Context: an optimization exercise on an open-source flow, tuned for small area and a short achievable clock period. The choices shown serve that exercise and are no tape-out recipe. RTL that was checked went through simulation tests only; none was proved equivalent to the original. The series may have gaps, and a smaller design here may also do less where the tests do not look. The RTL of run 3 was laid out without a check of its function.

### design.v
module pe #(
  parameter int SCORE_W = 8     
)(
  input  logic                         clk,
  input  logic                         rst_n,
  input  logic                         compute_en,     
  input  logic                         clear_en,       
  input  logic                         in_valid,       
  input  logic                          read_load_en,
  input  logic       [1:0]              read_base_in,
  input  logic       [1:0]              ref_base_in,
  input  logic signed [SCORE_W-1:0]     in1_up,        
  input  logic signed [SCORE_W-1:0]     in2_diag,      
  output logic signed [SCORE_W-1:0]     out1,          
  output logic signed [SCORE_W-1:0]     out2,          
  output logic                          out_valid,
  output logic        [1:0]             dir,           
  output logic signed [SCORE_W-1:0]     pe_score      
);
  logic        [1:0]         read_r;
  logic        [SCORE_W-1:0] out1_r, out2_r;
  logic signed [SCORE_W-1:0] cand_diag, cand_up, cand_left;
  logic signed [SCORE_W-1:0] best_raw;
  logic signed [SCORE_W-1:0] best;
  logic        [1:0]         best_dir;
  logic signed [SCORE_W-1:0]     match_score;
  logic signed [SCORE_W-1:0]     gap_penalty;   
  always_comb begin
    match_score    = 8'sd9;     
    gap_penalty    = 8'sd5;     
  end
  always_comb begin
    cand_diag = '0;
    cand_up   = '0;
    cand_left = '0;
    best_raw  = '0;
    if (compute_en) begin
      cand_diag = (ref_base_in == read_r) ? in2_diag + match_score : in2_diag - match_score;
      cand_up   = in1_up   - gap_penalty;
      cand_left = out1_r  - gap_penalty;
      best_raw = cand_diag;
      if (cand_up   > best_raw) best_raw = cand_up;
      if (cand_left > best_raw) best_raw = cand_left;
      if (!in_valid || (best_raw <= 0)) begin
        best     = '0;
        best_dir = 2'd0;  
      end else begin
        best = best_raw;
        if (cand_diag == best_raw)      
          best_dir = 2'd1;  
        else if (cand_up == best_raw)   
          best_dir = 2'd2;  
        else                            
          best_dir = 2'd3;  
      end
    end else begin
      best     = '0;
      best_dir = 2'd0;
    end
  end
  always_ff @(posedge clk) begin
    if (!rst_n) begin
      read_r       <= '0;
      out1_r       <= '0;
      out2_r       <= '0;
    end else begin
      out1_r       <= '0;
      out2_r       <= '0;
      if (read_load_en) begin
        read_r     <= read_base_in;
      end
      if (clear_en) begin
        out1_r      <= '0;
        out2_r      <= '0;
      end else if (compute_en) begin
        out2_r      <= out1_r;
        out1_r      <= best;
      end
    end
  end
  assign out1      = out1_r;
  assign out2      = out2_r;
  assign out_valid = in_valid;
  assign dir       = best_dir;
  assign pe_score  = best;
endmodule
module systolic #(
  parameter int N       = 5,
  parameter int SCORE_W = 8
)(
  input  logic                         clk,
  input  logic                         rst_n,
  input  logic                         compute_en,
  input  logic                         clear_en,
  input  logic                         read_load_en,
  input  logic [N-1:0][1:0]            read_base_in,
  input  logic                         ref_valid_in,
  input  logic       [1:0]             ref_in,
  output logic [N-1:0][SCORE_W-1:0]     pe_score,
  output logic [N-1:0][1:0]              pe_dir,
  output logic [N-1:0]                   pe_valid
);
  logic [N-1:0][1:0] ref_pipe;
  logic [N-1:0]      v_pipe;
  logic [N-1:0][1:0] ref_to_pe;
  logic [N-1:0]      v_to_pe;
  assign ref_to_pe[0] = ref_in;
  assign v_to_pe[0]   = ref_valid_in;
  genvar gi;
  generate
    for (gi = 1; gi < N; gi++) begin 
      assign ref_to_pe[gi] = ref_pipe[gi];
      assign v_to_pe[gi]   = v_pipe[gi];
    end
  endgenerate
  always_ff @(posedge clk) begin
    ref_pipe[1] <= ref_in;
    v_pipe[1]   <= ref_valid_in;
    if (!rst_n) begin
      for (int k = 1; k < N; k++) begin
        ref_pipe[k] <= '0;
        v_pipe[k]   <= 1'b0;
      end
    end else if (clear_en) begin
      for (int k = 1; k < N; k++) begin
        ref_pipe[k] <= '0;
        v_pipe[k]   <= 1'b0;
      end
    end else if (compute_en) begin
      for (int k = N-1; k >= 2; k--) begin
        ref_pipe[k] <= ref_pipe[k-1];
        v_pipe[k]   <= v_pipe[k-1];
      end
    end
  end
  logic [N-1:0][SCORE_W-1:0] in1_up;
  logic [N-1:0][SCORE_W-1:0] in2_diag;
  logic [N-1:0][SCORE_W-1:0] out1;
  logic [N-1:0][SCORE_W-1:0] out2;
  generate
    for (gi = 0; gi < N; gi++) begin 
      if (gi == 0) begin
        assign in1_up[gi]   = '0;
        assign in2_diag[gi] = '0;
      end else begin
        assign in1_up[gi]   = out1[gi-1];
        assign in2_diag[gi] = out2[gi-1];
      end
    end
  endgenerate
  generate
    for (gi = 0; gi < N; gi++) begin 
      pe #(.SCORE_W(SCORE_W)) u_pe (
        .clk         (clk),
        .rst_n       (rst_n),
        .compute_en  (compute_en),
        .clear_en    (clear_en),
        .in_valid    (v_to_pe[gi]),
        .read_load_en(read_load_en),
        .read_base_in(read_base_in[gi]),
        .ref_base_in (ref_to_pe[gi]),
        .in1_up      (in1_up[gi]),
        .in2_diag    (in2_diag[gi]),
        .out1        (out1[gi]),
        .out2        (out2[gi]),
        .out_valid   (pe_valid[gi]),
        .dir         (pe_dir[gi]),
        .pe_score    (pe_score[gi])
      );
    end
  endgenerate
endmodule
module sw_top #(
  parameter int N       = 32,
  parameter int SCORE_W = 10
)(
  input  logic                   clk,
  input  logic                   rst_n,
  input  logic                   compute_en,
  input  logic                   clear_en,
  input  logic                   read_load_en,
  input  logic [2*N-1:0]         read_base_in,
  input  logic                   ref_valid_in,
  input  logic [1:0]             ref_in,
  output logic [SCORE_W*N-1:0]   pe_score,
  output logic [2*N-1:0]         pe_dir,
  output logic [N-1:0]           pe_valid
);
  systolic #(.N(N), .SCORE_W(SCORE_W)) u_sys (
    .clk          (clk),
    .rst_n        (rst_n),
    .compute_en   (compute_en),
    .clear_en     (clear_en),
    .read_load_en (read_load_en),
    .read_base_in (read_base_in),
    .ref_valid_in (ref_valid_in),
    .ref_in       (ref_in),
    .pe_score     (pe_score),
    .pe_dir       (pe_dir),
    .pe_valid     (pe_valid)
  );
endmodule
### run.sh
#!/bin/bash
# synth_recipe.tcl (not shown) runs the flow's synth.tcl, then flattens the netlist and writes it again
# the make line also repeats each setting of config.mk as NAME=value (left out here)
make -C /OpenROAD-flow-scripts/flow DESIGN_CONFIG=/design/flow/config.mk WORK_HOME=/design/flow/orfs CLKGATE_MAP_FILE= SYNTH_SCRIPT=/design/flow/synth_recipe.tcl finish
### config.mk
export PLATFORM = sky130hd
export DESIGN_NAME = sw_top
export DESIGN_NICKNAME = sw_top
export VERILOG_FILES = /design/flow/design.v
export SDC_FILE = /design/flow/constraint.sdc
export NUM_CORES = 4
export LEC_CHECK = 0
export CAP_MARGIN = 20
export CORE_MARGIN = 2
export CORE_UTILIZATION = 40
export PLACE_DENSITY = 0.6
export SLEW_MARGIN = 20
### constraint.sdc
create_clock -name core_clock -period 11.0 [get_ports {clk}]
set_input_delay 2.2000 -clock core_clock [delete_from_list [all_inputs] [get_ports {clk}]]
set_output_delay 2.2000 -clock core_clock [all_outputs]
set_load 0.01 [all_outputs]
==> metrics.md, run 1 <==
| Metric | Value |
|---|---|
| Status | timing/DRC/antenna clean |
| Met3 Track Usage GR | 0.03402 |
| Layout Cells excl Fill | 13752 |
| Area Overhead vs Synth | 17.74% |
| Post-synthesis register bit count | 787 |
| Synth top area share | 0.1966 |
| Total CTS buffers | 100 |
| Via count of the first global-routing pass | a little under 80000 |
| Drt total wl | approximately 300000 um |
| I/O Buffers | around 460 |
| Final hold viol count | 0 |
| Via/cell ratio | 5.855 |
| Worst endpoint required time | 8.80 ns |
| YS warnings | 2 |
| Nets | 11962 |
| Final hold slack | 0.4425 ns |
| Die Y | around 450 um |
| Pins Over Slew Limit | 0 |
| Count of different cell masters after synthesis | 118 |
| Post-Syn Area | roughly 80000 um^2 |
| Largest net degree at the start of global routing | 84 |
| Worst path bufs/invs | 4 |
| First-pass GRT wire length | 459000 um |
| # fillers | 19795 |
| Ys flop type | dfxtp_1 |
| Placed cells | around 14000 |
| Die area | 203900 um^2 |
| Worst hold path type | flop to flop |
| Worst setup path class | flop to primary output |
| Die Wd | 451.6 um |
| Dominant cell type by area after synthesis | dfxtp_1 |
| Final std cell area, no fill | 94350 um^2 |
| Worst EP arrival | 8.42 ns |
| Mapped Cells | 10382 |
| Final Setup Violations | 0 |
| Setup crit end kind | primary output |
| Initial antenna violation count | 8 |
| Worst slew pin tran | 1.170 ns |
| Drc violations | 0 |
| Ys async rst share | 0 |
| Worst-Skew Late Latency | 0.76 ns |
| Hpwl dp | 234400 um |
| Synth top area cells | dfxtp_1, ha_1, xnor2_1, nor2_1, xor2_1 |
| CTS Buffer Depth | 3 |
| Fin crit period | 10.62 ns |
| Initial DRC count | 6826 |
| Fmax | 0.09415 GHz |
| Slew headroom | 0.2144 |
| Resized cells post-CTS | 35 |
| Ports | 488 |
| 1st-pass router iterations | 6 |
| H-tree depth | 3 |
| TritonCTS clock tree | yes |
| Worst-path fanout max | 14 |
| Clock transition at path regs | 0.06 ns |
| Most frequent cells in the layout | nor2_1, ha_1, dfxtp_1 |
| Slowest library cell on the worst path | clkdlybuf4s50_1 |
| Most common cell after layout, fill and taps aside | nor2_1 |
| Sink Count | ~800 |
| Via Count | 80519 |
| Tcrit/Tclk final | 0.9656 |
| GRT busiest layer | met2 |
| Maxcap violations | 0 |
| Gr usage total | 0.2828 |
| Area post-placement | ~90000 um^2 |
| Layout cell share with drive strength beyond 1 | 0.09366 |
| # hold bufs at CTS | 0 |
| Final RePlAce weighted congestion | 1.012 |
| Max stage delay on crit path | 0.59 ns |
| Synth Area per Inst | 7.718 um^2 |
| Post-synth EDFFs | 0 |
| Setup TNS | 0 ns |
| DRT antenna net count | 0 |
| Initial Utilization | 0.4018 |
| Root Buffer | clkbuf_16 |
| GRT met2 Usage | 0.4607 |
| CP Launch Type | flop |
| Met1 GRT Util | 0.3598 |
| Routed wire per std cell | 22.04 um |
| Sequential-to-total area share from yosys stat | 0.1966 |
| Crit path max-delay family | compound AO/OA/AOI/OAI gates |
| Post-CTS setup buffers | 5 |
| Global route overflow | 0 |
## run 1: state kept, by name, summed over array words and instances, names as in the netlist
register                   count
u_sys.genblk3.u_pe.read_r     64
u_sys.genblk3.u_pe.out2_r    310
u_sys.v_pipe                  31
u_sys.ref_pipe                62
u_sys.genblk3.u_pe.out1_r    320
## run 1: area by class of cell
cell class / instances / area (um^2) / area share
Antenna cell: 3 / 7.507 / 0.00007957
Inverter: 631 / 2381 / 0.02524
Timing Repair Buffer: 920 / 8134 / 0.08621
Tap cell: 2656 / 3323 / 0.03522
Clock buffer: 134 / 2830 / 0.03000
Clock inverter: 46 / 591.8 / 0.006272
Sequential cell: 787 / 15760 / 0.1670
Multi-Input combinational cell: 8575 / 61330 / 0.6500
## run 1: path summary, 6_finish.rpt
kind | end | cells past startpoint | slack (ns) | start
setup / recovery | pe_dir[38] | 30 | 0.38 | u_sys.ref_pipe[38]
hold / removal | u_sys.genblk3[7].u_pe.out2_r[1] | 2 | 0.44 | u_sys.genblk3[7].u_pe.out1_r[1]
setup reg to reg | u_sys.genblk3[30].u_pe.out1_r[4] | 27 | 3.61 | u_sys.ref_pipe[60]
hold reg to reg | u_sys.genblk3[7].u_pe.out2_r[1] | 2 | 0.44 | u_sys.genblk3[7].u_pe.out1_r[1]
## run 1: cells by family after synthesis
family          count (synthesis)  synth area share
mux                           387           0.05000
fa+ha+maj                     906            0.1434
simple gates                 3693            0.2275
compound gates               2331            0.1958
flops                         787            0.1966
xor+xnor                     1194            0.1322
buf+inv                      1083           0.05438
other cells                     1        0.00004680
## run 1: routing by layer
layer  share of wire  up-vias
met4           0.062        2
met1            0.43    38328
met2            0.46     2974
li1                -    38496
met3           0.056      719
met5        0.000053        -
## run 1: stage by stage
stage,utilization,setup WS (ns)
floorplan,-,1.648
global placement,0.4492,0.5084
detailed placement,0.4492,0.4260
CTS,0.4672,0.006996
global route,0.4731,-0.07639
finish,0.4731,0.3788
## run 1: synthesized netlist by cell type (all sizes together) (141+ instances only)
cell	number
a21o	145
a21oi	546
and3	297
clkbuf	336
dfxtp	787
ha	844
inv	599
mux2i	284
nand2	591
nand3	203
nand4	195
nor2	1286
nor2b	218
nor3	276
o21a	141
o21ai	462
xnor2	775
xor2	410
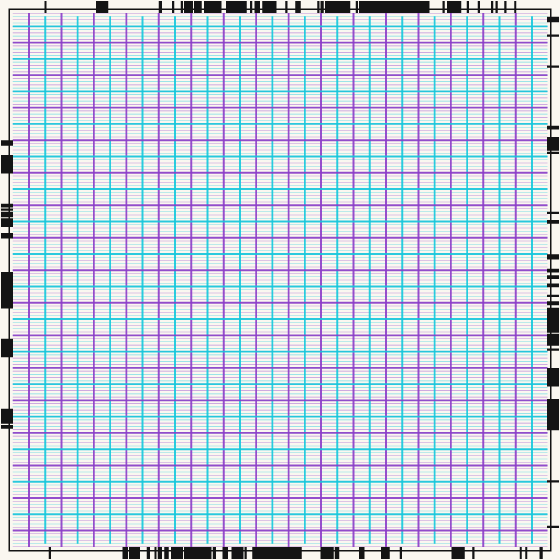
Fig. 1. PDN straps and rails (run 1).
Pins as bars on the die edge.
Key: cyan = VDD; purple = VSS
32 straps on met4. 32 straps on met5.

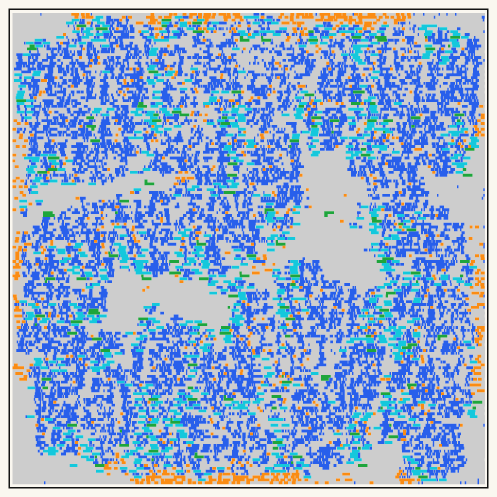
Fig. 2. Placed cells, one color a class (run 1).
Fill, decap, tap and diode cells in gray.
Key: blue = combinational and other logic [cells 9206]; cyan = sequential cells [cells 787]; green = clock drivers and dummy loads [cells 180]; orange = remaining buffers and delay cells [cells 920]
core box area: 199500 um^2
Core Util, Final: 0.4731
sequential share of cell area: 0.1670
Rows: 164

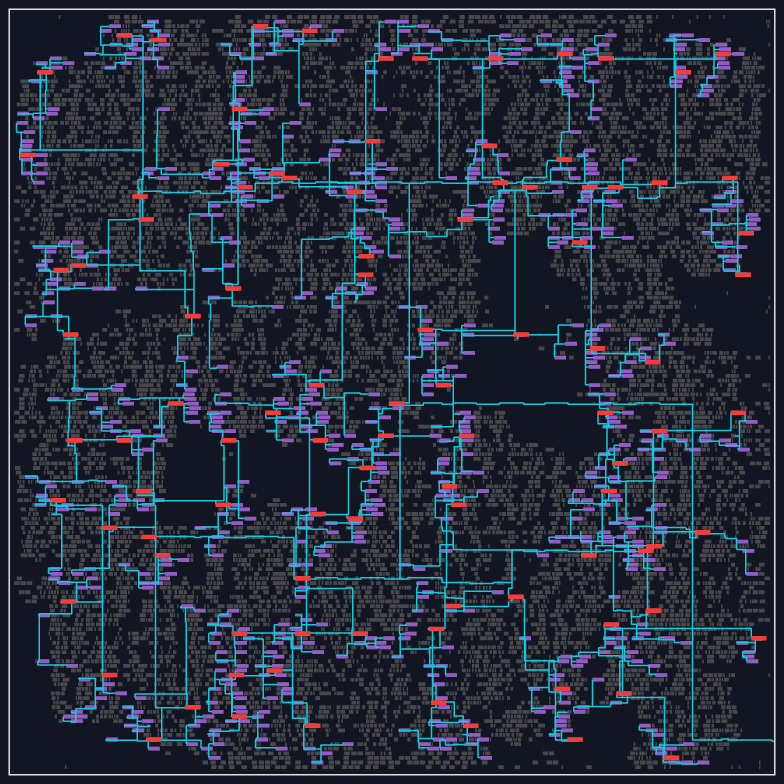
Fig. 3. Clock network drawn from the DEF (run 1).
Key: red = clock drivers [count 100]; cyan = clock wires [length 13900 um]; purple = flip-flops [count 787]
There are 101 routed clock nets.
skew final: 0.03806 ns

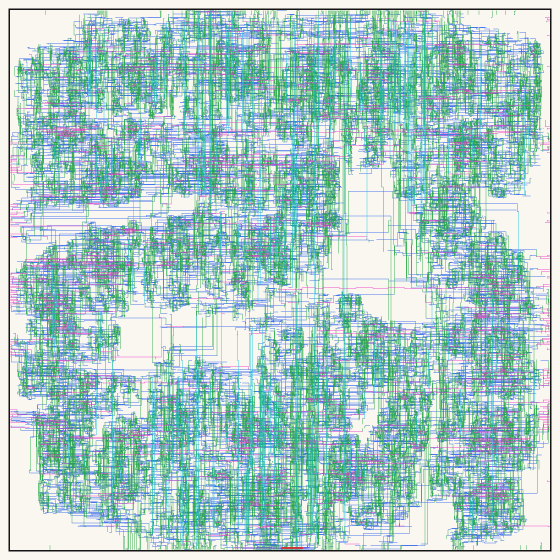
Fig. 4. Metal layers overlaid (run 1).
Key: blue = metal 1 [wire length 129 mm]; red = metal 5 [wire length 16.6 um]; magenta = metal 3 [wire length 16900 um]; cyan = metal 4 [wire length 18900 um]; green = metal 2 [wire length 138 mm]

--- run 2 (changed files replaced; the others as in run 1) ---
==> design.v <==
module pe #(
  parameter int W = 9
)(
  input  logic         clk,
  input  logic         adv,       
  input  logic         vnext,     
  input  logic         mnext,     
  input  logic [W-1:0] u,         
  input  logic [W-1:0] d,         
  output logic [W-1:0] s,
  output logic [1:0]   dir,
  output logic [W-1:0] o1
);
  logic [W-1:0] s_r, o1_r;
  logic [1:0]   dir_r;
  logic signed [W:0] ux, lx, dx, du, dl;
  assign ux = {1'b0, u};
  assign lx = {1'b0, s_r};
  assign dx = {1'b0, d};
  assign du = ux - dx;
  assign dl = lx - dx;
  logic u_ge_l;
  assign u_ge_l = (u >= s_r);
  logic [W-1:0] x;
  assign x = u_ge_l ? u : s_r;
  logic a_diag, b_diag;
  assign a_diag = (du <= 14) && (dl <= 14);
  assign b_diag = (du <= -4) && (dl <= -4);
  logic [W-1:0] dp9, dm9, xm5;
  assign dp9 = d + W'(9);
  assign dm9 = d - W'(9);
  assign xm5 = x - W'(5);
  logic         d_gt9, x_gt5;
  assign d_gt9 = (d > W'(9));
  assign x_gt5 = (x > W'(5));
  logic [W-1:0] a_val, b_val, nxt_val;
  logic [1:0]   a_dir, b_dir, nxt_dir;
  always_comb begin
    if (a_diag) begin a_val = dp9; a_dir = 2'd1; end
    else        begin a_val = xm5; a_dir = u_ge_l ? 2'd2 : 2'd3; end
    if (b_diag) begin
      if (d_gt9) begin b_val = dm9; b_dir = 2'd1; end
      else       begin b_val = '0;  b_dir = 2'd0; end
    end else begin
      if (x_gt5) begin b_val = xm5; b_dir = u_ge_l ? 2'd2 : 2'd3; end
      else       begin b_val = '0;  b_dir = 2'd0; end
    end
    if (!vnext) begin
      nxt_val = '0; nxt_dir = 2'd0;
    end else if (adv) begin
      nxt_val = mnext ? a_val : b_val;
      nxt_dir = mnext ? a_dir : b_dir;
    end else begin
      nxt_val = mnext ? W'(9) : '0;
      nxt_dir = mnext ? 2'd1 : 2'd0;
    end
  end
  always_ff @(posedge clk) begin
    s_r   <= nxt_val;
    dir_r <= nxt_dir;
    o1_r  <= adv ? s_r : '0;
  end
  assign s   = s_r;
  assign dir = dir_r;
  assign o1  = o1_r;
endmodule
module systolic #(
  parameter int N       = 32,
  parameter int SCORE_W = 10
)(
  input  logic                         clk,
  input  logic                         rst_n,
  input  logic                         compute_en,
  input  logic                         clear_en,
  input  logic                         read_load_en,
  input  logic [N-1:0][1:0]            read_base_in,
  input  logic                         ref_valid_in,
  input  logic       [1:0]             ref_in,
  output logic [N-1:0][SCORE_W-1:0]    pe_score,
  output logic [N-1:0][1:0]            pe_dir,
  output logic [N-1:0]                 pe_valid
);
  function automatic integer sw(input integer i);
    integer k;
    begin
      sw = 1;
      for (k = 1; k < 16; k = k + 1)
        if ((1 << k) <= 9*(i+1)) sw = k + 1;
    end
  endfunction
  localparam int WM = sw(N-1);
  logic adv, keep;
  assign keep = rst_n & ~clear_en;         
  assign adv  = keep & compute_en;         
  logic [N-1:0][1:0] read_r, read_nx;
  always_comb begin
    for (int k = 0; k < N; k++)
      read_nx[k] = !rst_n ? 2'b0 : read_load_en ? read_base_in[k] : read_r[k];
  end
  always_ff @(posedge clk) read_r <= read_nx;
  logic [N-1:1][1:0] ref_r, ref_nx;
  logic [N-1:1]      v_r, v_nx;
  always_comb begin
    ref_nx[1] = keep ? ref_in : 2'b0;
    v_nx[1]   = keep & ref_valid_in;
    for (int k = 2; k < N; k++) begin
      ref_nx[k] = !keep ? 2'b0 : compute_en ? ref_r[k-1] : ref_r[k];
      v_nx[k]   = keep & (compute_en ? v_r[k-1] : v_r[k]);
    end
  end
  always_ff @(posedge clk) begin
    ref_r <= ref_nx;
    v_r   <= v_nx;
  end
  logic o1_9, o1_4;        
  logic m0, s0_9, s0_4;
  assign m0   = (ref_in == read_r[0]);
  assign s0_9 = ref_valid_in & m0;
  assign s0_4 = ref_valid_in & ~m0 & o1_9;
  always_ff @(posedge clk) begin
    o1_9 <= adv & s0_9;
    o1_4 <= adv & s0_4;
  end
  logic [N-1:0][WM-1:0] s_v, o1_v;
  logic [N-1:0][1:0]    dir_v;
  assign s_v[0]  = s0_9 ? WM'(9) : s0_4 ? WM'(4) : '0;
  assign dir_v[0] = s0_9 ? 2'd1 : s0_4 ? 2'd3 : 2'd0;
  assign o1_v[0] = o1_9 ? WM'(9) : o1_4 ? WM'(4) : '0;
  genvar gi;
  generate
    for (gi = 1; gi < N; gi++) begin : g_pe
      localparam int W = sw(gi);
      logic [W-1:0] s, o1;
      logic [1:0]   dir;
      pe #(.W(W)) u_pe (
        .clk   (clk),
        .adv   (adv),
        .vnext (v_nx[gi]),
        .mnext (ref_nx[gi] == read_nx[gi]),
        .u     (W'(s_v[gi-1])),
        .d     (W'(o1_v[gi-1])),
        .s     (s),
        .dir   (dir),
        .o1    (o1)
      );
      assign s_v[gi]   = WM'(s);
      assign o1_v[gi]  = WM'(o1);
      assign dir_v[gi] = dir;
    end
  endgenerate
  generate
    for (gi = 0; gi < N; gi++) begin : g_out
      assign pe_score[gi] = compute_en ? SCORE_W'(s_v[gi]) : '0;
      assign pe_dir[gi]   = compute_en ? dir_v[gi] : 2'd0;
      assign pe_valid[gi] = (gi == 0) ? ref_valid_in : v_r[gi];
    end
  endgenerate
endmodule
module sw_top #(
  parameter int N       = 32,
  parameter int SCORE_W = 10
)(
  input  logic                   clk,
  input  logic                   rst_n,
  input  logic                   compute_en,
  input  logic                   clear_en,
  input  logic                   read_load_en,
  input  logic [2*N-1:0]         read_base_in,
  input  logic                   ref_valid_in,
  input  logic [1:0]             ref_in,
  output logic [SCORE_W*N-1:0]   pe_score,
  output logic [2*N-1:0]         pe_dir,
  output logic [N-1:0]           pe_valid
);
  systolic #(.N(N), .SCORE_W(SCORE_W)) u_sys (
    .clk          (clk),
    .rst_n        (rst_n),
    .compute_en   (compute_en),
    .clear_en     (clear_en),
    .read_load_en (read_load_en),
    .read_base_in (read_base_in),
    .ref_valid_in (ref_valid_in),
    .ref_in       (ref_in),
    .pe_score     (pe_score),
    .pe_dir       (pe_dir),
    .pe_valid     (pe_valid)
  );
endmodule
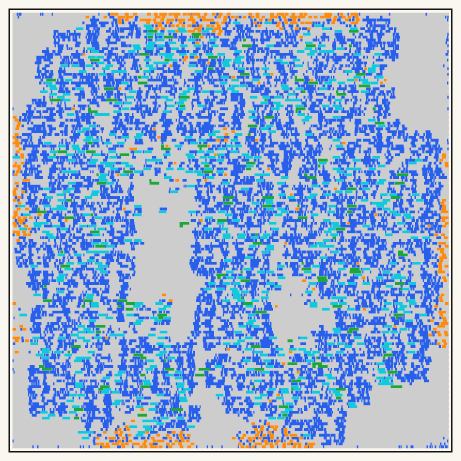
Fig. 5. Placed cells, one color a class (run 2).
Fill, decap, tap and diode cells in gray.
Key: orange = remaining buffers and delay cells [cells 441]; blue = combinational and other logic [cells 8061]; cyan = sequential cells [cells 674]; green = clock drivers and dummy loads [cells 166]
sequential share of cell area: 0.1735
core box area: 171400 um^2
Core Util, Final: 0.4537
Rows: 152

==> run 2 against run 1 <==
  * Routed wire length down 19%
  * Sequential cell count fell by 113
  * Still clean
  * Fmax rose by 61%
  * Global-route usage decreased by 1.2 points
  * Utilization shrank 1.9 points
==> metrics.md, run 2 <==
| Metric | Value |
|---|---|
| Status | timing/DRC/antenna clean |
| Skew final | 0.02835 ns |
| Area Overhead vs Synth | 12.95% |
| Root Buffer | clkbuf_16 |
| YS warnings | 6 |
| Pins Over Slew Limit | 0 |
| Ports | 488 |
| Hpwl dp | 187700 um |
| Worst-Skew Late Latency | 0.70 ns |
| Setup repair after global routing missed its margin | false |
| Total CTS buffers | just under 90 |
| Worst setup margin | 4.420 ns |
| CP Launch Type | primary input |
| Drt total wl | ~250000 um |
| Die Y | approximately 420 um |
| Ys flop type | dfxtp_1 |
| Post-Syn Area | 68830 um^2 |
| Post-synthesis register bit count | 674 |
| Via/cell ratio | 5.816 |
| Clock transition at path regs | 0.06 ns |
| Global route overflow | 0 |
| Maxcap violations | 0 |
| Synth Area in Adders | 0.1680 |
| Post-CTS setup buffers | 0 |
| TritonCTS clock tree | yes |
| Compound-Gate Fraction of Synth Area | 0.2302 |
| Setup TNS | 0 ns |
| Largest net degree at the start of global routing | 141 |
| Initial Utilization | 0.4017 |
| Sequential-to-total area share from yosys stat | 0.1960 |
| # hold bufs at CTS | 0 |
| Via count of the first global-routing pass | 65275 |
| Synth top cells by count | nor2_1, ha_1, inv_1, dfxtp_1, nand2_1 |
| Most common cell after layout, fill and taps aside | nor2_1 |
| Fin crit period | ~6.6 ns |
| First-pass GRT wire length | about 380000 um |
| Setup crit end kind | flop |
| Final Setup Violations | 0 |
| I/O Buffers | 401 |
| Count of different cell masters after synthesis | 110 |
| Multiplexer share of the synthesized area | 0.04526 |
| Slew headroom | 0.2859 |
| Largest register by flop count | u_sys.g_pe.u_pe.s_r |
| Worst setup path class | primary input to flop |
| Most common cell in the synthesized netlist | nor2_1 |
| Synth top area cells | dfxtp_1, ha_1, nor2_1, xnor2_1, a21oi_1 |
| Final hold viol count | 0 |
| Area post-placement | 74590 um^2 |
| Post-synth EDFFs | 0 |
| CTS Buffer Depth | 3 |
| Initial DRC count | between 5000 and 6000 |
| Via Count | 67826 |
| Worst slew pin tran | 1.060 ns |
| Register area | 13490 um^2 |
| Max reg flops | ~230 |
| Fmax | 0.1520 GHz |
| Die Wd | 418.8 um |
| Simple-gate area share of the yosys netlist | 0.2319 |
| Main combinational cell family by area after synthesis | simple AND/OR/NAND/NOR gates |
| Multi-input logic area | 51190 um^2 |
| Resized cells post-CTS | 0 |
| Initial antenna violation count | 14 |
| Nets | 10227 |
| Area share of xor/xnor cells in the synthesized design | 0.06273 |
| Worst EP arrival | 7.17 ns |
| Place WS | around 3.8 ns |
| 1st-pass router iterations | 6 |
| DRT antenna net count | 0 |
| Synth Area per Inst | 7.647 um^2 |
| Final RePlAce weighted congestion | just under 1 |
| Worst-path fanout max | 48 |
| Final hold slack | 0.5116 ns |
| Sink Count | 674 |
| Final std cell area, no fill | 77750 um^2 |
| Die area | around 180000 um^2 |
| Mapped Cells | 9001 |
| Ys async rst share | 0 |
| Worst hold path type | flop to flop |
| Layout cell share with drive strength beyond 1 | 0.04314 |
| Worst endpoint required time | about 12 ns |
| Largest registers | u_sys.g_pe.u_pe.s_r: 231 flops, u_sys.g_pe.u_pe.o1_r: 222 flops, u_sys.read_r: 64 flops |
| Routed wire per std cell | roughly 21 um |
| Drc violations | 0 |
| Most frequent cells in the layout | nor2_1, ha_1, inv_1 |
| H-tree depth | 3 |
| Tcrit/Tclk final | 0.5982 |
| Gr usage total | 0.2704 |
| Dominant cell type by area after synthesis | dfxtp_1 |
| Synth top area share | 0.1960 |
| # fillers | 17136 |
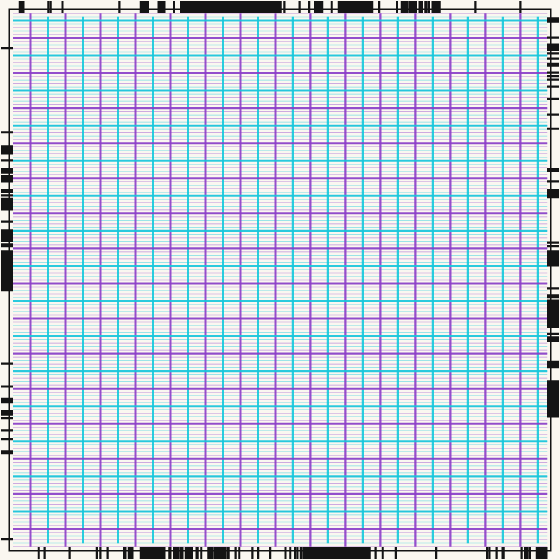
Fig. 6. PDN straps and rails (run 2).
Pins as bars on the die edge.
Key: cyan = VDD; purple = VSS
153 met1 rails follow the rows. 30 straps on met5. The core has 152 rows.

-- run 2: cell types whose count changed after synthesis, sizes merged, moves of 134 or more --
| cell | delta |
|---|---|
| and3 | -236 |
| xor2 | -311 |
| nor2 | -353 |
| clkbuf | -134 |
| xnor2 | -381 |
| and2 | +269 |
-- run 2: routing by layer --
metal,share of wire,GRT usage,vias to the layer above
met5,0.000053,0,-
met2,0.47,0.4587,2262
li1,-,-,32847
met1,0.42,0.3360,32185
met4,0.053,0.1419,2
met3,0.053,0.02967,530
-- run 2: worst max-delay path, cell delays in order --
cell             delay, ns
clkdlybuf4s50_1       1.09
nand2b_4              0.74
buf_4                 0.58
nor2_1                0.15
xor2_1                0.30
nand2_1               0.22
nor4_1                0.33
a31oi_1               0.19
nor2_1                0.58
or2_1                 0.37
nor2_1                0.09
o31a_1                0.29
-- run 2: cell type report --
cell class,instances,area share
multi-input cells,7337,0.6584
clock inverters,43,0.006743
inverters,724,0.03495
repair buffers,441,0.05562
diodes,9,0.0002897
flip-flops and latches,674,0.1735
well taps,2310,0.03717
clock buffers,123,0.03326
-- run 2: worst paths after layout --
| check | slack, ns | to | from | depth (start not counted) |
|---|---|---|---|---|
| setup / recovery | 4.42 | u_sys.g_pe[18].u_pe.s_r[3] | clear_en | 12 |
| hold / removal | 0.51 | u_sys.g_pe[13].u_pe.s_r[6] | u_sys.g_pe[12].u_pe.o1_r[6] | 2 |
| setup reg to reg | 5.98 | u_sys.g_pe[22].u_pe.s_r[7] | u_sys.g_pe[22].u_pe.s_r[4] | 17 |
| hold reg to reg | 0.51 | u_sys.g_pe[13].u_pe.s_r[6] | u_sys.g_pe[12].u_pe.o1_r[6] | 2 |
-- run 2: per-stage QoR --
| stage | util | instances |
|---|---|---|
| 2_1_floorplan | - | 9086 |
| 3_3_place_gp | 0.4353 | 11486 |
| 3_5_place_dp | 0.4353 | 11486 |
| 4_1_cts | 0.4535 | 11652 |
| 5_1_grt | 0.4537 | 11658 |
| 6_report | 0.4537 | 11661 |
--- run 3 (diff from run 2) ---
--- a/design.v
+++ b/design.v
@@ -11,39 +11,52 @@
   output logic [1:0]   dir,
   output logic [W-1:0] o1
 );
+  function automatic logic [W:0] add(input logic [W:0] a, input logic [W:0] b);
+    logic c;
+    c = 1'b0;
+    for (int k = 0; k <= W; k++) begin
+      add[k] = a[k] ^ b[k] ^ c;
+      c      = (a[k] & b[k]) | (c & (a[k] ^ b[k]));
+    end
+  endfunction
+  function automatic logic ge(input logic [W:0] a, input logic [W:0] b);
+    logic c;
+    c = 1'b1;
+    for (int k = 0; k <= W; k++)
+      c = (a[k] & ~b[k]) | (c & (a[k] | ~b[k]));
+    ge = c;
+  endfunction
   logic [W-1:0] s_r, o1_r;
   logic [1:0]   dir_r;
-  logic signed [W:0] ux, lx, dx, du, dl;
-  assign ux = {1'b0, u};
-  assign lx = {1'b0, s_r};
-  assign dx = {1'b0, d};
-  assign du = ux - dx;
-  assign dl = lx - dx;
+  logic [W:0] ue, le, de;
+  assign ue = {1'b0, u};
+  assign le = {1'b0, s_r};
+  assign de = {1'b0, d};
   logic u_ge_l;
-  assign u_ge_l = (u >= s_r);
-  logic [W-1:0] x;
-  assign x = u_ge_l ? u : s_r;
+  assign u_ge_l = ge(ue, le);
+  logic [W:0] xe;
+  assign xe = u_ge_l ? ue : le;
   logic a_diag, b_diag;
-  assign a_diag = (du <= 14) && (dl <= 14);
-  assign b_diag = (du <= -4) && (dl <= -4);
-  logic [W-1:0] dp9, dm9, xm5;
-  assign dp9 = d + W'(9);
-  assign dm9 = d - W'(9);
-  assign xm5 = x - W'(5);
-  logic         d_gt9, x_gt5;
-  assign d_gt9 = (d > W'(9));
-  assign x_gt5 = (x > W'(5));
+  assign a_diag = ge(add(de, (W+1)'(14)), xe);
+  assign b_diag = ge(de, add(xe, (W+1)'(4)));
+  logic [W:0] dp9, dm9, xm5;
+  assign dp9 = add(de, (W+1)'(9));
+  assign dm9 = add(de, ~(W+1)'(8));      
+  assign xm5 = add(xe, ~(W+1)'(4));      
+  logic d_gt9, x_gt5;
+  assign d_gt9 = ge(de, (W+1)'(10));
+  assign x_gt5 = ge(xe, (W+1)'(6));
   logic [W-1:0] a_val, b_val, nxt_val;
   logic [1:0]   a_dir, b_dir, nxt_dir;
   always_comb begin
-    if (a_diag) begin a_val = dp9; a_dir = 2'd1; end
-    else        begin a_val = xm5; a_dir = u_ge_l ? 2'd2 : 2'd3; end
+    if (a_diag) begin a_val = dp9[W-1:0]; a_dir = 2'd1; end
+    else        begin a_val = xm5[W-1:0]; a_dir = u_ge_l ? 2'd2 : 2'd3; end
     if (b_diag) begin
-      if (d_gt9) begin b_val = dm9; b_dir = 2'd1; end
-      else       begin b_val = '0;  b_dir = 2'd0; end
+      if (d_gt9) begin b_val = dm9[W-1:0]; b_dir = 2'd1; end
+      else       begin b_val = '0;         b_dir = 2'd0; end
     end else begin
-      if (x_gt5) begin b_val = xm5; b_dir = u_ge_l ? 2'd2 : 2'd3; end
-      else       begin b_val = '0;  b_dir = 2'd0; end
+      if (x_gt5) begin b_val = xm5[W-1:0]; b_dir = u_ge_l ? 2'd2 : 2'd3; end
+      else       begin b_val = '0;         b_dir = 2'd0; end
     end
     if (!vnext) begin
       nxt_val = '0; nxt_dir = 2'd0;
--- a/config.mk
+++ b/config.mk
@@ -7,6 +7,7 @@
 export LEC_CHECK = 0
 export CAP_MARGIN = 20
 export CORE_MARGIN = 2
-export CORE_UTILIZATION = 40
-export PLACE_DENSITY = 0.6
+export CORE_UTILIZATION = 60
+export PLACE_DENSITY = 0.7
+export SETUP_SLACK_MARGIN = 4.5
 export SLEW_MARGIN = 20
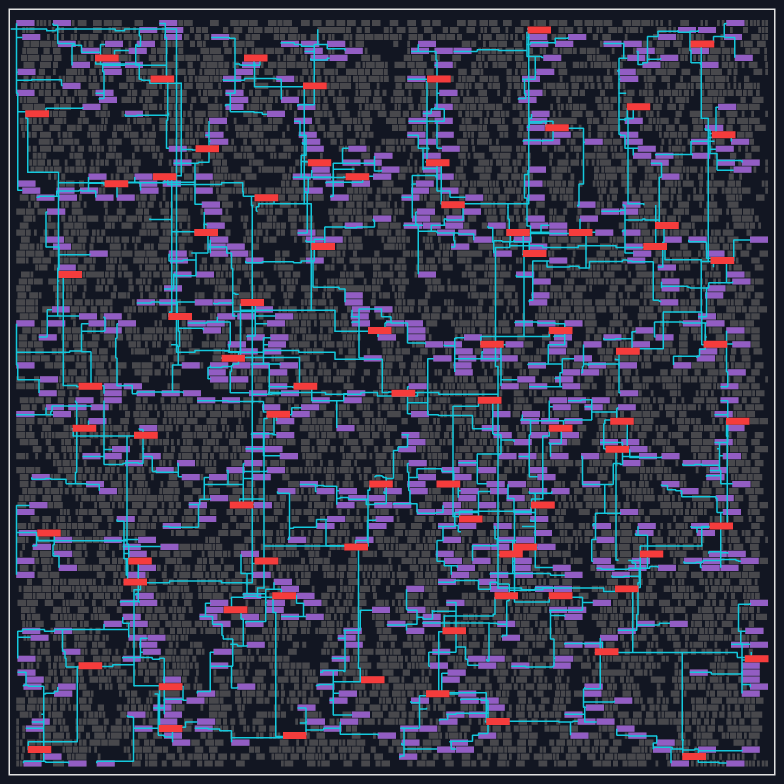
Fig. 7. Clock network drawn from the DEF (run 3).
Key: purple = flip-flops [count 674]; cyan = clock wires [length 9540 um]; red = clock drivers [count 78]
There are 79 routed clock nets.

==> run 3 against run 2 <==
  * Worst setup slack improved by 0.12 ns
  * Sequential cell count stayed put
  * Count of clock-buffer cells in the layout decreased by 12
  * Non-clock buffer count shrank 20
  * Synthesized area decreased by 25%
==> metrics.md, run 3 <==
| Metric | Value |
|---|---|
| Pins Over Slew Limit | 0 |
| Initial Utilization | 0.6059 |
| Drt total wl | 166400 um |
| Post-synth EDFFs | 0 |
| Rows | 107 |
| Mapped Cells | between 6000 and 7000 |
| Setup repair after global routing missed its margin | true |
| Root Buffer | clkbuf_16 |
| Synth top area share | 0.2611 |
| Slew headroom | 0.2238 |
| Worst setup margin | about 4.5 ns |
| Maxcap violations | 0 |
| Worst endpoint required time | 8.80 ns |
| Most frequent cells in the layout | nor2_1, inv_1, dfxtp_1 |
| 1st-pass router iterations | 7 |
| Sequential-to-total area share from yosys stat | 0.2611 |
| Compound-Gate Fraction of Synth Area | 0.2060 |
| Main combinational cell family by area after synthesis | compound AO/OA/AOI/OAI gates |
| Post-Syn Area | 51670 um^2 |
| Area share of xor/xnor cells in the synthesized design | 0.01203 |
| Hold EP | u_sys.g_pe[29].u_pe.s_r[2] |
| Via/cell ratio | 6.216 |
| Die area | 88480 um^2 |
| Largest net degree at the start of global routing | 93 |
| Via Count | 49704 |
| Synth top cells by count | nor2_1, inv_1, dfxtp_1, ha_1, nand2_1 |
| Final hold viol count | 0 |
| # hold bufs at CTS | 0 |
| Sink Count | slightly below 700 |
| Hpwl dp | 124400 um |
| Largest register by flop count | u_sys.g_pe.u_pe.s_r |
| Dominant cell type by area after synthesis | dfxtp_1 |
| Ys async rst share | 0 |
| Setup TNS | 0 ns |
| Initial DRC count | 4804 |
| Most common cell in the synthesized netlist | nor2_1 |
| Routed wire per std cell | roughly 21 um |
| Total CTS buffers | 78 |
| CP Launch Type | primary input |
| Worst reg-to-reg setup slack | 5.02 ns |
| Skew final | 0.02673 ns |
| Synth Area per Inst | just under 8 um^2 |
| CTS Buffer Depth | 3 |
| Worst hold path type | flop to flop |
| TritonCTS clock tree | yes |
| Worst Hold Depth | 2 |
| Worst-path fanout max | 8 |
| Final RePlAce weighted congestion | 0.9769 |
| Tcrit/Tclk final | 0.5870 |
| Layout Cells excl Fill | around 8000 |
| Place WS | about 3.9 ns |
| Status | timing/DRC/antenna clean |
| Worst setup path class | primary input to primary output |
| Die Wd | about 300 um |
| Setup crit end kind | primary output |
| Final Setup Violations | 0 |
| Nets | 7435 |
| Gr usage total | 0.3594 |
| Largest registers | u_sys.g_pe.u_pe.s_r: 231 flops, u_sys.g_pe.u_pe.o1_r: 222 flops, u_sys.read_r: 64 flops |
| Worst-Skew Late Latency | about 0.66 ns |
| Final hold slack | 0.5272 ns |
| Reg-to-reg startpoint | u_sys.g_pe[21].u_pe.s_r[6] |
| Multiplexer share of the synthesized area | 0.06630 |
| Placed cells | 7853 |
| Fmax | 0.1549 GHz |
| Simple-gate area share of the yosys netlist | 0.1957 |
| R2r endpoint | u_sys.g_pe[21].u_pe.s_r[3] |
| Clock transition at path regs | 0.06 ns |
| Ys flop type | dfxtp_1 |
| Worst EP arrival | 4.26 ns |
| Drc violations | 0 |
| Via count of the first global-routing pass | between 40000 and 50000 |
| DRT antenna net count | 0 |
| H-tree depth | 3 |
| I/O Buffers | 401 |
| Count of different cell masters after synthesis | about 110 |
| Core box area | between 80000 and 90000 um^2 |
| Min-delay src | u_sys.g_pe[28].u_pe.o1_r[2] |
| Post-synthesis register bit count | 674 |
| Synth Area in Adders | 0.1733 |
| Max reg flops | 231 |
| Most common cell after layout, fill and taps aside | nor2_1 |
| Fin crit period | 6.457 ns |
| Layout cell share with drive strength beyond 1 | 0.05284 |
| Initial antenna violation count | 4 |
| Worst slew pin tran | 1.162 ns |
| Die Y | 297.5 um |
| Area Overhead vs Synth | 13.52% |
| First-pass GRT wire length | 259700 um |
| Ports | slightly below 500 |
| Path depth of the worst reg2reg path | 19 |
| YS warnings | 6 |
| Synth top area cells | dfxtp_1, ha_1, nor2_1, inv_1, mux2i_1 |
| Global route overflow | 0 |
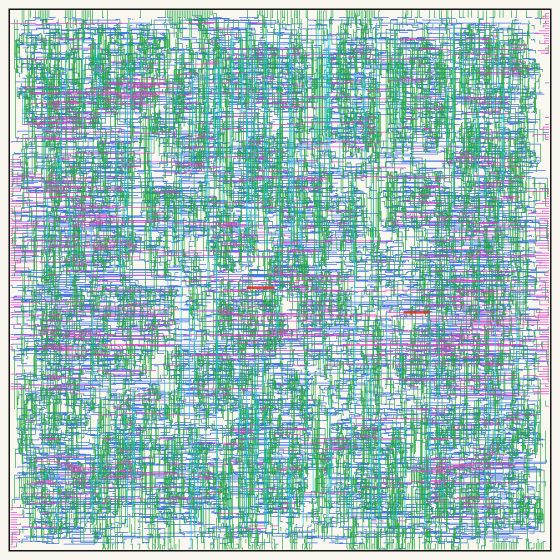
Fig. 8. Metal layers overlaid (run 3).
Key: red = metal 5 [wire length 26.7 um]; green = metal 2 [wire length 74.3 mm]; cyan = metal 4 [wire length 7630 um]; blue = metal 1 [wire length 70.9 mm]; magenta = metal 3 [wire length 13500 um]

## run 3: cell count changes in the layout (fill, tap and decap cells not counted), moves of 143 or more
cell     change
a21oi_1    -260
nor3_1     -180
maj3_1     +159
ha_1       -254
and2_1     -185
o21ai_0    -246
xnor2_1    -365
nand3_1    -143
## run 3: worst max-delay path by stage
stage / start / end / slack, ns / cells after the start
final: ref_valid_in / pe_dir[0] / 4.54 / 5
after global routing: ref_valid_in / pe_dir[0] / 4.46 / 5
after CTS: ref_in[0] / pe_score[0] / 4.51 / 5
after detailed placement: ref_in[1] / pe_score[0] / 3.88 / 5
after global placement: ref_in[1] / pe_score[0] / 3.92 / 5
after floorplan: compute_en / pe_dir[10] / 4.61 / 8
## run 3: kinds of logic after synthesis
family	count (synthesis)
other cells	1
buf+inv	1067
fa+ha+maj	749
simple gates	2133
flops	674
xor+xnor	71
mux	328
compound gates	1513
## run 3: stage by stage
stage / instance area (um^2) / util
3_3_place_gp: 55960 / 0.6562
6_report: 58660 / 0.6878
2_1_floorplan: 51990 / -
5_1_grt: 58660 / 0.6878
4_1_cts: 58630 / 0.6875
3_5_place_dp: 55960 / 0.6562
## run 3: area by class of cell
| cell class | instances | area [um^2] |
|---|---|---|
| sequential | 674 | 13490 |
| clock buffer | 111 | 2206 |
| fill | 7186 | 26620 |
| antenna | 1 | 2.502 |
| inverter | 734 | 2763 |
| tap | 1144 | 1431 |
| clock inverter | 31 | 406.6 |
| multi-input combinational | 4880 | 34180 |
| timing repair buffer | 421 | 4179 |
## run 3: worst max-delay path, cell delays in order
cell,delay (ns)
clkdlybuf4s50_1,0.79
nand2_1,0.14
a21o_1,0.25
a21oi_2,0.27
clkdlybuf4s50_1,0.60
## run 3: layer usage
metal  GRT usage  share of wire  vias up  wire length [um]
met5           0        0.00016        -                26
met1      0.4802           0.43    23481             70920
met3     0.04893          0.081      393             13500
met4      0.1627          0.046        4              7627
li1            -              -    23553                 -
met2      0.5757           0.45     2273             74320
## run 3: what timing repair did
item	in CTS	in global routing
gates resized for setup	9	6
buffers inserted	0	0
pin swaps	0	1
setup endpoints to repair	95	121
--- run 4 (diff from run 3) ---
--- a/design.v
+++ b/design.v
@@ -5,6 +5,7 @@
   input  logic         adv,       
   input  logic         vnext,     
   input  logic         mnext,     
+  input  logic         mhold,     
   input  logic [W-1:0] u,         
   input  logic [W-1:0] d,         
   output logic [W-1:0] s,
@@ -36,36 +37,31 @@
   assign u_ge_l = ge(ue, le);
   logic [W:0] xe;
   assign xe = u_ge_l ? ue : le;
-  logic a_diag, b_diag;
-  assign a_diag = ge(add(de, (W+1)'(14)), xe);
-  assign b_diag = ge(de, add(xe, (W+1)'(4)));
+  localparam logic [W:0] KM9 = (W+1)'((1 << (W+1)) - 9);    
+  localparam logic [W:0] KM5 = (W+1)'((1 << (W+1)) - 5);    
   logic [W:0] dp9, dm9, xm5;
   assign dp9 = add(de, (W+1)'(9));
-  assign dm9 = add(de, ~(W+1)'(8));      
-  assign xm5 = add(xe, ~(W+1)'(4));      
-  logic d_gt9, x_gt5;
-  assign d_gt9 = ge(de, (W+1)'(10));
-  assign x_gt5 = ge(xe, (W+1)'(6));
-  logic [W-1:0] a_val, b_val, nxt_val;
-  logic [1:0]   a_dir, b_dir, nxt_dir;
-  always_comb begin
-    if (a_diag) begin a_val = dp9[W-1:0]; a_dir = 2'd1; end
-    else        begin a_val = xm5[W-1:0]; a_dir = u_ge_l ? 2'd2 : 2'd3; end
-    if (b_diag) begin
-      if (d_gt9) begin b_val = dm9[W-1:0]; b_dir = 2'd1; end
-      else       begin b_val = '0;         b_dir = 2'd0; end
-    end else begin
-      if (x_gt5) begin b_val = xm5[W-1:0]; b_dir = u_ge_l ? 2'd2 : 2'd3; end
-      else       begin b_val = '0;         b_dir = 2'd0; end
-    end
+  assign dm9 = add(de, KM9);      
+  assign xm5 = add(xe, KM5);      
+  logic [W:0] t;
+  assign t = mnext ? dp9 : dm9;
+  logic diag;
+  assign diag = ge({~t[W], t[W-1:0]}, {~xm5[W], xm5[W-1:0]});
+  logic [W:0] best;
+  assign best = diag ? t : xm5;
+  logic pos;
+  assign pos = !best[W] && (best != '0);
+  logic [W-1:0] nxt_val;
+  logic [1:0]   nxt_dir;
+  always_comb begin
     if (!vnext) begin
       nxt_val = '0; nxt_dir = 2'd0;
     end else if (adv) begin
-      nxt_val = mnext ? a_val : b_val;
-      nxt_dir = mnext ? a_dir : b_dir;
+      nxt_val = pos ? best[W-1:0] : '0;
+      nxt_dir = !pos ? 2'd0 : diag ? 2'd1 : u_ge_l ? 2'd2 : 2'd3;
     end else begin
-      nxt_val = mnext ? W'(9) : '0;
-      nxt_dir = mnext ? 2'd1 : 2'd0;
+      nxt_val = mhold ? W'(9) : '0;
+      nxt_dir = mhold ? 2'd1 : 2'd0;
     end
   end
   always_ff @(posedge clk) begin
@@ -139,6 +135,18 @@
   assign s_v[0]  = s0_9 ? WM'(9) : s0_4 ? WM'(4) : '0;
   assign dir_v[0] = s0_9 ? 2'd1 : s0_4 ? 2'd3 : 2'd0;
   assign o1_v[0] = o1_9 ? WM'(9) : o1_4 ? WM'(4) : '0;
+  logic [N-1:0][1:0] read_ld;
+  logic [N-1:1]      m_adv, m_hold;
+  always_comb begin
+    for (int k = 0; k < N; k++)
+      read_ld[k] = read_load_en ? read_base_in[k] : read_r[k];
+    m_adv[1]  = (ref_in == read_ld[1]);
+    m_hold[1] = m_adv[1];
+    for (int k = 2; k < N; k++) begin
+      m_adv[k]  = (ref_r[k-1] == read_ld[k]);
+      m_hold[k] = (ref_r[k]   == read_ld[k]);
+    end
+  end
   genvar gi;
   generate
     for (gi = 1; gi < N; gi++) begin : g_pe
@@ -149,7 +157,8 @@
         .clk   (clk),
         .adv   (adv),
         .vnext (v_nx[gi]),
-        .mnext (ref_nx[gi] == read_nx[gi]),
+        .mnext (m_adv[gi]),
+        .mhold (m_hold[gi]),
         .u     (W'(s_v[gi-1])),
         .d     (W'(o1_v[gi-1])),
         .s     (s),
==> flow/run.sh (new file) <==
#!/bin/bash
set -uo pipefail
MARGIN=${MARGIN:-5.5}
bash standard.sh "BUFFER_PORTS_ARGS=-buffer_cell sky130_fd_sc_hd__buf_1" \
  SETUP_SLACK_MARGIN=$MARGIN finish > standard.log 2>&1
==> standard.sh (new file) <==
#!/bin/bash
# synth_recipe.tcl (not shown) runs the flow's synth.tcl, then flattens the netlist and writes it again
# the make line also repeats each setting of config.mk as NAME=value (left out here)
make -C /OpenROAD-flow-scripts/flow DESIGN_CONFIG=/design/flow/config.mk WORK_HOME=/design/flow/orfs CLKGATE_MAP_FILE= SYNTH_SCRIPT=/design/flow/synth_recipe.tcl "${@:-finish}"
--- a/config.mk
+++ b/config.mk
@@ -9,5 +9,5 @@
 export CORE_MARGIN = 2
 export CORE_UTILIZATION = 60
 export PLACE_DENSITY = 0.7
-export SETUP_SLACK_MARGIN = 4.5
+export SETUP_SLACK_MARGIN = 5
 export SLEW_MARGIN = 20
removed: run.sh
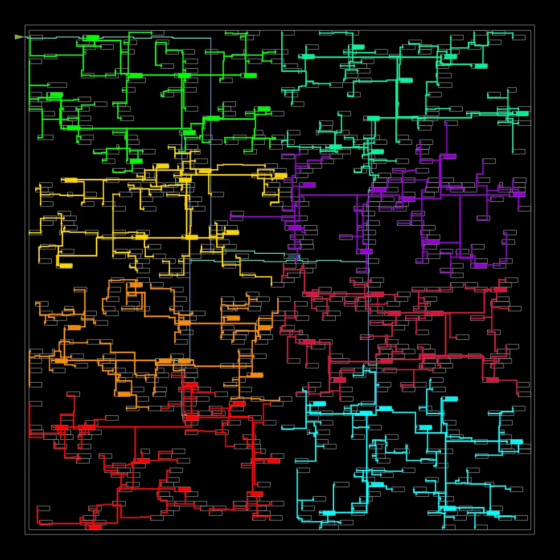
Fig. 9. Clock tree after CTS (run 4).
seq_cells: 674
Sink Count: 674
total CTS buffers: 78

==> run 4 against run 3 <==
  * Hold slack worse by 0.011 ns
  * Die area decreased by 4.0%
  * Synthesized cell count decreased by 4.9%
  * Critical path depth stayed put
  * Clock skew down 0.012 ns
  * Critical endpoint is now pe_score[0]
==> metrics.md, run 4 <==
| Metric | Value |
|---|---|
| Status | timing/DRC/antenna clean |
| Nets | 7219 |
| Worst-Skew Late Latency | between 0.6 and 0.7 ns |
| Initial Utilization | 0.6047 |
| Most common cell in the synthesized netlist | nor2_1 |
| Largest register by flop count | u_sys.g_pe.u_pe.s_r |
| Via/cell ratio | between 5 and 6 |
| Setup TNS | 0 ns |
| Area Overhead vs Synth | 13.39% |
| Rows | 105 |
| DRT antenna net count | 0 |
| Ports | between 400 and 500 |
| Global route overflow | 0 |
| Drc violations | 0 |
| Worst setup path class | primary input to primary output |
| Ys async rst share | 0 |
| Met1 GRT Util | 0.4503 |
| Ys flop type | dfxtp_1 |
| Most common cell after layout, fill and taps aside | nor2_1 |
| # fillers | 7068 |
| Die Y | between 200 and 300 um |
| I/O Buffers | 401 |
| Final RePlAce weighted congestion | 0.9576 |
| CTS Buffer Depth | 3 |
| Clock transition at path regs | around 0.060 ns |
| Synth Area per Inst | 7.972 um^2 |
| Pins Over Slew Limit | 0 |
| Sequential-to-total area share from yosys stat | 0.2722 |
| Die Wd | 291.4 um |
| Post-synthesis register bit count | 674 |
| Post-Syn Area | 49570 um^2 |
| GRT busiest layer | met2 |
| Crit-path cells | clkbuf_4 -> xor2_4 -> or3_4 -> nor2_2 -> buf_1 |
| Count of different cell masters after synthesis | around 110 |
| YS warnings | 6 |
| Worst EP arrival | approximately 3.3 ns |
| Synth top area share | 0.2722 |
| Setup crit end kind | primary output |
| Layout cell share with drive strength beyond 1 | 0.09266 |
| Tcrit/Tclk final | 0.4984 |
| Slew headroom | 0.3349 |
| Slowest library cell on the worst path | or3_4 |
| Met2 wire length | ~70000 um |
| Final Setup Violations | 0 |
| Met3 Track Usage GR | 0.04940 |
| Most frequent cells in the layout | nor2_1, inv_1, dfxtp_1 |
| Largest net degree at the start of global routing | 75 |
| GRT met2 Usage | 0.5631 |
| First-pass GRT wire length | 236500 um |
| Met3 routed WL | 10470 um |
| Via count of the first global-routing pass | 42912 |
| Final hold viol count | 0 |
| TritonCTS clock tree | yes |
| Worst hold path type | flop to flop |
| Max reg flops | 231 |
| Mapped Cells | 6218 |
| Max stage delay on crit path | about 0.46 ns |
| Worst slew pin tran | 0.9976 ns |
| Hpwl dp | between 100000 and 150000 um |
| Skew final | 0.01428 ns |
| Root Buffer | clkbuf_16 |
| Synth top area cells | dfxtp_1, ha_1, nor2_1, mux2i_1, inv_1 |
| Core box area | 81980 um^2 |
| Worst-path fanout max | 4 |
| WL met1 | 66590 um |
| Setup repair after global routing missed its margin | true |
| 1st-pass router iterations | 8 |
| Fin crit period | 5.483 ns |
| Top Metal Used | met5 |
| Synth top cells by count | nor2_1, dfxtp_1, inv_1, ha_1, a21oi_1 |
| Core Util, Final | 0.6857 |
| # hold bufs at CTS | 0 |
| CP Launch Type | primary input |
| Maxcap violations | 0 |
| Initial DRC count | 3162 |
| Post-synth EDFFs | 0 |
| Fmax | about 0.18 GHz |
| Dominant cell type by area after synthesis | dfxtp_1 |
| Largest registers | u_sys.g_pe.u_pe.s_r: 231 flops, u_sys.g_pe.u_pe.o1_r: 222 flops, u_sys.read_r: 64 flops |
| Worst endpoint required time | 8.80 ns |
| H-tree depth | 3 |
| Routed wire per std cell | 19.99 um |
| Initial antenna violation count | 16 |
| Die area | 84930 um^2 |
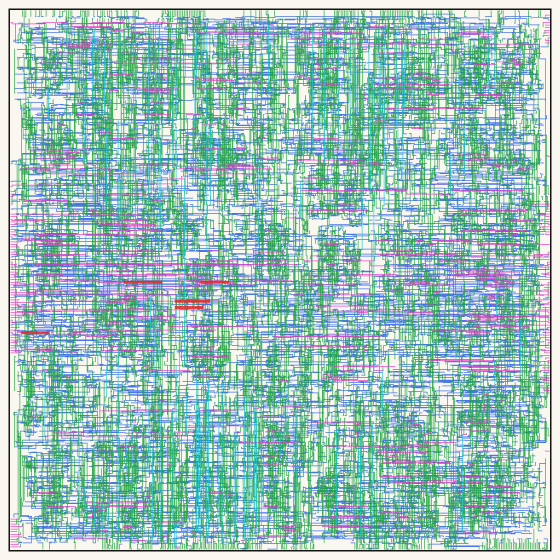
Fig. 10. Metal layers overlaid (run 4).
Key: red = metal 5 [wire length 78.2 um]; magenta = metal 3 [wire length 10500 um]; blue = metal 1 [wire length 66.6 mm]; cyan = metal 4 [wire length 7160 um]; green = metal 2 [wire length 70.7 mm]
drt total wl: 155000 um
Via Count: 45975
gr usage total: 0.3449

==> run 4: through the flow <==
stage	cells	setup slack (ns)	hold WS (ns)	cell area, um^2
2_1_floorplan	6303	5.499	0.4679	50010
3_5_place_dp	7509	3.609	0.5107	51490
3_3_place_gp	7509	3.668	0.4947	51490
4_1_cts	7673	5.511	0.5237	54930
5_1_grt	7755	5.383	0.5509	56210
6_report	7755	5.517	0.5160	56210
==> run 4: kinds of logic (layout without fill, tap and decap cells) <==
group           Yosys count  after routing  synth area share
fa+ha+maj               659            661            0.1601
buf+inv                 960           1332           0.08236
flops                   674            674            0.2722
xor+xnor                177            177           0.03185
compound gates         1223           1224            0.1653
simple gates           2137           2139            0.2081
other cells               1             91        0.00007565
mux                     387            387           0.08006
==> run 4: final cells by class <==
class | count | area, um^2 | share of cell area
multi-input cells | 4674 | 33330 | 0.5930
flip-flops and latches | 674 | 13530 | 0.2407
repair buffers | 521 | 2768 | 0.04924
inverters | 672 | 2539 | 0.04516
clock buffers | 112 | 2303 | 0.04098
well taps | 1070 | 1339 | 0.02382
clock inverters | 26 | 380.4 | 0.006767
diodes | 5 | 12.51 | 0.0002226
repair inverters | 1 | 8.758 | 0.0001558
==> run 4: critical path, delay by kind of cell <==
kind	cells	cell delay (ns)
buf+inv	2	0.33
simple gates	2	0.58
xor+xnor	1	0.17
==> run 4: path summary, 6_finish.rpt <==
check / from / end / slack, ns / cells after the start
worst min-delay path: u_sys.ref_r[61] / u_sys.ref_r[61] / 0.52 / 2
worst max-delay path: ref_in[1] / pe_score[0] / 5.52 / 5
worst max register to register: u_sys.g_pe[18].u_pe.s_r[5] / u_sys.g_pe[18].u_pe.s_r[0] / 5.56 / 21
worst min register to register: u_sys.ref_r[61] / u_sys.ref_r[61] / 0.52 / 2
==> run 4: timing repair <==
item,CTS,global route
gates cloned,8,8
resized for setup,86,159
hold endpoints to repair,0,0
setup endpoints to repair,538,267
setup buffers,18,69
pin swaps,9,40
--- run 5 (diff from run 4) ---
==> flow/run.sh (replaced) <==
#!/bin/bash
# Layout flow: the standard ORFS flow (standard.sh, unchanged synthesis),
# with these changes to how the layout is made:
#  - the port buffers are sky130_fd_sc_hd__buf_1 cells instead of the
#    default (a clock delay buffer), so timing repair can size them;
#  - clock tree: smaller clock buffers, larger sink clusters, no dummy loads.
# The full output of the flow goes to standard.log; ORFS keeps its own
# per-step logs under orfs/logs.
set -uo pipefail
MARGIN=${MARGIN:-5.5}
bash standard.sh "BUFFER_PORTS_ARGS=-buffer_cell sky130_fd_sc_hd__buf_1" \
  SETUP_SLACK_MARGIN=$MARGIN \
  "CTS_ARGS=-sink_clustering_enable -repair_clock_nets -dont_use_dummy_load -buf_list {sky130_fd_sc_hd__clkbuf_8} -sink_clustering_size 14 -sink_clustering_max_diameter 70" \
  finish > standard.log 2>&1
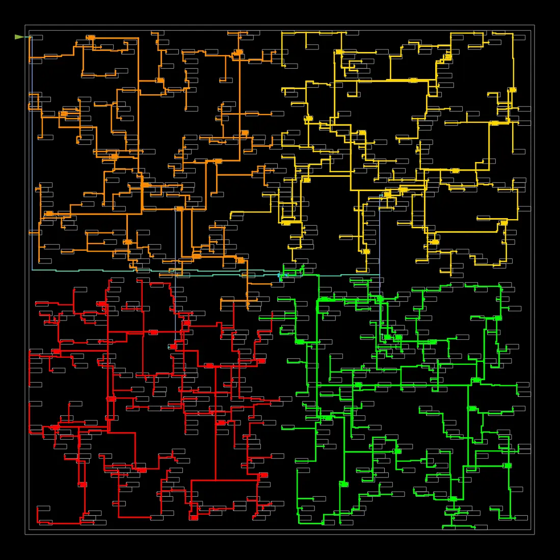
Fig. 11. Clock tree after CTS (run 5).
total CTS buffers: 58
H-tree depth: 2
Root Buffer: clkbuf_8

==> run 5 against run 4 <==
  * Register-to-register slack better by 0.06 ns
  * First-iteration DRC count increased by 9.1%
  * Routed wire length fell by 0.83%
  * Non-clock buffer count down 4
  * Critical path depth is 1 higher
  * Utilization down 2.4 points
  * Worst setup slack lost 0.017 ns
  * Final area decreased by 3.5%
  * Count of clock-buffer cells in the layout down 54
==> metrics.md, run 5 <==
| Metric | Value |
|---|---|
| Status | timing/DRC/antenna clean |
| Dominant cell type by area after synthesis | dfxtp_1 |
| Synth top area share | 0.2722 |
| Worst hold path type | flop to flop |
| Tcrit/Tclk final | 0.5000 |
| # fillers | 7267 |
| Worst EP arrival | 3.30 ns |
| Register area | 13540 um^2 |
| Post-synthesis register bit count | 674 |
| Post-Syn Area | 49570 um^2 |
| Resized cells post-CTS | 81 |
| Initial DRC count | around 3400 |
| Ports | 488 |
| Drt total wl | about 150000 um |
| Synth top cells by count | nor2_1, dfxtp_1, inv_1, ha_1, a21oi_1 |
| Via/cell ratio | ~6.0 |
| Clock transition at path regs | about 0.090 ns |
| Worst endpoint required time | 8.80 ns |
| Most common cell after layout, fill and taps aside | nor2_1 |
| # hold bufs at CTS | 0 |
| Pins Over Slew Limit | 0 |
| Core box area | 81980 um^2 |
| Initial antenna violation count | 19 |
| Worst slew pin tran | a little under 1 ns |
| TritonCTS clock tree | yes |
| Drc violations | 0 |
| Simple-gate area share of the yosys netlist | 0.2081 |
| Slowest library cell on the worst path | clkbuf_16 |
| Synth Area in Adders | 0.1601 |
| Rows | 105 |
| Post-CTS setup buffers | 19 |
| Reg-to-reg startpoint | u_sys.g_pe[31].u_pe.s_r[0] |
| Largest register by flop count | u_sys.g_pe.u_pe.s_r |
| Setup crit end kind | primary output |
| Post-synth EDFFs | 0 |
| YS warnings | 6 |
| Via Count | 45715 |
| CP Launch Type | primary input |
| First-pass GRT wire length | 234400 um |
| Synth Area per Inst | 7.972 um^2 |
| Synth top area cells | dfxtp_1, ha_1, nor2_1, mux2i_1, inv_1 |
| Largest registers | u_sys.g_pe.u_pe.s_r: 231 flops, u_sys.g_pe.u_pe.o1_r: 222 flops, u_sys.read_r: 64 flops |
| Setup TNS | 0 ns |
| Max stage delay on crit path | 0.19 ns |
| Layout cell share with drive strength beyond 1 | 0.08111 |
| Crit-path cells | clkbuf_16 -> buf_16 -> buf_6 -> clkbuf_16 -> and2_1 -> buf_1 |
| Critical Path Source | compute_en |
| I/O Buffers | 401 |
| Area Overhead vs Synth | 9.415% |
| Ys flop type | dfxtp_1 |
| Main combinational cell family by area after synthesis | simple AND/OR/NAND/NOR gates |
| Max reg flops | 231 |
| Sequential-to-total area share from yosys stat | 0.2722 |
| Worst-path fanout max | 19 |
| Die area | 84930 um^2 |
| DRT antenna net count | 0 |
| Nets | about 7200 |
| Count of different cell masters after synthesis | approximately 110 |
| Mapped Cells | 6218 |
| Ys async rst share | 0 |
| Crit path max-delay family | buffers and inverters |
| Area share of xor/xnor cells in the synthesized design | 0.03185 |
| Final RePlAce weighted congestion | 0.9576 |
| Hpwl dp | 110700 um |
| Maxcap violations | 0 |
| R2r endpoint | u_sys.g_pe[31].u_pe.dir_r[0] |
| Gr usage total | 0.3416 |
| Compound-Gate Fraction of Synth Area | 0.1653 |
| Worst reg-to-reg setup slack | about 5.6 ns |
| 1st-pass router iterations | 6 |
| Path depth of the worst reg2reg path | 25 |
| Worst setup path class | primary input to primary output |
| Multiplexer share of the synthesized area | 0.08006 |
| Via count of the first global-routing pass | 42302 |
| Fin crit period | 5.500 ns |
| Worst setup endpoint | pe_score[64] |
| Final hold viol count | 0 |
| Multi-input logic area | between 30000 and 40000 um^2 |
| Initial Utilization | 0.6047 |
| Fmax | around 0.18 GHz |
| Slew headroom | 0.3401 |
| Skew final | 0.04106 ns |
| Worst-Skew Late Latency | ~0.73 ns |
| Number of cells on the critical path | 6 |
| Largest net degree at the start of global routing | 67 |
| Most frequent cells in the layout | nor2_1, inv_1, dfxtp_1 |
| Most used cell, CP | clkbuf_16 |
| CTS Buffer Depth | 3 |
| Most common cell in the synthesized netlist | nor2_1 |
| Final Setup Violations | 0 |
| Worst path bufs/invs | 5 |
| Sink Count | 674 |
| Global route overflow | 0 |
| Setup repair after global routing missed its margin | true |
| Routed wire per std cell | 20.03 um |
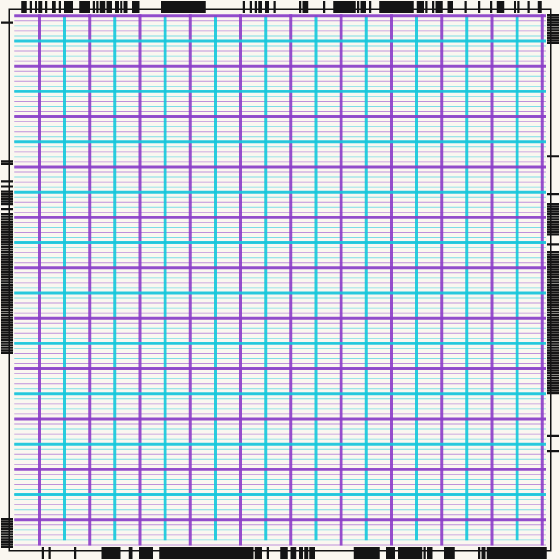
Fig. 12. PDN straps and rails (run 5).
Pins as bars on the die edge.
Key: purple = VSS; cyan = VDD
488 signal pins sit on the boundary. The core has 105 rows.
Die Wd: 291.4 um
Die Y: 291.4 um

[run 5: area by class of cell]
| class | instances | share of cell area |
|---|---|---|
| Clock buffer | 58 | 0.01472 |
| Timing Repair Buffer | 517 | 0.05103 |
| Inverter | 672 | 0.04688 |
| Timing Repair inverter | 1 | 0.0001615 |
| Multi-Input combinational cell | 4674 | 0.6125 |
| Tap cell | 1070 | 0.02468 |
| Sequential cell | 674 | 0.2496 |
| Antenna cell | 10 | 0.0004614 |
[run 5: logic make-up (layout without fill, tap and decap cells)]
kind of cell               count (synthesis)  in the layout
other                                      1             96
buffers and inverters                    960           1248
adders and majority gates                659            662
muxes                                    387            387
and+or+nand+nor                         2137           2138
xor gates and xnor gates                 177            177
DFF                                      674            674
AOI/OAI and AO/OA                       1223           1224
[run 5: how the worst min path moves through the flow]
stage,from,endpoint,slack (ns),depth (start not counted)
global route,u_sys.g_pe[8].u_pe.s_r[0],u_sys.g_pe[8].u_pe.o1_r[0],0.56,2
CTS,u_sys.ref_r[61],u_sys.ref_r[61],0.53,2
global placement,u_sys.ref_r[60],u_sys.ref_r[60],0.49,2
finish,u_sys.ref_r[61],u_sys.ref_r[61],0.53,2
detailed placement,u_sys.ref_r[61],u_sys.ref_r[61],0.51,2
floorplan,u_sys.g_pe[12].u_pe.s_r[0],u_sys.g_pe[12].u_pe.o1_r[0],0.47,2
[run 5: tightest hold or removal path: cells and delay by family, from the launching register on]
kind | cells | cell delay, ns
muxes | 1 | 0.07
and+or+nand+nor | 1 | 0.08
DFF | 1 | 0.35
[run 5: per-stage QoR]
stage / utilization / std cells / area, um^2 / setup slack, ns / hold WS (ns)
3_3_place_gp: 0.6281 / 7509 / 51490 / 3.668 / 0.4947
6_report: 0.6616 / 7676 / 54240 / 5.500 / 0.5259
2_1_floorplan: - / 6303 / 50010 / 5.499 / 0.4679
3_5_place_dp: 0.6281 / 7509 / 51490 / 3.609 / 0.5107
5_1_grt: 0.6615 / 7673 / 54230 / 5.433 / 0.5612
4_1_cts: 0.6471 / 7595 / 53050 / 5.455 / 0.5331
[run 5: routing by layer]
metal | share of wire | global-route usage | up-vias
li1 | - | - | 22128
met1 | 0.43 | 0.4517 | 21599
met2 | 0.46 | 0.5616 | 1653
met3 | 0.068 | 0.04093 | 325
met4 | 0.040 | 0.1468 | 10
met5 | 0.00042 | 0 | -
--- run 6 (diff from run 5) ---
==> flow/run.sh (replaced) <==
#!/bin/bash
# Layout flow: the standard ORFS flow (standard.sh, unchanged synthesis),
# with these changes to how the layout is made:
#  - the port buffers are sky130_fd_sc_hd__buf_1 cells instead of the
#    default (a clock delay buffer), so timing repair can size them;
#  - clock tree: larger sink clusters, no dummy loads.
# The full output of the flow goes to standard.log; ORFS keeps its own
# per-step logs under orfs/logs.
set -uo pipefail
MARGIN=${MARGIN:-5.5}
bash standard.sh "BUFFER_PORTS_ARGS=-buffer_cell sky130_fd_sc_hd__buf_1" \
  SETUP_SLACK_MARGIN=$MARGIN \
  "CTS_ARGS=-sink_clustering_enable -repair_clock_nets -dont_use_dummy_load -buf_list {sky130_fd_sc_hd__clkbuf_16} -sink_clustering_size 22 -sink_clustering_max_diameter 90" \
  finish > standard.log 2>&1
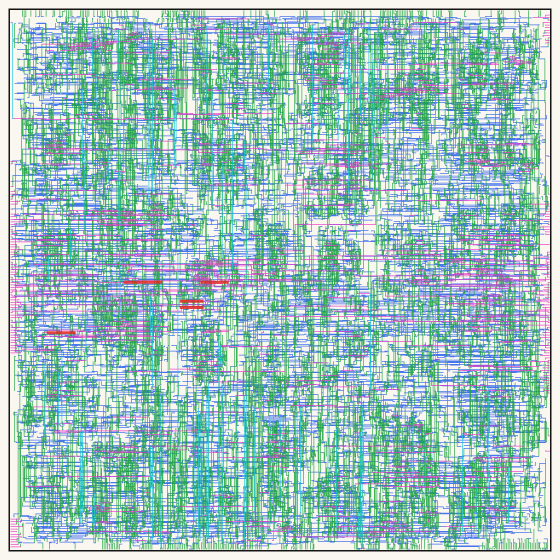
Fig. 13. Metal layers overlaid (run 6).
Key: magenta = metal 3 [wire length 10100 um]; blue = metal 1 [wire length 66.2 mm]; red = metal 5 [wire length 69.0 um]; cyan = metal 4 [wire length 6130 um]; green = metal 2 [wire length 70.7 mm]

==> run 6 against run 5 <==
  * Still clean
  * Clock skew shrank 0.0083 ns
  * Critical path depth down 1
  * Synthesized area stayed put
  * Global-route usage decreased by 0.17 points
  * Utilization increased by 0.27 points
  * First-iteration DRC count is 6.9% lower
  * Worst setup slack got worse by 0.0052 ns
  * Cell count shrank 0.27%
  * Routed wire length decreased by 0.38%
  * Critical path type unchanged
  * Highest routed layer unchanged
==> metrics.md, run 6 <==
| Metric | Value |
|---|---|
| Status | timing/DRC/antenna clean |
| Min-delay src | u_sys.ref_r[61] |
| CTS Buffer Depth | 3 |
| Pins Over Slew Limit | 0 |
| Post-synth EDFFs | 0 |
| Count of different cell masters after synthesis | 112 |
| Final hold slack | 0.5196 ns |
| Drc violations | 0 |
| Post-Syn Area | around 50000 um^2 |
| Setup repair after global routing missed its margin | true |
| Resized cells post-CTS | 94 |
| Die Y | 291.4 um |
| Synth Area per Inst | 7.972 um^2 |
| Sink Count | 674 |
| 1st-pass router iterations | 6 |
| Post-CTS setup buffers | 25 |
| Most common cell after layout, fill and taps aside | nor2_1 |
| Final hold viol count | 0 |
| Final Setup Violations | 0 |
| Setup TNS | 0 ns |
| Layout cell share with drive strength beyond 1 | 0.08055 |
| Die Wd | 291.4 um |
| Post-synthesis register bit count | 674 |
| Root Buffer | clkbuf_16 |
| Worst setup path class | primary input to primary output |
| Area post-placement | 51490 um^2 |
| Rows | 105 |
| Worst slew pin tran | 1.010 ns |
| Slowest library cell on the worst path | nor2_2 |
| Tcrit/Tclk final | 0.5004 |
| Hpwl dp | 110700 um |
| Via count of the first global-routing pass | about 42000 |
| Reg-to-reg startpoint | u_sys.g_pe[22].u_pe.s_r[5] |
| Core box area | between 80000 and 90000 um^2 |
| Routed wire per std cell | 20.01 um |
| Crit path max-delay family | buffers and inverters |
| Crit-path cells | clkbuf_16 -> inv_16 -> buf_16 -> nor2_2 -> buf_1 |
| Largest register by flop count | u_sys.g_pe.u_pe.s_r |
| Skew final | 0.03273 ns |
| TritonCTS clock tree | yes |
| Ports | 488 |
| DRT antenna net count | 0 |
| Maxcap violations | 0 |
| Most common cell in the synthesized netlist | nor2_1 |
| Ys async rst share | 0 |
| Largest net degree at the start of global routing | 67 |
| Worst setup margin | 5.495 ns |
| Critical Path Source | compute_en |
| Synth top area share | 0.2722 |
| Sequential-to-total area share from yosys stat | 0.2722 |
| Ys flop type | dfxtp_1 |
| I/O Buffers | between 400 and 500 |
| Via/cell ratio | 5.962 |
| Mapped Cells | 6218 |
| YS warnings | 6 |
| Gr usage total | 0.3399 |
| Synth top cells by count | nor2_1, dfxtp_1, inv_1, ha_1, a21oi_1 |
| Core Util, Final | 0.6644 |
| Area Overhead vs Synth | 9.869% |
| Initial antenna violation count | 15 |
| Nets | 7179 |
| Place WS | between 3 and 4 ns |
| Fmax | 0.1817 GHz |
| Layout Cells excl Fill | roughly 7700 |
| Worst-path fanout max | 45 |
| Worst EP arrival | 3.30 ns |
| Number of cells on the critical path | 5 |
| Placed cells | 7509 |
| Largest registers | u_sys.g_pe.u_pe.s_r: 231 flops, u_sys.g_pe.u_pe.o1_r: 222 flops, u_sys.read_r: 64 flops |
| Initial Utilization | 0.6047 |
| Final RePlAce weighted congestion | 0.9576 |
| First-pass GRT wire length | around 230000 um |
| Total CTS buffers | 40 |
| # hold bufs at CTS | 0 |
| Final std cell area, no fill | 54460 um^2 |
| Worst-Skew Late Latency | between 0.6 and 0.7 ns |
| Global route overflow | 0 |
| Slew headroom | 0.3266 |
| H-tree depth | 2 |
| Worst path bufs/invs | 4 |
| Max reg flops | ~230 |
| Die area | 84930 um^2 |
| Path depth of the worst reg2reg path | 22 |
| Worst Hold Depth | 2 |
| Synth top area cells | dfxtp_1, ha_1, nor2_1, mux2i_1, inv_1 |
| Fin crit period | 5.505 ns |
| CP Launch Type | primary input |
| Dominant cell type by area after synthesis | dfxtp_1 |
| Max stage delay on crit path | 0.26 ns |
| Via Count | 45642 |
| Most frequent cells in the layout | nor2_1, inv_1, dfxtp_1 |
| Initial DRC count | 3211 |
| Setup crit end kind | primary output |
| Drt total wl | 153200 um |
| Worst endpoint required time | between 8 and 9 ns |
| Clock transition at path regs | 0.07 ns |
| Worst hold path type | flop to flop |
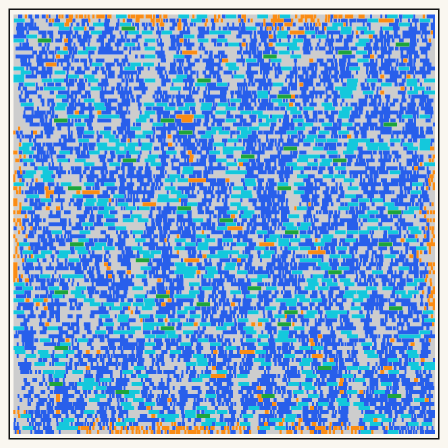
Fig. 14. Placed cells, one color a class (run 6).
Fill, decap, tap and diode cells in gray.
Key: green = clock drivers [cells 40]; cyan = sequential cells [cells 674]; orange = remaining buffers and delay cells [cells 519]; blue = combinational and other logic [cells 5347]

[run 6: cell types whose count changed in the layout (fill, tap and decap cells not counted), moves of 3 or more]
cell / previous run / this run
clkbuf_16: 2 / 41
mux2i_1: 302 / 291
o31ai_2: 8 / 5
xnor2_1: 93 / 90
clkbuf_8: 59 / 0
o31ai_1: 40 / 43
dfxtp_4: 9 / 6
mux2i_2: 19 / 32
xnor2_2: 6 / 9
buf_4: 95 / 100
diode_2: 10 / 5
nor2_4: 18 / 22
[run 6: routing by layer]
metal / GRT usage / vias to the layer above / wire length [um]
met1: 0.4484 / 21629 / 66190
li1: - / 22092 / -
met2: 0.5632 / 1604 / 70710
met4: 0.1374 / 10 / 6132
met5: 0 / - / 69
met3: 0.04177 / 307 / 10050
[run 6: logic make-up (layout without fill, tap and decap cells)]
family / count (synthesis) / count (layout) / share of synthesized area
XOR/XNOR: 177 / 177 / 0.03185
AND/OR/NAND/NOR: 2137 / 2139 / 0.2081
buffers and inverters: 960 / 1232 / 0.08236
flip-flops: 674 / 674 / 0.2722
other: 1 / 91 / 0.00007565
adder cells (fa/ha/maj): 659 / 661 / 0.1601
multiplexers: 387 / 387 / 0.08006
AO/OA/AOI/OAI: 1223 / 1224 / 0.1653
[run 6: final cells by class]
type	count	area (um^2)
Clock buffer	40	1001
Sequential cell	674	13530
Inverter	672	2539
Antenna cell	5	12.51
Multi-Input combinational cell	4674	33290
Timing Repair Buffer	519	2743
Tap cell	1070	1339
Fill cell	7242	27520
Timing Repair inverter	1	8.758
[run 6: final timing paths]
path | end | slack (ns)
worst min-delay path | u_sys.ref_r[61] | 0.52
worst max register to register | u_sys.g_pe[23].u_pe.s_r[3] | 5.63
worst min register to register | u_sys.ref_r[61] | 0.52
worst max-delay path | pe_score[13] | 5.50
[run 6: worst min-delay path: stages (launching register included)]
cell,delay [ns]
dfxtp_1,0.34
mux2i_1,0.07
nor2_1,0.07
--- run 7 (diff from run 6) ---
--- a/design.v
+++ b/design.v
@@ -7,8 +7,10 @@
   input  logic         mnext,     
   input  logic         mhold,     
   input  logic [W-1:0] u,         
+  input  logic [W:0]   um5,       
   input  logic [W-1:0] d,         
   output logic [W-1:0] s,
+  output logic [W:0]   sm5,       
   output logic [1:0]   dir,
   output logic [W-1:0] o1
 );
@@ -27,22 +29,24 @@
       c = (a[k] & ~b[k]) | (c & (a[k] | ~b[k]));
     ge = c;
   endfunction
+  localparam logic [W:0] K9  = (W+1)'(9);
+  localparam logic [W:0] KM9 = (W+1)'((1 << (W+1)) - 9);    
+  localparam logic [W:0] KM5 = (W+1)'((1 << (W+1)) - 5);    
   logic [W-1:0] s_r, o1_r;
   logic [1:0]   dir_r;
   logic [W:0] ue, le, de;
   assign ue = {1'b0, u};
   assign le = {1'b0, s_r};
   assign de = {1'b0, d};
+  logic [W:0] lm5;
+  assign lm5 = add(le, KM5);
   logic u_ge_l;
   assign u_ge_l = ge(ue, le);
-  logic [W:0] xe;
-  assign xe = u_ge_l ? ue : le;
-  localparam logic [W:0] KM9 = (W+1)'((1 << (W+1)) - 9);    
-  localparam logic [W:0] KM5 = (W+1)'((1 << (W+1)) - 5);    
-  logic [W:0] dp9, dm9, xm5;
-  assign dp9 = add(de, (W+1)'(9));
-  assign dm9 = add(de, KM9);      
-  assign xm5 = add(xe, KM5);      
+  logic [W:0] xm5;
+  assign xm5 = u_ge_l ? um5 : lm5;
+  logic [W:0] dp9, dm9;
+  assign dp9 = add(de, K9);
+  assign dm9 = add(de, KM9);
   logic [W:0] t;
   assign t = mnext ? dp9 : dm9;
   logic diag;
@@ -70,6 +74,7 @@
     o1_r  <= adv ? s_r : '0;
   end
   assign s   = s_r;
+  assign sm5 = lm5;
   assign dir = dir_r;
   assign o1  = o1_r;
 endmodule
@@ -131,10 +136,13 @@
     o1_4 <= adv & s0_4;
   end
   logic [N-1:0][WM-1:0] s_v, o1_v;
+  logic [N-1:0][WM:0]   sm5_v;            
   logic [N-1:0][1:0]    dir_v;
   assign s_v[0]  = s0_9 ? WM'(9) : s0_4 ? WM'(4) : '0;
   assign dir_v[0] = s0_9 ? 2'd1 : s0_4 ? 2'd3 : 2'd0;
   assign o1_v[0] = o1_9 ? WM'(9) : o1_4 ? WM'(4) : '0;
+  assign sm5_v[0] = s0_9 ? (WM+1)'(4) : s0_4 ? (WM+1)'((1 << (WM+1)) - 1)
+                                             : (WM+1)'((1 << (WM+1)) - 5);
   logic [N-1:0][1:0] read_ld;
   logic [N-1:1]      m_adv, m_hold;
   always_comb begin
@@ -152,6 +160,7 @@
     for (gi = 1; gi < N; gi++) begin : g_pe
       localparam int W = sw(gi);
       logic [W-1:0] s, o1;
+      logic [W:0]   sm5;
       logic [1:0]   dir;
       pe #(.W(W)) u_pe (
         .clk   (clk),
@@ -160,13 +169,16 @@
         .mnext (m_adv[gi]),
         .mhold (m_hold[gi]),
         .u     (W'(s_v[gi-1])),
+        .um5   (sm5_v[gi-1][W:0]),
         .d     (W'(o1_v[gi-1])),
         .s     (s),
+        .sm5   (sm5),
         .dir   (dir),
         .o1    (o1)
       );
       assign s_v[gi]   = WM'(s);
       assign o1_v[gi]  = WM'(o1);
+      assign sm5_v[gi] = {{(WM-W){sm5[W]}}, sm5};
       assign dir_v[gi] = dir;
     end
   endgenerate
==> flow/run.sh (replaced) <==
#!/bin/bash
# Layout flow: the standard ORFS flow (standard.sh, unchanged synthesis),
# with these changes to how the layout is made:
#  - the port buffers are sky130_fd_sc_hd__buf_1 cells instead of the
#    default (a clock delay buffer), so timing repair can size them;
#  - clock tree: smaller clock buffers, larger sink clusters, no dummy loads.
# The full output of the flow goes to standard.log; ORFS keeps its own
# per-step logs under orfs/logs.
set -uo pipefail
MARGIN=${MARGIN:-5.5}
bash standard.sh "BUFFER_PORTS_ARGS=-buffer_cell sky130_fd_sc_hd__buf_1" \
  SETUP_SLACK_MARGIN=$MARGIN \
  "CTS_ARGS=-sink_clustering_enable -repair_clock_nets -dont_use_dummy_load -buf_list {sky130_fd_sc_hd__clkbuf_8} -sink_clustering_size 14 -sink_clustering_max_diameter 70" \
  finish > standard.log 2>&1
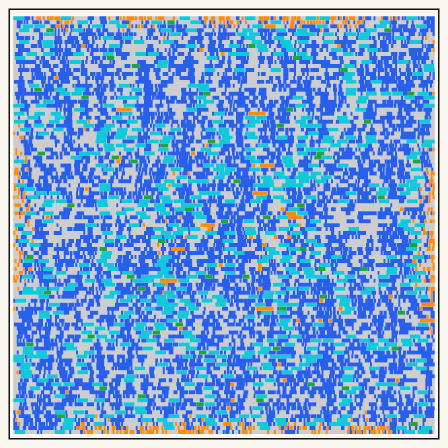
Fig. 15. Placed cells, one color a class (run 7).
Fill, decap, tap and diode cells in gray.
Key: cyan = sequential cells [cells 674]; green = clock drivers [cells 61]; orange = remaining buffers and delay cells [cells 453]; blue = combinational and other logic [cells 5287]
sequential share of cell area: 0.2517
final std cell area, no fill: 53610 um^2

==> run 7 against run 6 <==
  * Fmax rose by 0.50%
  * Register-to-register slack improved by 0.55 ns
  * Count of clock-buffer cells in the layout rose by 21
  * Utilization fell by 1.3 points
  * Critical path type unchanged
  * Synthesized cell count fell by 0.88%
  * Global-route usage rose by 1.3 points
  * Sequential share of layout area rose by 0.33 points
  * Highest routed layer unchanged
==> metrics.md, run 7 <==
| Metric | Value |
|---|---|
| Status | timing/DRC/antenna clean |
| Die area | 85590 um^2 |
| Via count of the first global-routing pass | 42757 |
| Hold EP | u_sys.ref_r[61] |
| Path depth of the worst reg2reg path | 13 |
| I/O Buffers | 401 |
| Worst endpoint required time | approximately 9 ns |
| Hpwl dp | 118400 um |
| Ys flop type | dfxtp_1 |
| Skew final | 0.05607 ns |
| Crit-path cells | clkbuf_16 -> inv_16 -> buf_16 -> nor2_1 -> buf_1 |
| Routed wire per std cell | 20.97 um |
| Count of different cell masters after synthesis | around 110 |
| Post-Syn Area | around 50000 um^2 |
| Post-synthesis register bit count | 674 |
| Placed cells | 7455 |
| DRT antenna net count | 0 |
| Core Util, Final | 0.6518 |
| R2r endpoint | u_sys.g_pe[25].u_pe.s_r[3] |
| Root Buffer | clkbuf_8 |
| H-tree depth | 2 |
| Initial antenna violation count | 10 |
| Synth top area cells | dfxtp_1, ha_1, mux2i_1, nor2_1, inv_1 |
| Largest register by flop count | u_sys.g_pe.u_pe.s_r |
| Fmax | 0.1826 GHz |
| Worst Hold Depth | 2 |
| Most frequent cells in the layout | nor2_1, inv_1, dfxtp_1 |
| Clock transition at path regs | 0.09 ns |
| Setup repair after global routing missed its margin | true |
| Most common cell in the synthesized netlist | nor2_1 |
| Fin crit period | 5.477 ns |
| Rows | between 100 and 150 |
| Worst EP arrival | 3.28 ns |
| Die Wd | 292.6 um |
| TritonCTS clock tree | yes |
| Slew headroom | 0.2669 |
| Max reg flops | 231 |
| Worst-Skew Late Latency | 0.75 ns |
| Area Overhead vs Synth | 7.300% |
| Drt total wl | about 160000 um |
| Initial Utilization | 0.6075 |
| Via Count | 45408 |
| Drc violations | 0 |
| Reg-to-reg startpoint | u_sys.g_pe[24].u_pe.s_r[0] |
| Worst-path fanout max | 46 |
| Final hold viol count | 0 |
| Largest registers | u_sys.g_pe.u_pe.s_r: 231 flops, u_sys.g_pe.u_pe.o1_r: 222 flops, u_sys.read_r: 64 flops |
| CP Launch Type | primary input |
| Final RePlAce weighted congestion | 0.9830 |
| 1st-pass router iterations | 7 |
| Area post-placement | around 52000 um^2 |
| Gr usage total | 0.3526 |
| Most common cell after layout, fill and taps aside | nor2_1 |
| Post-synth EDFFs | 0 |
| Setup crit end kind | primary output |
| Tcrit/Tclk final | 0.4979 |
| Worst setup margin | roughly 5.5 ns |
| Place WS | 3.741 ns |
| Maxcap violations | 0 |
| Global route overflow | 0 |
| First-pass GRT wire length | 240400 um |
| Synth top area share | 0.2701 |
| Ys async rst share | 0 |
| Layout cell share with drive strength beyond 1 | 0.05931 |
| Worst slew pin tran | 1.100 ns |
| Mapped Cells | roughly 6000 |
| Setup TNS | 0 ns |
| Sink Count | slightly below 700 |
| Layout Cells excl Fill | 7550 |
| Final Setup Violations | 0 |
| Ports | between 400 and 500 |
| Via/cell ratio | 6.014 |
| Core box area | about 82000 um^2 |
| Max stage delay on crit path | 0.30 ns |
| Min-delay src | u_sys.ref_r[61] |
| Initial DRC count | 3621 |
| Synth top cells by count | nor2_1, inv_1, dfxtp_1, mux2i_1, ha_1 |
| Pins Over Slew Limit | 0 |
| Worst setup path class | primary input to primary output |
| CTS Buffer Depth | 3 |
| Die Y | roughly 290 um |
| Nets | 7074 |
| Worst hold path type | flop to flop |
| Final hold slack | 0.5389 ns |
| YS warnings | 6 |
| Slowest library cell on the worst path | buf_16 |
| Largest net degree at the start of global routing | 69 |
| Worst reg-to-reg setup slack | approximately 6.2 ns |
| Synth Area per Inst | 8.107 um^2 |
| Dominant cell type by area after synthesis | dfxtp_1 |
| Sequential-to-total area share from yosys stat | 0.2701 |
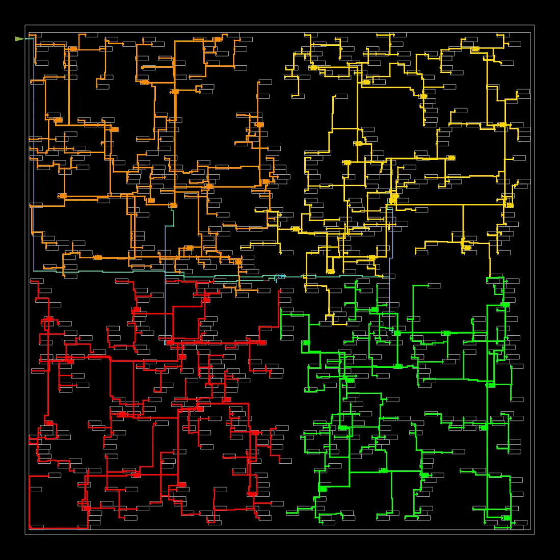
Fig. 16. Clock tree after CTS (run 7).
total CTS buffers: 61

## run 7: cell count changes in the layout (fill, tap and decap cells not counted), moves of 59 or more
cell | previous run | this run
a21oi_1 | 325 | 213
and2_1 | 217 | 127
and3_1 | 95 | 21
buf_4 | 100 | 41
clkbuf_8 | 0 | 61
mux2i_1 | 291 | 508
## run 7: area by class of cell
| type | instances | area (um^2) |
|---|---|---|
| Fill cell | 7421 | 28630 |
| Clock buffer | 61 | 839.6 |
| Sequential cell | 674 | 13490 |
| Tap cell | 1070 | 1339 |
| Timing Repair inverter | 2 | 17.52 |
| Multi-Input combinational cell | 4559 | 33020 |
| Antenna cell | 5 | 12.51 |
| Inverter | 726 | 2741 |
| Timing Repair Buffer | 453 | 2151 |
## run 7: what timing repair did
item,in CTS,in global routing
pin swaps,3,7
resized for setup,58,47
hold buffers,0,0
gates cloned,7,1
endpoints found under the setup margin,382,267
setup buffers,2,17
## run 7: critical path: cells and delay by family
family        cells  cell delay [ns]
buf+inv           4             0.84
simple gates      1             0.13
## run 7: metal layers
layer | share of wire | wire length, um | track usage | vias to the layer above
li1 | - | - | - | 21823
met1 | 0.44 | 69480 | 0.4721 | 21517
met2 | 0.45 | 70720 | 0.5631 | 1713
met3 | 0.072 | 11470 | 0.05395 | 343
met4 | 0.041 | 6553 | 0.1535 | 12
met5 | 0.00049 | 77 | 0 | -
## run 7: worst max-delay path by stage
| stage | from | endpoint | cells past startpoint |
|---|---|---|---|
| after global placement | read_load_en | u_sys.g_pe[12].u_pe.s_r[0] | 14 |
| after floorplan | read_load_en | u_sys.g_pe[1].u_pe.s_r[2] | 20 |
| final | compute_en | pe_score[157] | 5 |
| after CTS | read_load_en | u_sys.g_pe[18].u_pe.s_r[6] | 15 |
| after global routing | read_load_en | u_sys.g_pe[15].u_pe.s_r[1] | 15 |
| after detailed placement | read_load_en | u_sys.g_pe[15].u_pe.s_r[1] | 14 |
## run 7: logic make-up after synthesis
kind of cell	share of synthesized area
AO/OA/AOI/OAI	0.1486
multiplexers	0.1265
flip-flops	0.2701
adder cells (fa/ha/maj)	0.1594
XOR/XNOR	0.03093
other	0.00007506
buffers and inverters	0.08585
AND/OR/NAND/NOR	0.1786
--- run 8 (diff from run 7) ---
--- a/design.v
+++ b/design.v
@@ -115,10 +115,10 @@
   logic [N-1:1][1:0] ref_r, ref_nx;
   logic [N-1:1]      v_r, v_nx;
   always_comb begin
-    ref_nx[1] = keep ? ref_in : 2'b0;
+    ref_nx[1] = ref_in;
     v_nx[1]   = keep & ref_valid_in;
     for (int k = 2; k < N; k++) begin
-      ref_nx[k] = !keep ? 2'b0 : compute_en ? ref_r[k-1] : ref_r[k];
+      ref_nx[k] = compute_en ? ref_r[k-1] : ref_r[k];
       v_nx[k]   = keep & (compute_en ? v_r[k-1] : v_r[k]);
     end
   end
--- a/flow/run.sh
+++ b/flow/run.sh
@@ -7,7 +7,7 @@
 # The full output of the flow goes to standard.log; ORFS keeps its own
 # per-step logs under orfs/logs.
 set -uo pipefail
-MARGIN=${MARGIN:-5.5}
+MARGIN=${MARGIN:-5.3}
 bash standard.sh "BUFFER_PORTS_ARGS=-buffer_cell sky130_fd_sc_hd__buf_1" \
   SETUP_SLACK_MARGIN=$MARGIN \
   "CTS_ARGS=-sink_clustering_enable -repair_clock_nets -dont_use_dummy_load -buf_list {sky130_fd_sc_hd__clkbuf_8} -sink_clustering_size 14 -sink_clustering_max_diameter 70" \
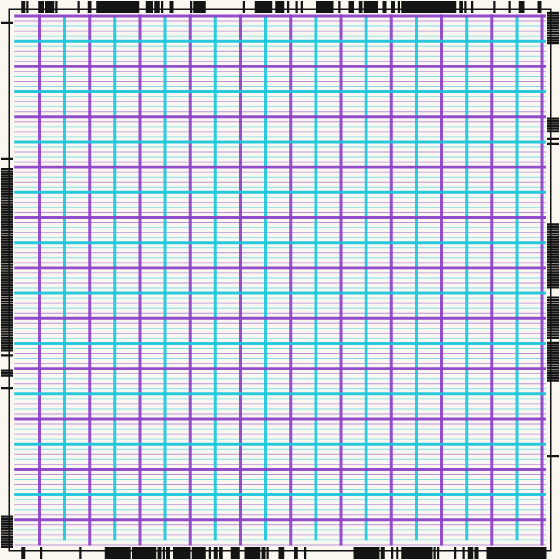
Fig. 17. PDN straps and rails (run 8).
Pins as bars on the die edge.
Key: cyan = VDD; purple = VSS
21 straps on met5. 488 signal pins sit on the boundary. 21 straps on met4.
core box area: 81980 um^2
Die Wd: 291.6 um

==> run 8 against run 7 <==
  * Cell count is 1.1% lower
  * Synthesized area is 0.70% lower
  * Hold slack worse by 0.055 ns
  * Critical endpoint is now pe_dir[37]
  * Critical path depth is 1 lower
  * First-iteration DRC count is 6.4% lower
==> metrics.md, run 8 <==
| Metric | Value |
|---|---|
| Synth Area per Inst | 8.194 um^2 |
| Ys async rst share | 0 |
| Worst slew pin tran | slightly below 1 ns |
| Initial DRC count | 3390 |
| # fillers | 7277 |
| Nets | 6987 |
| Area post-placement | 51550 um^2 |
| Root Buffer | clkbuf_8 |
| Max reg flops | 231 |
| Most common cell in the synthesized netlist | nor2_1 |
| Fmax | 0.1771 GHz |
| Worst hold path type | flop to flop |
| CP Launch Type | primary input |
| Final hold viol count | 0 |
| CTS Buffer Depth | 3 |
| Worst setup margin | 5.355 ns |
| Setup crit end kind | primary output |
| Status | timing/DRC/antenna clean |
| Largest registers | u_sys.g_pe.u_pe.s_r: 231 flops, u_sys.g_pe.u_pe.o1_r: 222 flops, u_sys.read_r: 64 flops |
| Final std cell area, no fill | between 50000 and 60000 um^2 |
| Maxcap violations | 0 |
| Core Util, Final | 0.6453 |
| WL met1 | between 60000 and 70000 um |
| Met2 wire length | a little under 70000 um |
| YS warnings | 6 |
| I/O Buffers | 401 |
| Post-synth EDFFs | 60 |
| Via count of the first global-routing pass | 41979 |
| First-pass GRT wire length | 233900 um |
| Slew headroom | 0.3370 |
| Mapped Cells | 6055 |
| GRT met2 Usage | 0.5597 |
| Met1 GRT Util | 0.4543 |
| Sink Count | 674 |
| Ys flop type | dfxtp_1 |
| Initial Utilization | 0.6052 |
| Synth top area cells | dfxtp_1, ha_1, mux2i_1, nor2_1, inv_1 |
| Area Overhead vs Synth | 6.625% |
| Place WS | 3.787 ns |
| Top Metal Used | met5 |
| Final RePlAce weighted congestion | around 0.99 |
| Post-Syn Area | 49610 um^2 |
| Synth top cells by count | nor2_1, inv_1, dfxtp_1, ha_1, mux2i_1 |
| Total CTS buffers | about 60 |
| Count of different cell masters after synthesis | about 120 |
| Drc violations | 0 |
| Setup repair after global routing missed its margin | true |
| Worst endpoint required time | roughly 8.8 ns |
| Die area | 85000 um^2 |
| Pins Over Slew Limit | 0 |
| Layout cell share with drive strength beyond 1 | 0.05714 |
| Worst setup path class | primary input to primary output |
| Largest net degree at the start of global routing | 119 |
| Largest register by flop count | u_sys.g_pe.u_pe.s_r |
| H-tree depth | 2 |
| Via/cell ratio | about 6.0 |
| Dominant cell type by area after synthesis | dfxtp_1 |
| Sequential-to-total area share from yosys stat | 0.2841 |
| Ports | 488 |
| Initial antenna violation count | 11 |
| Post-synthesis register bit count | roughly 670 |
| Final Setup Violations | 0 |
| Most frequent cells in the layout | nor2_1, inv_1, dfxtp_1 |
| Global route overflow | 0 |
| Worst-Skew Late Latency | 0.76 ns |
| Met3 Track Usage GR | 0.05237 |
| Setup TNS | 0 ns |
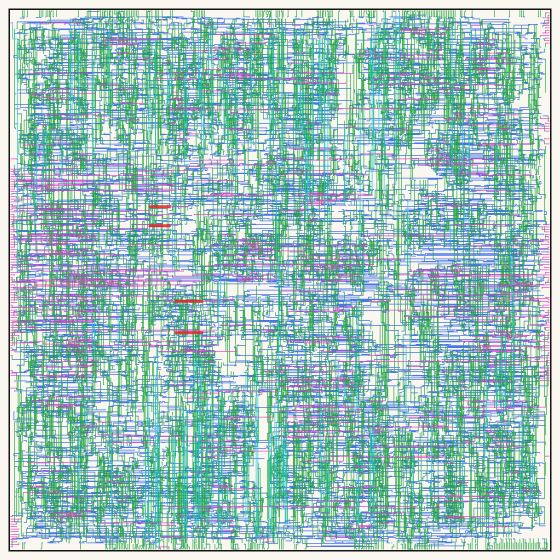
Fig. 18. Metal layers overlaid (run 8).
Key: magenta = metal 3 [wire length 10500 um]; green = metal 2 [wire length 69.2 mm]; blue = metal 1 [wire length 65.9 mm]; cyan = metal 4 [wire length 6560 um]; red = metal 5 [wire length 47.8 um]
gr usage total: 0.3427
Routed wire per std cell: 20.39 um

run 8: cell types whose count changed after synthesis, sizes merged, moves of 22 or more:
cell,change
a21oi,+22
clkbuf,-30
dfxtp,-60
edfxtp,+60
maj3,-32
mux2i,-136
nand2,+64
nor2,-114
nor3,+25
o211ai,-24
run 8: final timing paths:
path,cells after the start,to,from,slack [ns]
max reg2reg,14,u_sys.g_pe[22].u_pe.s_r[7],u_sys.g_pe[22].u_pe.s_r[0],6.27
max,4,pe_dir[37],compute_en,5.35
min reg2reg,0,u_sys.ref_r[2],u_sys.ref_r[0],0.48
min,0,u_sys.ref_r[2],u_sys.ref_r[0],0.48
run 8: repair_timing:
action                                  in CTS  in global routing
setup buffers                                0                 20
pin swaps                                    1                  6
hold endpoints to repair                     0                  0
gates resized for setup                     26                 43
gates cloned                                 1                  1
endpoints found under the setup margin     326                235
run 8: per-stage QoR:
| step | std cells | hold slack [ns] |
|---|---|---|
| finish | 7465 | 0.4839 |
| global route | 7464 | 0.4919 |
| CTS | 7437 | 0.4917 |
| detailed placement | 7377 | 0.4723 |
| global placement | 7377 | 0.4729 |
| floorplan | 6140 | 0.4292 |
run 8: critical path, cell delays in order:
cell and delay (ns):
clkbuf_8 0.31, buf_16 0.38, and2_1 0.30, buf_1 0.19
run 8: area by class of cell:
type	count	area, um^2	share of cell area
timing repair inverter	1	8.758	0.0001656
sequential	674	14090	0.2664
tap	1070	1339	0.02531
multi-input combinational	4481	31920	0.6034
antenna	7	17.52	0.0003311
inverter	727	2745	0.05189
timing repair buffer	446	1963	0.03711
clock buffer	59	812.0	0.01535
run 8: cells by family after synthesis:
family                   Yosys count  share of synthesized area
AO/OA/AOI/OAI                   1172                     0.1604
XOR/XNOR                         182                    0.03271
adder cells (fa/ha/maj)          630                     0.1540
buffers and inverters            985                    0.08431
flip-flops                       674                     0.2841
multiplexers                     503                     0.1049
other                              1                 0.00007559
AND/OR/NAND/NOR                 1908                     0.1795
--- run 9 (diff from run 8) ---
--- a/flow/run.sh
+++ b/flow/run.sh
@@ -7,7 +7,7 @@
 # The full output of the flow goes to standard.log; ORFS keeps its own
 # per-step logs under orfs/logs.
 set -uo pipefail
-MARGIN=${MARGIN:-5.3}
+MARGIN=${MARGIN:-5.5}
 bash standard.sh "BUFFER_PORTS_ARGS=-buffer_cell sky130_fd_sc_hd__buf_1" \
   SETUP_SLACK_MARGIN=$MARGIN \
   "CTS_ARGS=-sink_clustering_enable -repair_clock_nets -dont_use_dummy_load -buf_list {sky130_fd_sc_hd__clkbuf_8} -sink_clustering_size 14 -sink_clustering_max_diameter 70" \
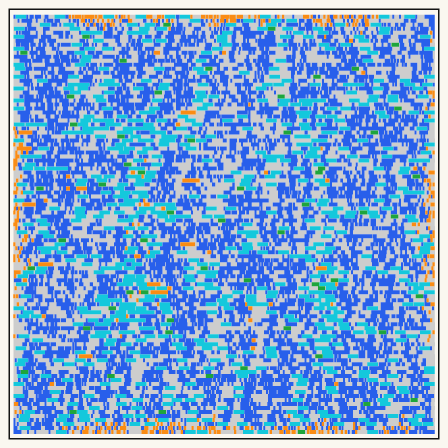
Fig. 19. Placed cells, one color a class (run 9).
Fill, decap, tap and diode cells in gray.
Key: green = clock drivers [cells 59]; cyan = sequential cells [cells 674]; orange = remaining buffers and delay cells [cells 437]; blue = combinational and other logic [cells 5210]

==> run 9 against run 8 <==
  * Via count increased by 0.48%
  * Die area is the same
  * Cell count hardly changed
  * Clock skew decreased by 0.027 ns
  * Worst setup slack better by 0.17 ns
  * Fmax up 3.1%
  * First-iteration DRC count increased by 7.0%
  * Still clean on timing, DRC and antenna
  * Critical path type unchanged
  * Utilization grew 0.14 points
  * Critical path depth is 1 higher
  * Hold slack gained 0.0077 ns
  * Routed wire length grew 1.7%
==> metrics.md, run 9 <==
| Metric | Value |
|---|---|
| 1st-pass router iterations | 6 |
| Die Wd | 291.6 um |
| Synth top cells by count | nor2_1, inv_1, dfxtp_1, ha_1, mux2i_1 |
| # fillers | 7330 |
| Slew headroom | 0.2562 |
| Post-synth EDFFs | 60 |
| GRT met2 Usage | 0.5542 |
| Gr usage total | 0.3472 |
| Setup crit end kind | primary output |
| Routed wire per std cell | 20.75 um |
| Synth top area share | 0.2478 |
| First-pass GRT wire length | 236500 um |
| Met3 Track Usage GR | 0.05107 |
| Most common cell after layout, fill and taps aside | nor2_1 |
| Layout Cells excl Fill | ~7500 |
| Worst setup path class | primary input to primary output |
| DRT antenna net count | 0 |
| Initial DRC count | 3628 |
| Status | timing/DRC/antenna clean |
| Critical Path Source | ref_in[0] |
| H-tree depth | 2 |
| Skew final | 0.04288 ns |
| Area Overhead vs Synth | 6.850% |
| Path depth of the worst reg2reg path | 12 |
| Worst setup margin | around 5.5 ns |
| Largest register by flop count | u_sys.g_pe.u_pe.s_r |
| I/O Buffers | 401 |
| Count of different cell masters after synthesis | 116 |
| Hold EP | u_sys.ref_r[2] |
| Setup repair after global routing missed its margin | true |
| Reg-to-reg startpoint | u_sys.g_pe[26].u_pe.s_r[0] |
| Min-delay src | u_sys.ref_r[0] |
| Total CTS buffers | 59 |
| Tcrit/Tclk final | 0.4979 |
| Worst path bufs/invs | 2 |
| Worst hold path type | flop to flop |
| Clock transition at path regs | 0.09 ns |
| Mapped Cells | 6055 |
| Nets | 6979 |
| YS warnings | 6 |
| Via count of the first global-routing pass | approximately 42000 |
| Sink Count | 674 |
| Crit path max-delay family | buffers and inverters |
| Maxcap violations | 0 |
| Hpwl dp | around 120000 um |
| Global route overflow | 0 |
| Met1 GRT Util | 0.4671 |
| Place WS | 3.801 ns |
| Via Count | around 45000 |
| CP Launch Type | primary input |
| Setup TNS | 0 ns |
| Ys flop type | dfxtp_1 |
| Initial Utilization | 0.6052 |
| Synth top area cells | dfxtp_1, ha_1, mux2i_1, nor2_1, inv_1 |
| Core box area | 81980 um^2 |
| Final hold slack | 0.4915 ns |
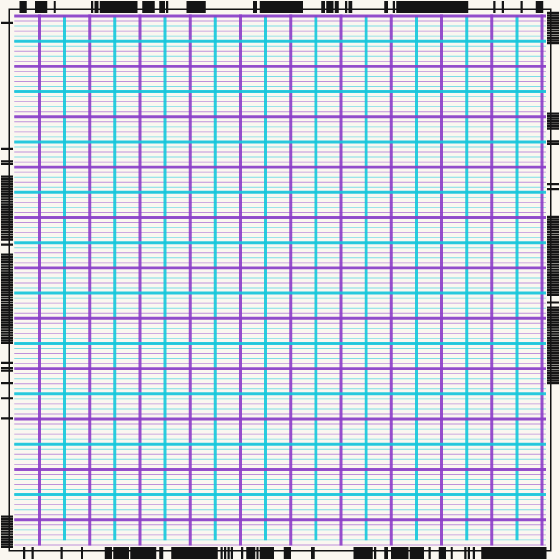
Fig. 20. PDN straps and rails (run 9).
Pins as bars on the die edge.
Key: cyan = VDD; purple = VSS
21 straps on met5. The core has 105 rows. 106 met1 rails follow the rows.
Die Y: 291.6 um

run 9: cell types whose count changed in the layout (fill, tap and decap cells not counted), moves of 2 or more:
cell	delta
nor2_1	-5
nor2_4	+3
nor2_2	+2
buf_8	-2
buf_6	+2
clkbuf_16	+3
xor2_2	+2
mux2i_2	-2
buf_4	-15
diode_2	+3
bufbuf_16	+2
run 9: worst reg2reg max path: stages, from the launching register on:
cell and delay [ns]:
dfxtp_1 0.53, nor2b_1 0.09, maj3_1 0.36, maj3_1 0.36, maj3_2 0.34, nor4_2 0.38
or2_1 0.56, mux2i_1 0.42, o22ai_1 0.17, o31ai_1 0.35, o211a_1 0.42, o21ai_0 0.21
o221ai_1 0.21
run 9: cells by family (layout without fill, tap and decap cells):
kind of cell / after synthesis / after routing / synth area share
AOI/OAI and AO/OA: 1172 / 1172 / 0.1604
adders and majority gates: 630 / 630 / 0.1540
muxes: 503 / 503 / 0.1049
other: 1 / 96 / 0.00007559
and+or+nand+nor: 1908 / 1908 / 0.1795
buffers and inverters: 985 / 1225 / 0.08431
xor gates and xnor gates: 182 / 182 / 0.03271
DFF: 674 / 674 / 0.2841
run 9: metal layers:
metal  up-vias  share of wire
met2      1763           0.45
met3       345          0.073
met1     21149           0.43
met5         -        0.00036
met4         8          0.044
li1      21553              -
run 9: timing repair:
item | CTS | global route
resized for setup | 39 | 43
setup endpoints to repair | 474 | 238
hold endpoints to repair | 0 | 0
setup buffers | 2 | 8
hold buffers | 0 | 0
gates cloned | 4 | 3
pin swaps | 1 | 4
run 9: cell type report:
| cell class | instances | area [um^2] | area share |
|---|---|---|---|
| multi-input combinational | 4481 | 31960 | 0.6029 |
| clock buffer | 59 | 812.0 | 0.01532 |
| timing repair inverter | 2 | 20.02 | 0.0003776 |
| sequential | 674 | 14090 | 0.2659 |
| tap | 1070 | 1339 | 0.02525 |
| antenna | 10 | 25.02 | 0.0004721 |
| inverter | 727 | 2745 | 0.05178 |
| timing repair buffer | 437 | 2018 | 0.03807 |
run 9: stage by stage:
stage          utilization  cell area, um^2
2_1_floorplan            -            49950
3_3_place_gp        0.6289            51550
3_5_place_dp        0.6289            51550
4_1_cts             0.6425            52670
5_1_grt             0.6466            53010
6_report            0.6466            53010
--- run 10 (diff from run 9) ---
--- a/flow/run.sh
+++ b/flow/run.sh
@@ -7,7 +7,7 @@
 # The full output of the flow goes to standard.log; ORFS keeps its own
 # per-step logs under orfs/logs.
 set -uo pipefail
-MARGIN=${MARGIN:-5.5}
+MARGIN=${MARGIN:-5.65}
 bash standard.sh "BUFFER_PORTS_ARGS=-buffer_cell sky130_fd_sc_hd__buf_1" \
   SETUP_SLACK_MARGIN=$MARGIN \
   "CTS_ARGS=-sink_clustering_enable -repair_clock_nets -dont_use_dummy_load -buf_list {sky130_fd_sc_hd__clkbuf_8} -sink_clustering_size 14 -sink_clustering_max_diameter 70" \
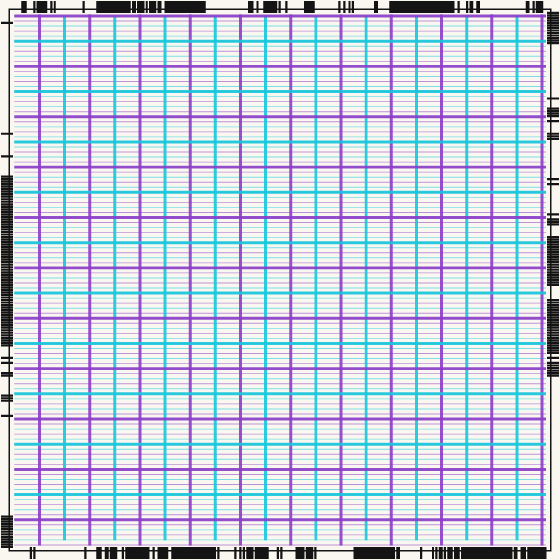
Fig. 21. PDN straps and rails (run 10).
Pins as bars on the die edge.
Key: cyan = VDD; purple = VSS
The core has 105 rows. 21 straps on met4.

==> run 10 against run 9 <==
  * Count of clock-buffer cells in the layout grew 1
  * Largest cell class unchanged
  * Routed wire length grew 1.6%
  * Clock skew grew 0.028 ns
  * Still clean on timing, DRC and antenna
  * Highest routed layer unchanged
  * Hold slack lost 0.017 ns
  * Fmax grew 2.4%
  * Sequential cell count is the same
  * Final area grew 1.5%
==> metrics.md, run 10 <==
| Metric | Value |
|---|---|
| Status | timing/DRC/antenna clean |
| Most common cell after layout, fill and taps aside | nor2_1 |
| Largest net degree at the start of global routing | 121 |
| # fillers | 7313 |
| Maxcap violations | 0 |
| GRT met2 Usage | 0.5746 |
| Layout Cells excl Fill | 7501 |
| CTS Buffer Depth | 3 |
| Placed cells | 7374 |
| # hold bufs at CTS | 0 |
| Die area | between 80000 and 90000 um^2 |
| CP Launch Type | primary input |
| WL met1 | 67640 um |
| 1st-pass router iterations | 9 |
| Mapped Cells | 6055 |
| Worst-Skew Late Latency | 0.75 ns |
| Critical Path Source | compute_en |
| Initial antenna violation count | 10 |
| Sequential-to-total area share from yosys stat | 0.2841 |
| Ports | 488 |
| Layout cell share with drive strength beyond 1 | 0.07351 |
| Gr usage total | 0.3511 |
| Tcrit/Tclk final | 0.4863 |
| Post-Syn Area | 49610 um^2 |
| Post-synth EDFFs | 60 |
| Largest register by flop count | u_sys.g_pe.u_pe.s_r |
| I/O Buffers | roughly 400 |
| Nets | 7020 |
| Worst EP arrival | ~3.2 ns |
| Initial Utilization | 0.6052 |
| Via/cell ratio | ~6 |
| Clock transition at path regs | around 0.09 ns |
| Rows | 105 |
| Met3 routed WL | 11470 um |
| Most frequent cells in the layout | nor2_1, inv_1, dfxtp_1 |
| Count of different cell masters after synthesis | 116 |
| Setup TNS | 0 ns |
| Worst hold path type | flop to flop |
| Hpwl dp | 116100 um |
| Largest registers | u_sys.g_pe.u_pe.s_r: 231 flops, u_sys.g_pe.u_pe.o1_r: 222 flops, u_sys.read_r: 64 flops |
| Met1 GRT Util | 0.4641 |
| Fin crit period | 5.350 ns |
| Reg-to-reg startpoint | u_sys.g_pe[17].u_pe.s_r[0] |
| Min-delay src | u_sys.ref_r[0] |
| Most common cell in the synthesized netlist | nor2_1 |
| Synth top area cells | dfxtp_1, ha_1, mux2i_1, nor2_1, inv_1 |
| Via count of the first global-routing pass | 42393 |
| Final Setup Violations | 0 |
| Final std cell area, no fill | 53800 um^2 |
| Dominant cell type by area after synthesis | dfxtp_1 |
| Post-synthesis register bit count | 674 |
| Max reg flops | about 230 |
| Ys flop type | dfxtp_1 |
| Register area | 14090 um^2 |
| Routed wire per std cell | 20.97 um |
| Fmax | about 0.19 GHz |
| Slew headroom | 0.3027 |
| Die Wd | 291.6 um |
| Synth Area per Inst | 8.194 um^2 |
| Drt total wl | 157300 um |
| Pins Over Slew Limit | 0 |
| Synth top area share | 0.2478 |
| DRT antenna net count | 0 |
| TritonCTS clock tree | yes |
| Drc violations | 0 |
| Setup crit end kind | primary output |
| Initial DRC count | roughly 3500 |
| First-pass GRT wire length | about 240000 um |
| GRT busiest layer | met2 |
| Worst slew pin tran | a little over 1 ns |
| Area Overhead vs Synth | 8.438% |
| Worst endpoint required time | 8.80 ns |
| Worst-path fanout max | 18 |
| Global route overflow | 0 |
| H-tree depth | 2 |
| Synth top cells by count | nor2_1, inv_1, dfxtp_1, ha_1, mux2i_1 |
| Area post-placement | between 50000 and 60000 um^2 |
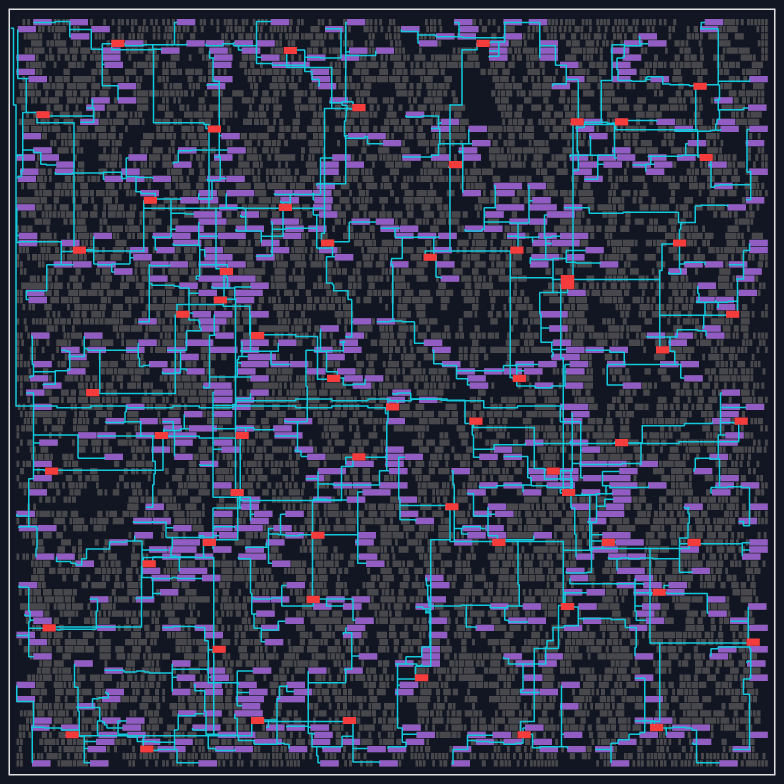
Fig. 22. Clock network drawn from the DEF (run 10).
Key: red = clock drivers [count 60]; cyan = clock wires [length 9070 um]; purple = flip-flops [count 674]
There are 61 routed clock nets. Position of the flops: all over the die.
skew final: 0.07056 ns

==> run 10: cell counts after synthesis <==
No cell type changed its count.
==> run 10: critical path, stage by stage <==
cell,delay (ns)
clkbuf_16,0.20
buf_16,0.18
buf_16,0.18
and2_1,0.19
buf_1,0.16
==> run 10: layout make-up <==
class,count,area share
Antenna cell,10,0.0004651
Clock buffer,60,0.01535
Inverter,727,0.05121
Multi-Input combinational cell,4482,0.6006
Sequential cell,674,0.2620
Tap cell,1070,0.02488
Timing Repair Buffer,475,0.04491
Timing Repair inverter,3,0.0006279
==> run 10: metrics by stage <==
stage | hold slack (ns) | setup slack, ns | utilization
finish | 0.4745 | 5.650 | 0.6563
global route | 0.4860 | 5.627 | 0.6561
CTS | 0.4740 | 5.611 | 0.6468
detailed placement | 0.4554 | 3.752 | 0.6302
global placement | 0.4374 | 3.916 | 0.6302
floorplan | 0.4292 | 5.624 | -
==> run 10: final timing paths <==
kind,to,cells after the start
worst min register to register,u_sys.ref_r[2],0
worst max-delay path,pe_dir[58],5
worst max register to register,u_sys.g_pe[18].u_pe.dir_r[0],17
worst min-delay path,u_sys.ref_r[2],0
==> run 10: cell families (layout without fill, tap and decap cells) <==
kind of cell,Yosys count,count (layout),share of synthesized area
AND/OR/NAND/NOR,1908,1909,0.1795
AO/OA/AOI/OAI,1172,1172,0.1604
buffers and inverters,985,1265,0.08431
flip-flops,674,674,0.2841
adder cells (fa/ha/maj),630,630,0.1540
multiplexers,503,503,0.1049
XOR/XNOR,182,182,0.03271
other,1,96,0.00007559
==> run 10: what timing repair did <==
action                                 in CTS  in global routing
gates cloned                                9                  4
setup buffers                               7                 37
gates resized for setup                    60                 84
pin swaps                                   3                 12
endpoints found under the hold margin       0                  0
setup endpoints to repair                 589                272
--- run 11 (diff from run 10) ---
--- a/flow/run.sh
+++ b/flow/run.sh
@@ -7,7 +7,7 @@
 # The full output of the flow goes to standard.log; ORFS keeps its own
 # per-step logs under orfs/logs.
 set -uo pipefail
-MARGIN=${MARGIN:-5.65}
+MARGIN=${MARGIN:-5.5}
 bash standard.sh "BUFFER_PORTS_ARGS=-buffer_cell sky130_fd_sc_hd__buf_1" \
   SETUP_SLACK_MARGIN=$MARGIN \
   "CTS_ARGS=-sink_clustering_enable -repair_clock_nets -dont_use_dummy_load -buf_list {sky130_fd_sc_hd__clkbuf_8} -sink_clustering_size 14 -sink_clustering_max_diameter 70" \
--- a/config.mk
+++ b/config.mk
@@ -7,7 +7,7 @@
 export LEC_CHECK = 0
 export CAP_MARGIN = 20
 export CORE_MARGIN = 2
-export CORE_UTILIZATION = 60
-export PLACE_DENSITY = 0.7
+export CORE_UTILIZATION = 70
+export PLACE_DENSITY = 0.8
 export SETUP_SLACK_MARGIN = 5
 export SLEW_MARGIN = 20
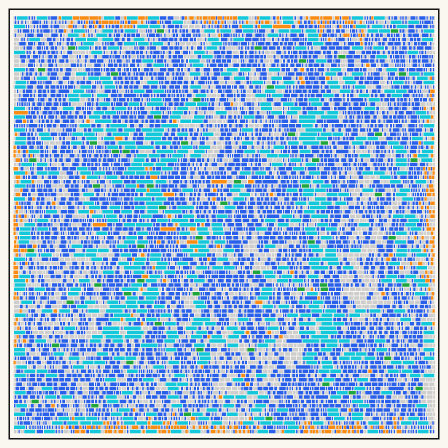
Fig. 23. Placed cells, one color a class (run 11).
Fill, decap, tap and diode cells in gray.
Key: green = clock drivers [cells 57]; cyan = sequential cells [cells 674]; blue = combinational and other logic [cells 5210]; orange = remaining buffers and delay cells [cells 449]
sequential share of cell area: 0.2661
core box area: 70150 um^2
final std cell area, no fill: 52960 um^2
Rows: 97
Core Util, Final: 0.7549

==> run 11 against run 10 <==
  * Highest routed layer unchanged
  * Final area decreased by 1.6%
==> metrics.md, run 11 <==
| Metric | Value |
|---|---|
| Via Count | 46343 |
| I/O Buffers | 401 |
| # fillers | between 5000 and 6000 |
| TritonCTS clock tree | yes |
| Worst endpoint required time | 8.80 ns |
| Setup crit end kind | primary output |
| Synth top area cells | dfxtp_1, ha_1, mux2i_1, nor2_1, inv_1 |
| Ports | 488 |
| Fmax | approximately 0.18 GHz |
| Via/cell ratio | ~6.3 |
| Largest register by flop count | u_sys.g_pe.u_pe.s_r |
| Reg-to-reg startpoint | u_sys.g_pe[18].u_pe.s_r[0] |
| Min-delay src | u_sys.ref_r[1] |
| Most common cell in the synthesized netlist | nor2_1 |
| Resized cells post-CTS | 47 |
| Synth top area share | 0.2478 |
| Status | timing/DRC/antenna clean |
| Largest net degree at the start of global routing | 121 |
| YS warnings | 6 |
| Number of cells on the critical path | 5 |
| Setup repair after global routing missed its margin | true |
| Initial antenna violation count | 15 |
| Post-synth EDFFs | 60 |
| DRT antenna net count | 0 |
| Synth top cells by count | nor2_1, inv_1, dfxtp_1, ha_1, mux2i_1 |
| Largest registers | u_sys.g_pe.u_pe.s_r: 231 flops, u_sys.g_pe.u_pe.o1_r: 222 flops, u_sys.read_r: 64 flops |
| Most common cell after layout, fill and taps aside | nor2_1 |
| Root Buffer | clkbuf_8 |
| Fin crit period | 5.499 ns |
| Die area | between 70000 and 80000 um^2 |
| Count of different cell masters after synthesis | 116 |
| Via count of the first global-routing pass | 43815 |
| Path depth of the worst reg2reg path | 17 |
| Worst EP arrival | roughly 3.3 ns |
| Dominant cell type by area after synthesis | dfxtp_1 |
| Layout Cells excl Fill | 7342 |
| # hold bufs at CTS | 0 |
| Skew final | 0.05814 ns |
| R2r endpoint | u_sys.g_pe[18].u_pe.dir_r[0] |
| Sink Count | 674 |
| Slew headroom | 0.2690 |
| Mapped Cells | 6055 |
| Crit path max-delay family | compound AO/OA/AOI/OAI gates |
| Tcrit/Tclk final | 0.4999 |
| Most frequent cells in the layout | nor2_1, inv_1, dfxtp_1 |
| Drt total wl | around 160000 um |
| Post-Syn Area | roughly 50000 um^2 |
| Critical Path Source | ref_valid_in |
| Routed wire per std cell | 21.25 um |
| 1st-pass router iterations | 8 |
| Worst slew pin tran | 1.086 ns |
| Max stage delay on crit path | 0.31 ns |
| Worst-path fanout max | 6 |
| Final hold viol count | 0 |
| Worst path bufs/invs | 2 |
| CP Launch Type | primary input |
| Total CTS buffers | 57 |
| Setup TNS | 0 ns |
| Worst reg-to-reg setup slack | 6.16 ns |
| Post-CTS setup buffers | 9 |
| Hpwl dp | 115700 um |
| Maxcap violations | 0 |
| Clock transition at path regs | 0.09 ns |
| CTS Buffer Depth | 3 |
| Global route overflow | 0 |
| Drc violations | 0 |
| Initial DRC count | 5175 |
| Max reg flops | around 230 |
| Post-synthesis register bit count | about 670 |
| Gr usage total | 0.4047 |
| Area Overhead vs Synth | 6.744% |
| Pins Over Slew Limit | 0 |
| Final Setup Violations | 0 |
| Nets | 6989 |
| Initial Utilization | 0.7072 |
| Crit-path cells | buf_1 -> nand2_1 -> a21o_2 -> a21oi_4 -> buf_1 |
| H-tree depth | 2 |
| Ys flop type | dfxtp_1 |
| Synth Area per Inst | 8.194 um^2 |
| Worst setup endpoint | pe_dir[0] |
| Final RePlAce weighted congestion | 1.005 |
| First-pass GRT wire length | 238600 um |
| Layout cell share with drive strength beyond 1 | 0.06072 |
| Worst setup path class | primary input to primary output |
| Placed cells | 7244 |
| Worst-Skew Late Latency | 0.75 ns |
| Ys async rst share | 0 |
| Worst hold path type | flop to flop |
| Sequential-to-total area share from yosys stat | 0.2841 |
| Most used cell, CP | buf_1 |
| Slowest library cell on the worst path | a21o_2 |
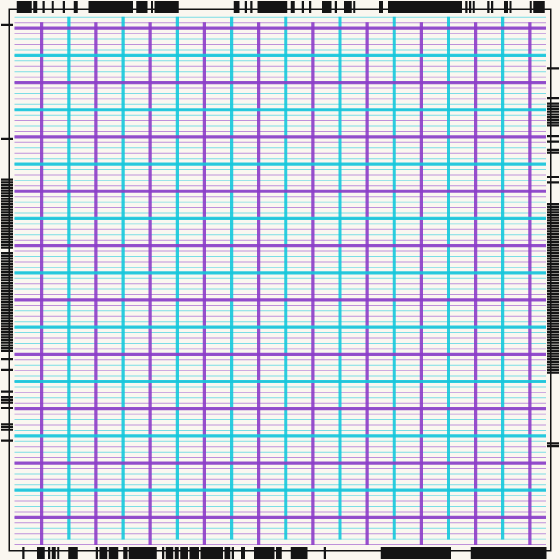
Fig. 24. PDN straps and rails (run 11).
Pins as bars on the die edge.
Key: cyan = VDD; purple = VSS
488 signal pins sit on the boundary. 19 straps on met5.
Die Y: 270.2 um
Die Wd: 270.2 um

run 11: cell types whose count changed in the layout (fill, tap and decap cells not counted), sizes merged:
cell / before / now
clkbuf: 78 / 61
diode: 10 / 12
buf: 453 / 444
clkinv: 3 / 2
bufbuf: 4 / 1
nor2: 842 / 841
run 11: cells by family (layout without fill, tap and decap cells):
kind of cell,count (synthesis),count (layout),synth area share
AOI/OAI and AO/OA,1172,1172,0.1604
xor gates and xnor gates,182,182,0.03271
adders and majority gates,630,630,0.1540
buffers and inverters,985,1235,0.08431
DFF,674,674,0.2841
muxes,503,503,0.1049
other,1,98,0.00007559
and+or+nand+nor,1908,1908,0.1795
run 11: how the worst min path moves through the flow:
stage | end | slack, ns | cells after the start
floorplan | u_sys.ref_r[2] | 0.43 | 0
global placement | u_sys.ref_r[3] | 0.44 | 0
detailed placement | u_sys.ref_r[3] | 0.45 | 0
CTS | u_sys.ref_r[3] | 0.47 | 0
global route | u_sys.ref_r[3] | 0.48 | 0
finish | u_sys.ref_r[3] | 0.48 | 0
run 11: layout make-up:
type                       count  area (um^2)  area share
antenna                       12        30.03   0.0005670
timing repair inverter         2        17.52   0.0003308
inverter                     727         2745     0.05184
sequential                   674        14090      0.2661
clock buffer                  57        784.5     0.01481
timing repair buffer         449         2026     0.03825
multi-input combinational   4481        32090      0.6059
tap                          940         1176     0.02221
run 11: metal layers:
layer  up-vias  global-route usage  part of all wire
met5         -                   0           0.00072
met1     21793              0.5251              0.40
met2      2402              0.6398              0.45
li1      21595                   -                 -
met3       535             0.07406             0.094
met4        18              0.2178             0.058
run 11: per-stage QoR:
| stage | hold WS [ns] | utilization | setup WS (ns) | area, um^2 |
|---|---|---|---|---|
| floorplan | 0.4292 | - | 5.508 | 49950 |
| detailed placement | 0.4456 | 0.7326 | 3.543 | 51390 |
| finish | 0.4767 | 0.7549 | 5.501 | 52960 |
| CTS | 0.4672 | 0.7491 | 5.501 | 52550 |
| global placement | 0.4446 | 0.7325 | 3.762 | 51380 |
| global route | 0.4760 | 0.7548 | 5.467 | 52950 |

[what the ideal ports hide]
The results above use ideal ports. As a check the final layouts listed here were re-extracted and re-timed, cells and wires unchanged.
Step 1 sets driving cells, clkbuf_16 on the clock port and buf_2 on the other inputs (assumed; they add their load-dependent delay and slew).
Step 2, shift: input delay + t, output delay - t, t = (earliest + latest rising clock arrival at the registers) / 2. This alone moves slack from input paths to output paths.
Slacks: ideal / step 1 / step 2; pairs: ideal / step 1.
run	shift t [ns]	setup slack, ns	latest minus earliest clock arrival (ns)	worst data-port slew with drivers (ns)	cell pins on the clock port's net
run 1	0.841	0.379 / 0.286 / 1.127	0.049 / 0.049	0.19	1
run 2	0.768	4.420 / 4.379 / 3.621	0.033 / 0.033	0.21	1
run 3	0.727	4.543 / 4.519 / 4.519	0.027 / 0.028	0.21	1
run 4	0.688	5.517 / 5.212 / 4.872	0.015 / 0.015	0.30	1
run 5	0.777	5.500 / 5.160 / 4.854	0.049 / 0.050	0.34	1
run 6	0.662	5.495 / 5.185 / 4.883	0.040 / 0.040	0.30	1
run 7	0.793	5.523 / 5.443 / 4.800	0.064 / 0.063	0.15	1
run 8	0.793	5.355 / 5.322 / 4.705	0.073 / 0.073	0.13	1
run 9	0.786	5.523 / 5.390 / 4.879	0.052 / 0.052	0.18	1
run 10	0.788	5.650 / 5.315 / 4.841	0.087 / 0.088	0.33	1
run 11	0.783	5.501 / 5.292 / 4.706	0.059 / 0.059	0.33	1
After both steps every run listed still meets setup and hold. For run 10, which loses most, drivers alone change the setup slack by -0.335 ns; drivers and shift together by -0.809 ns.
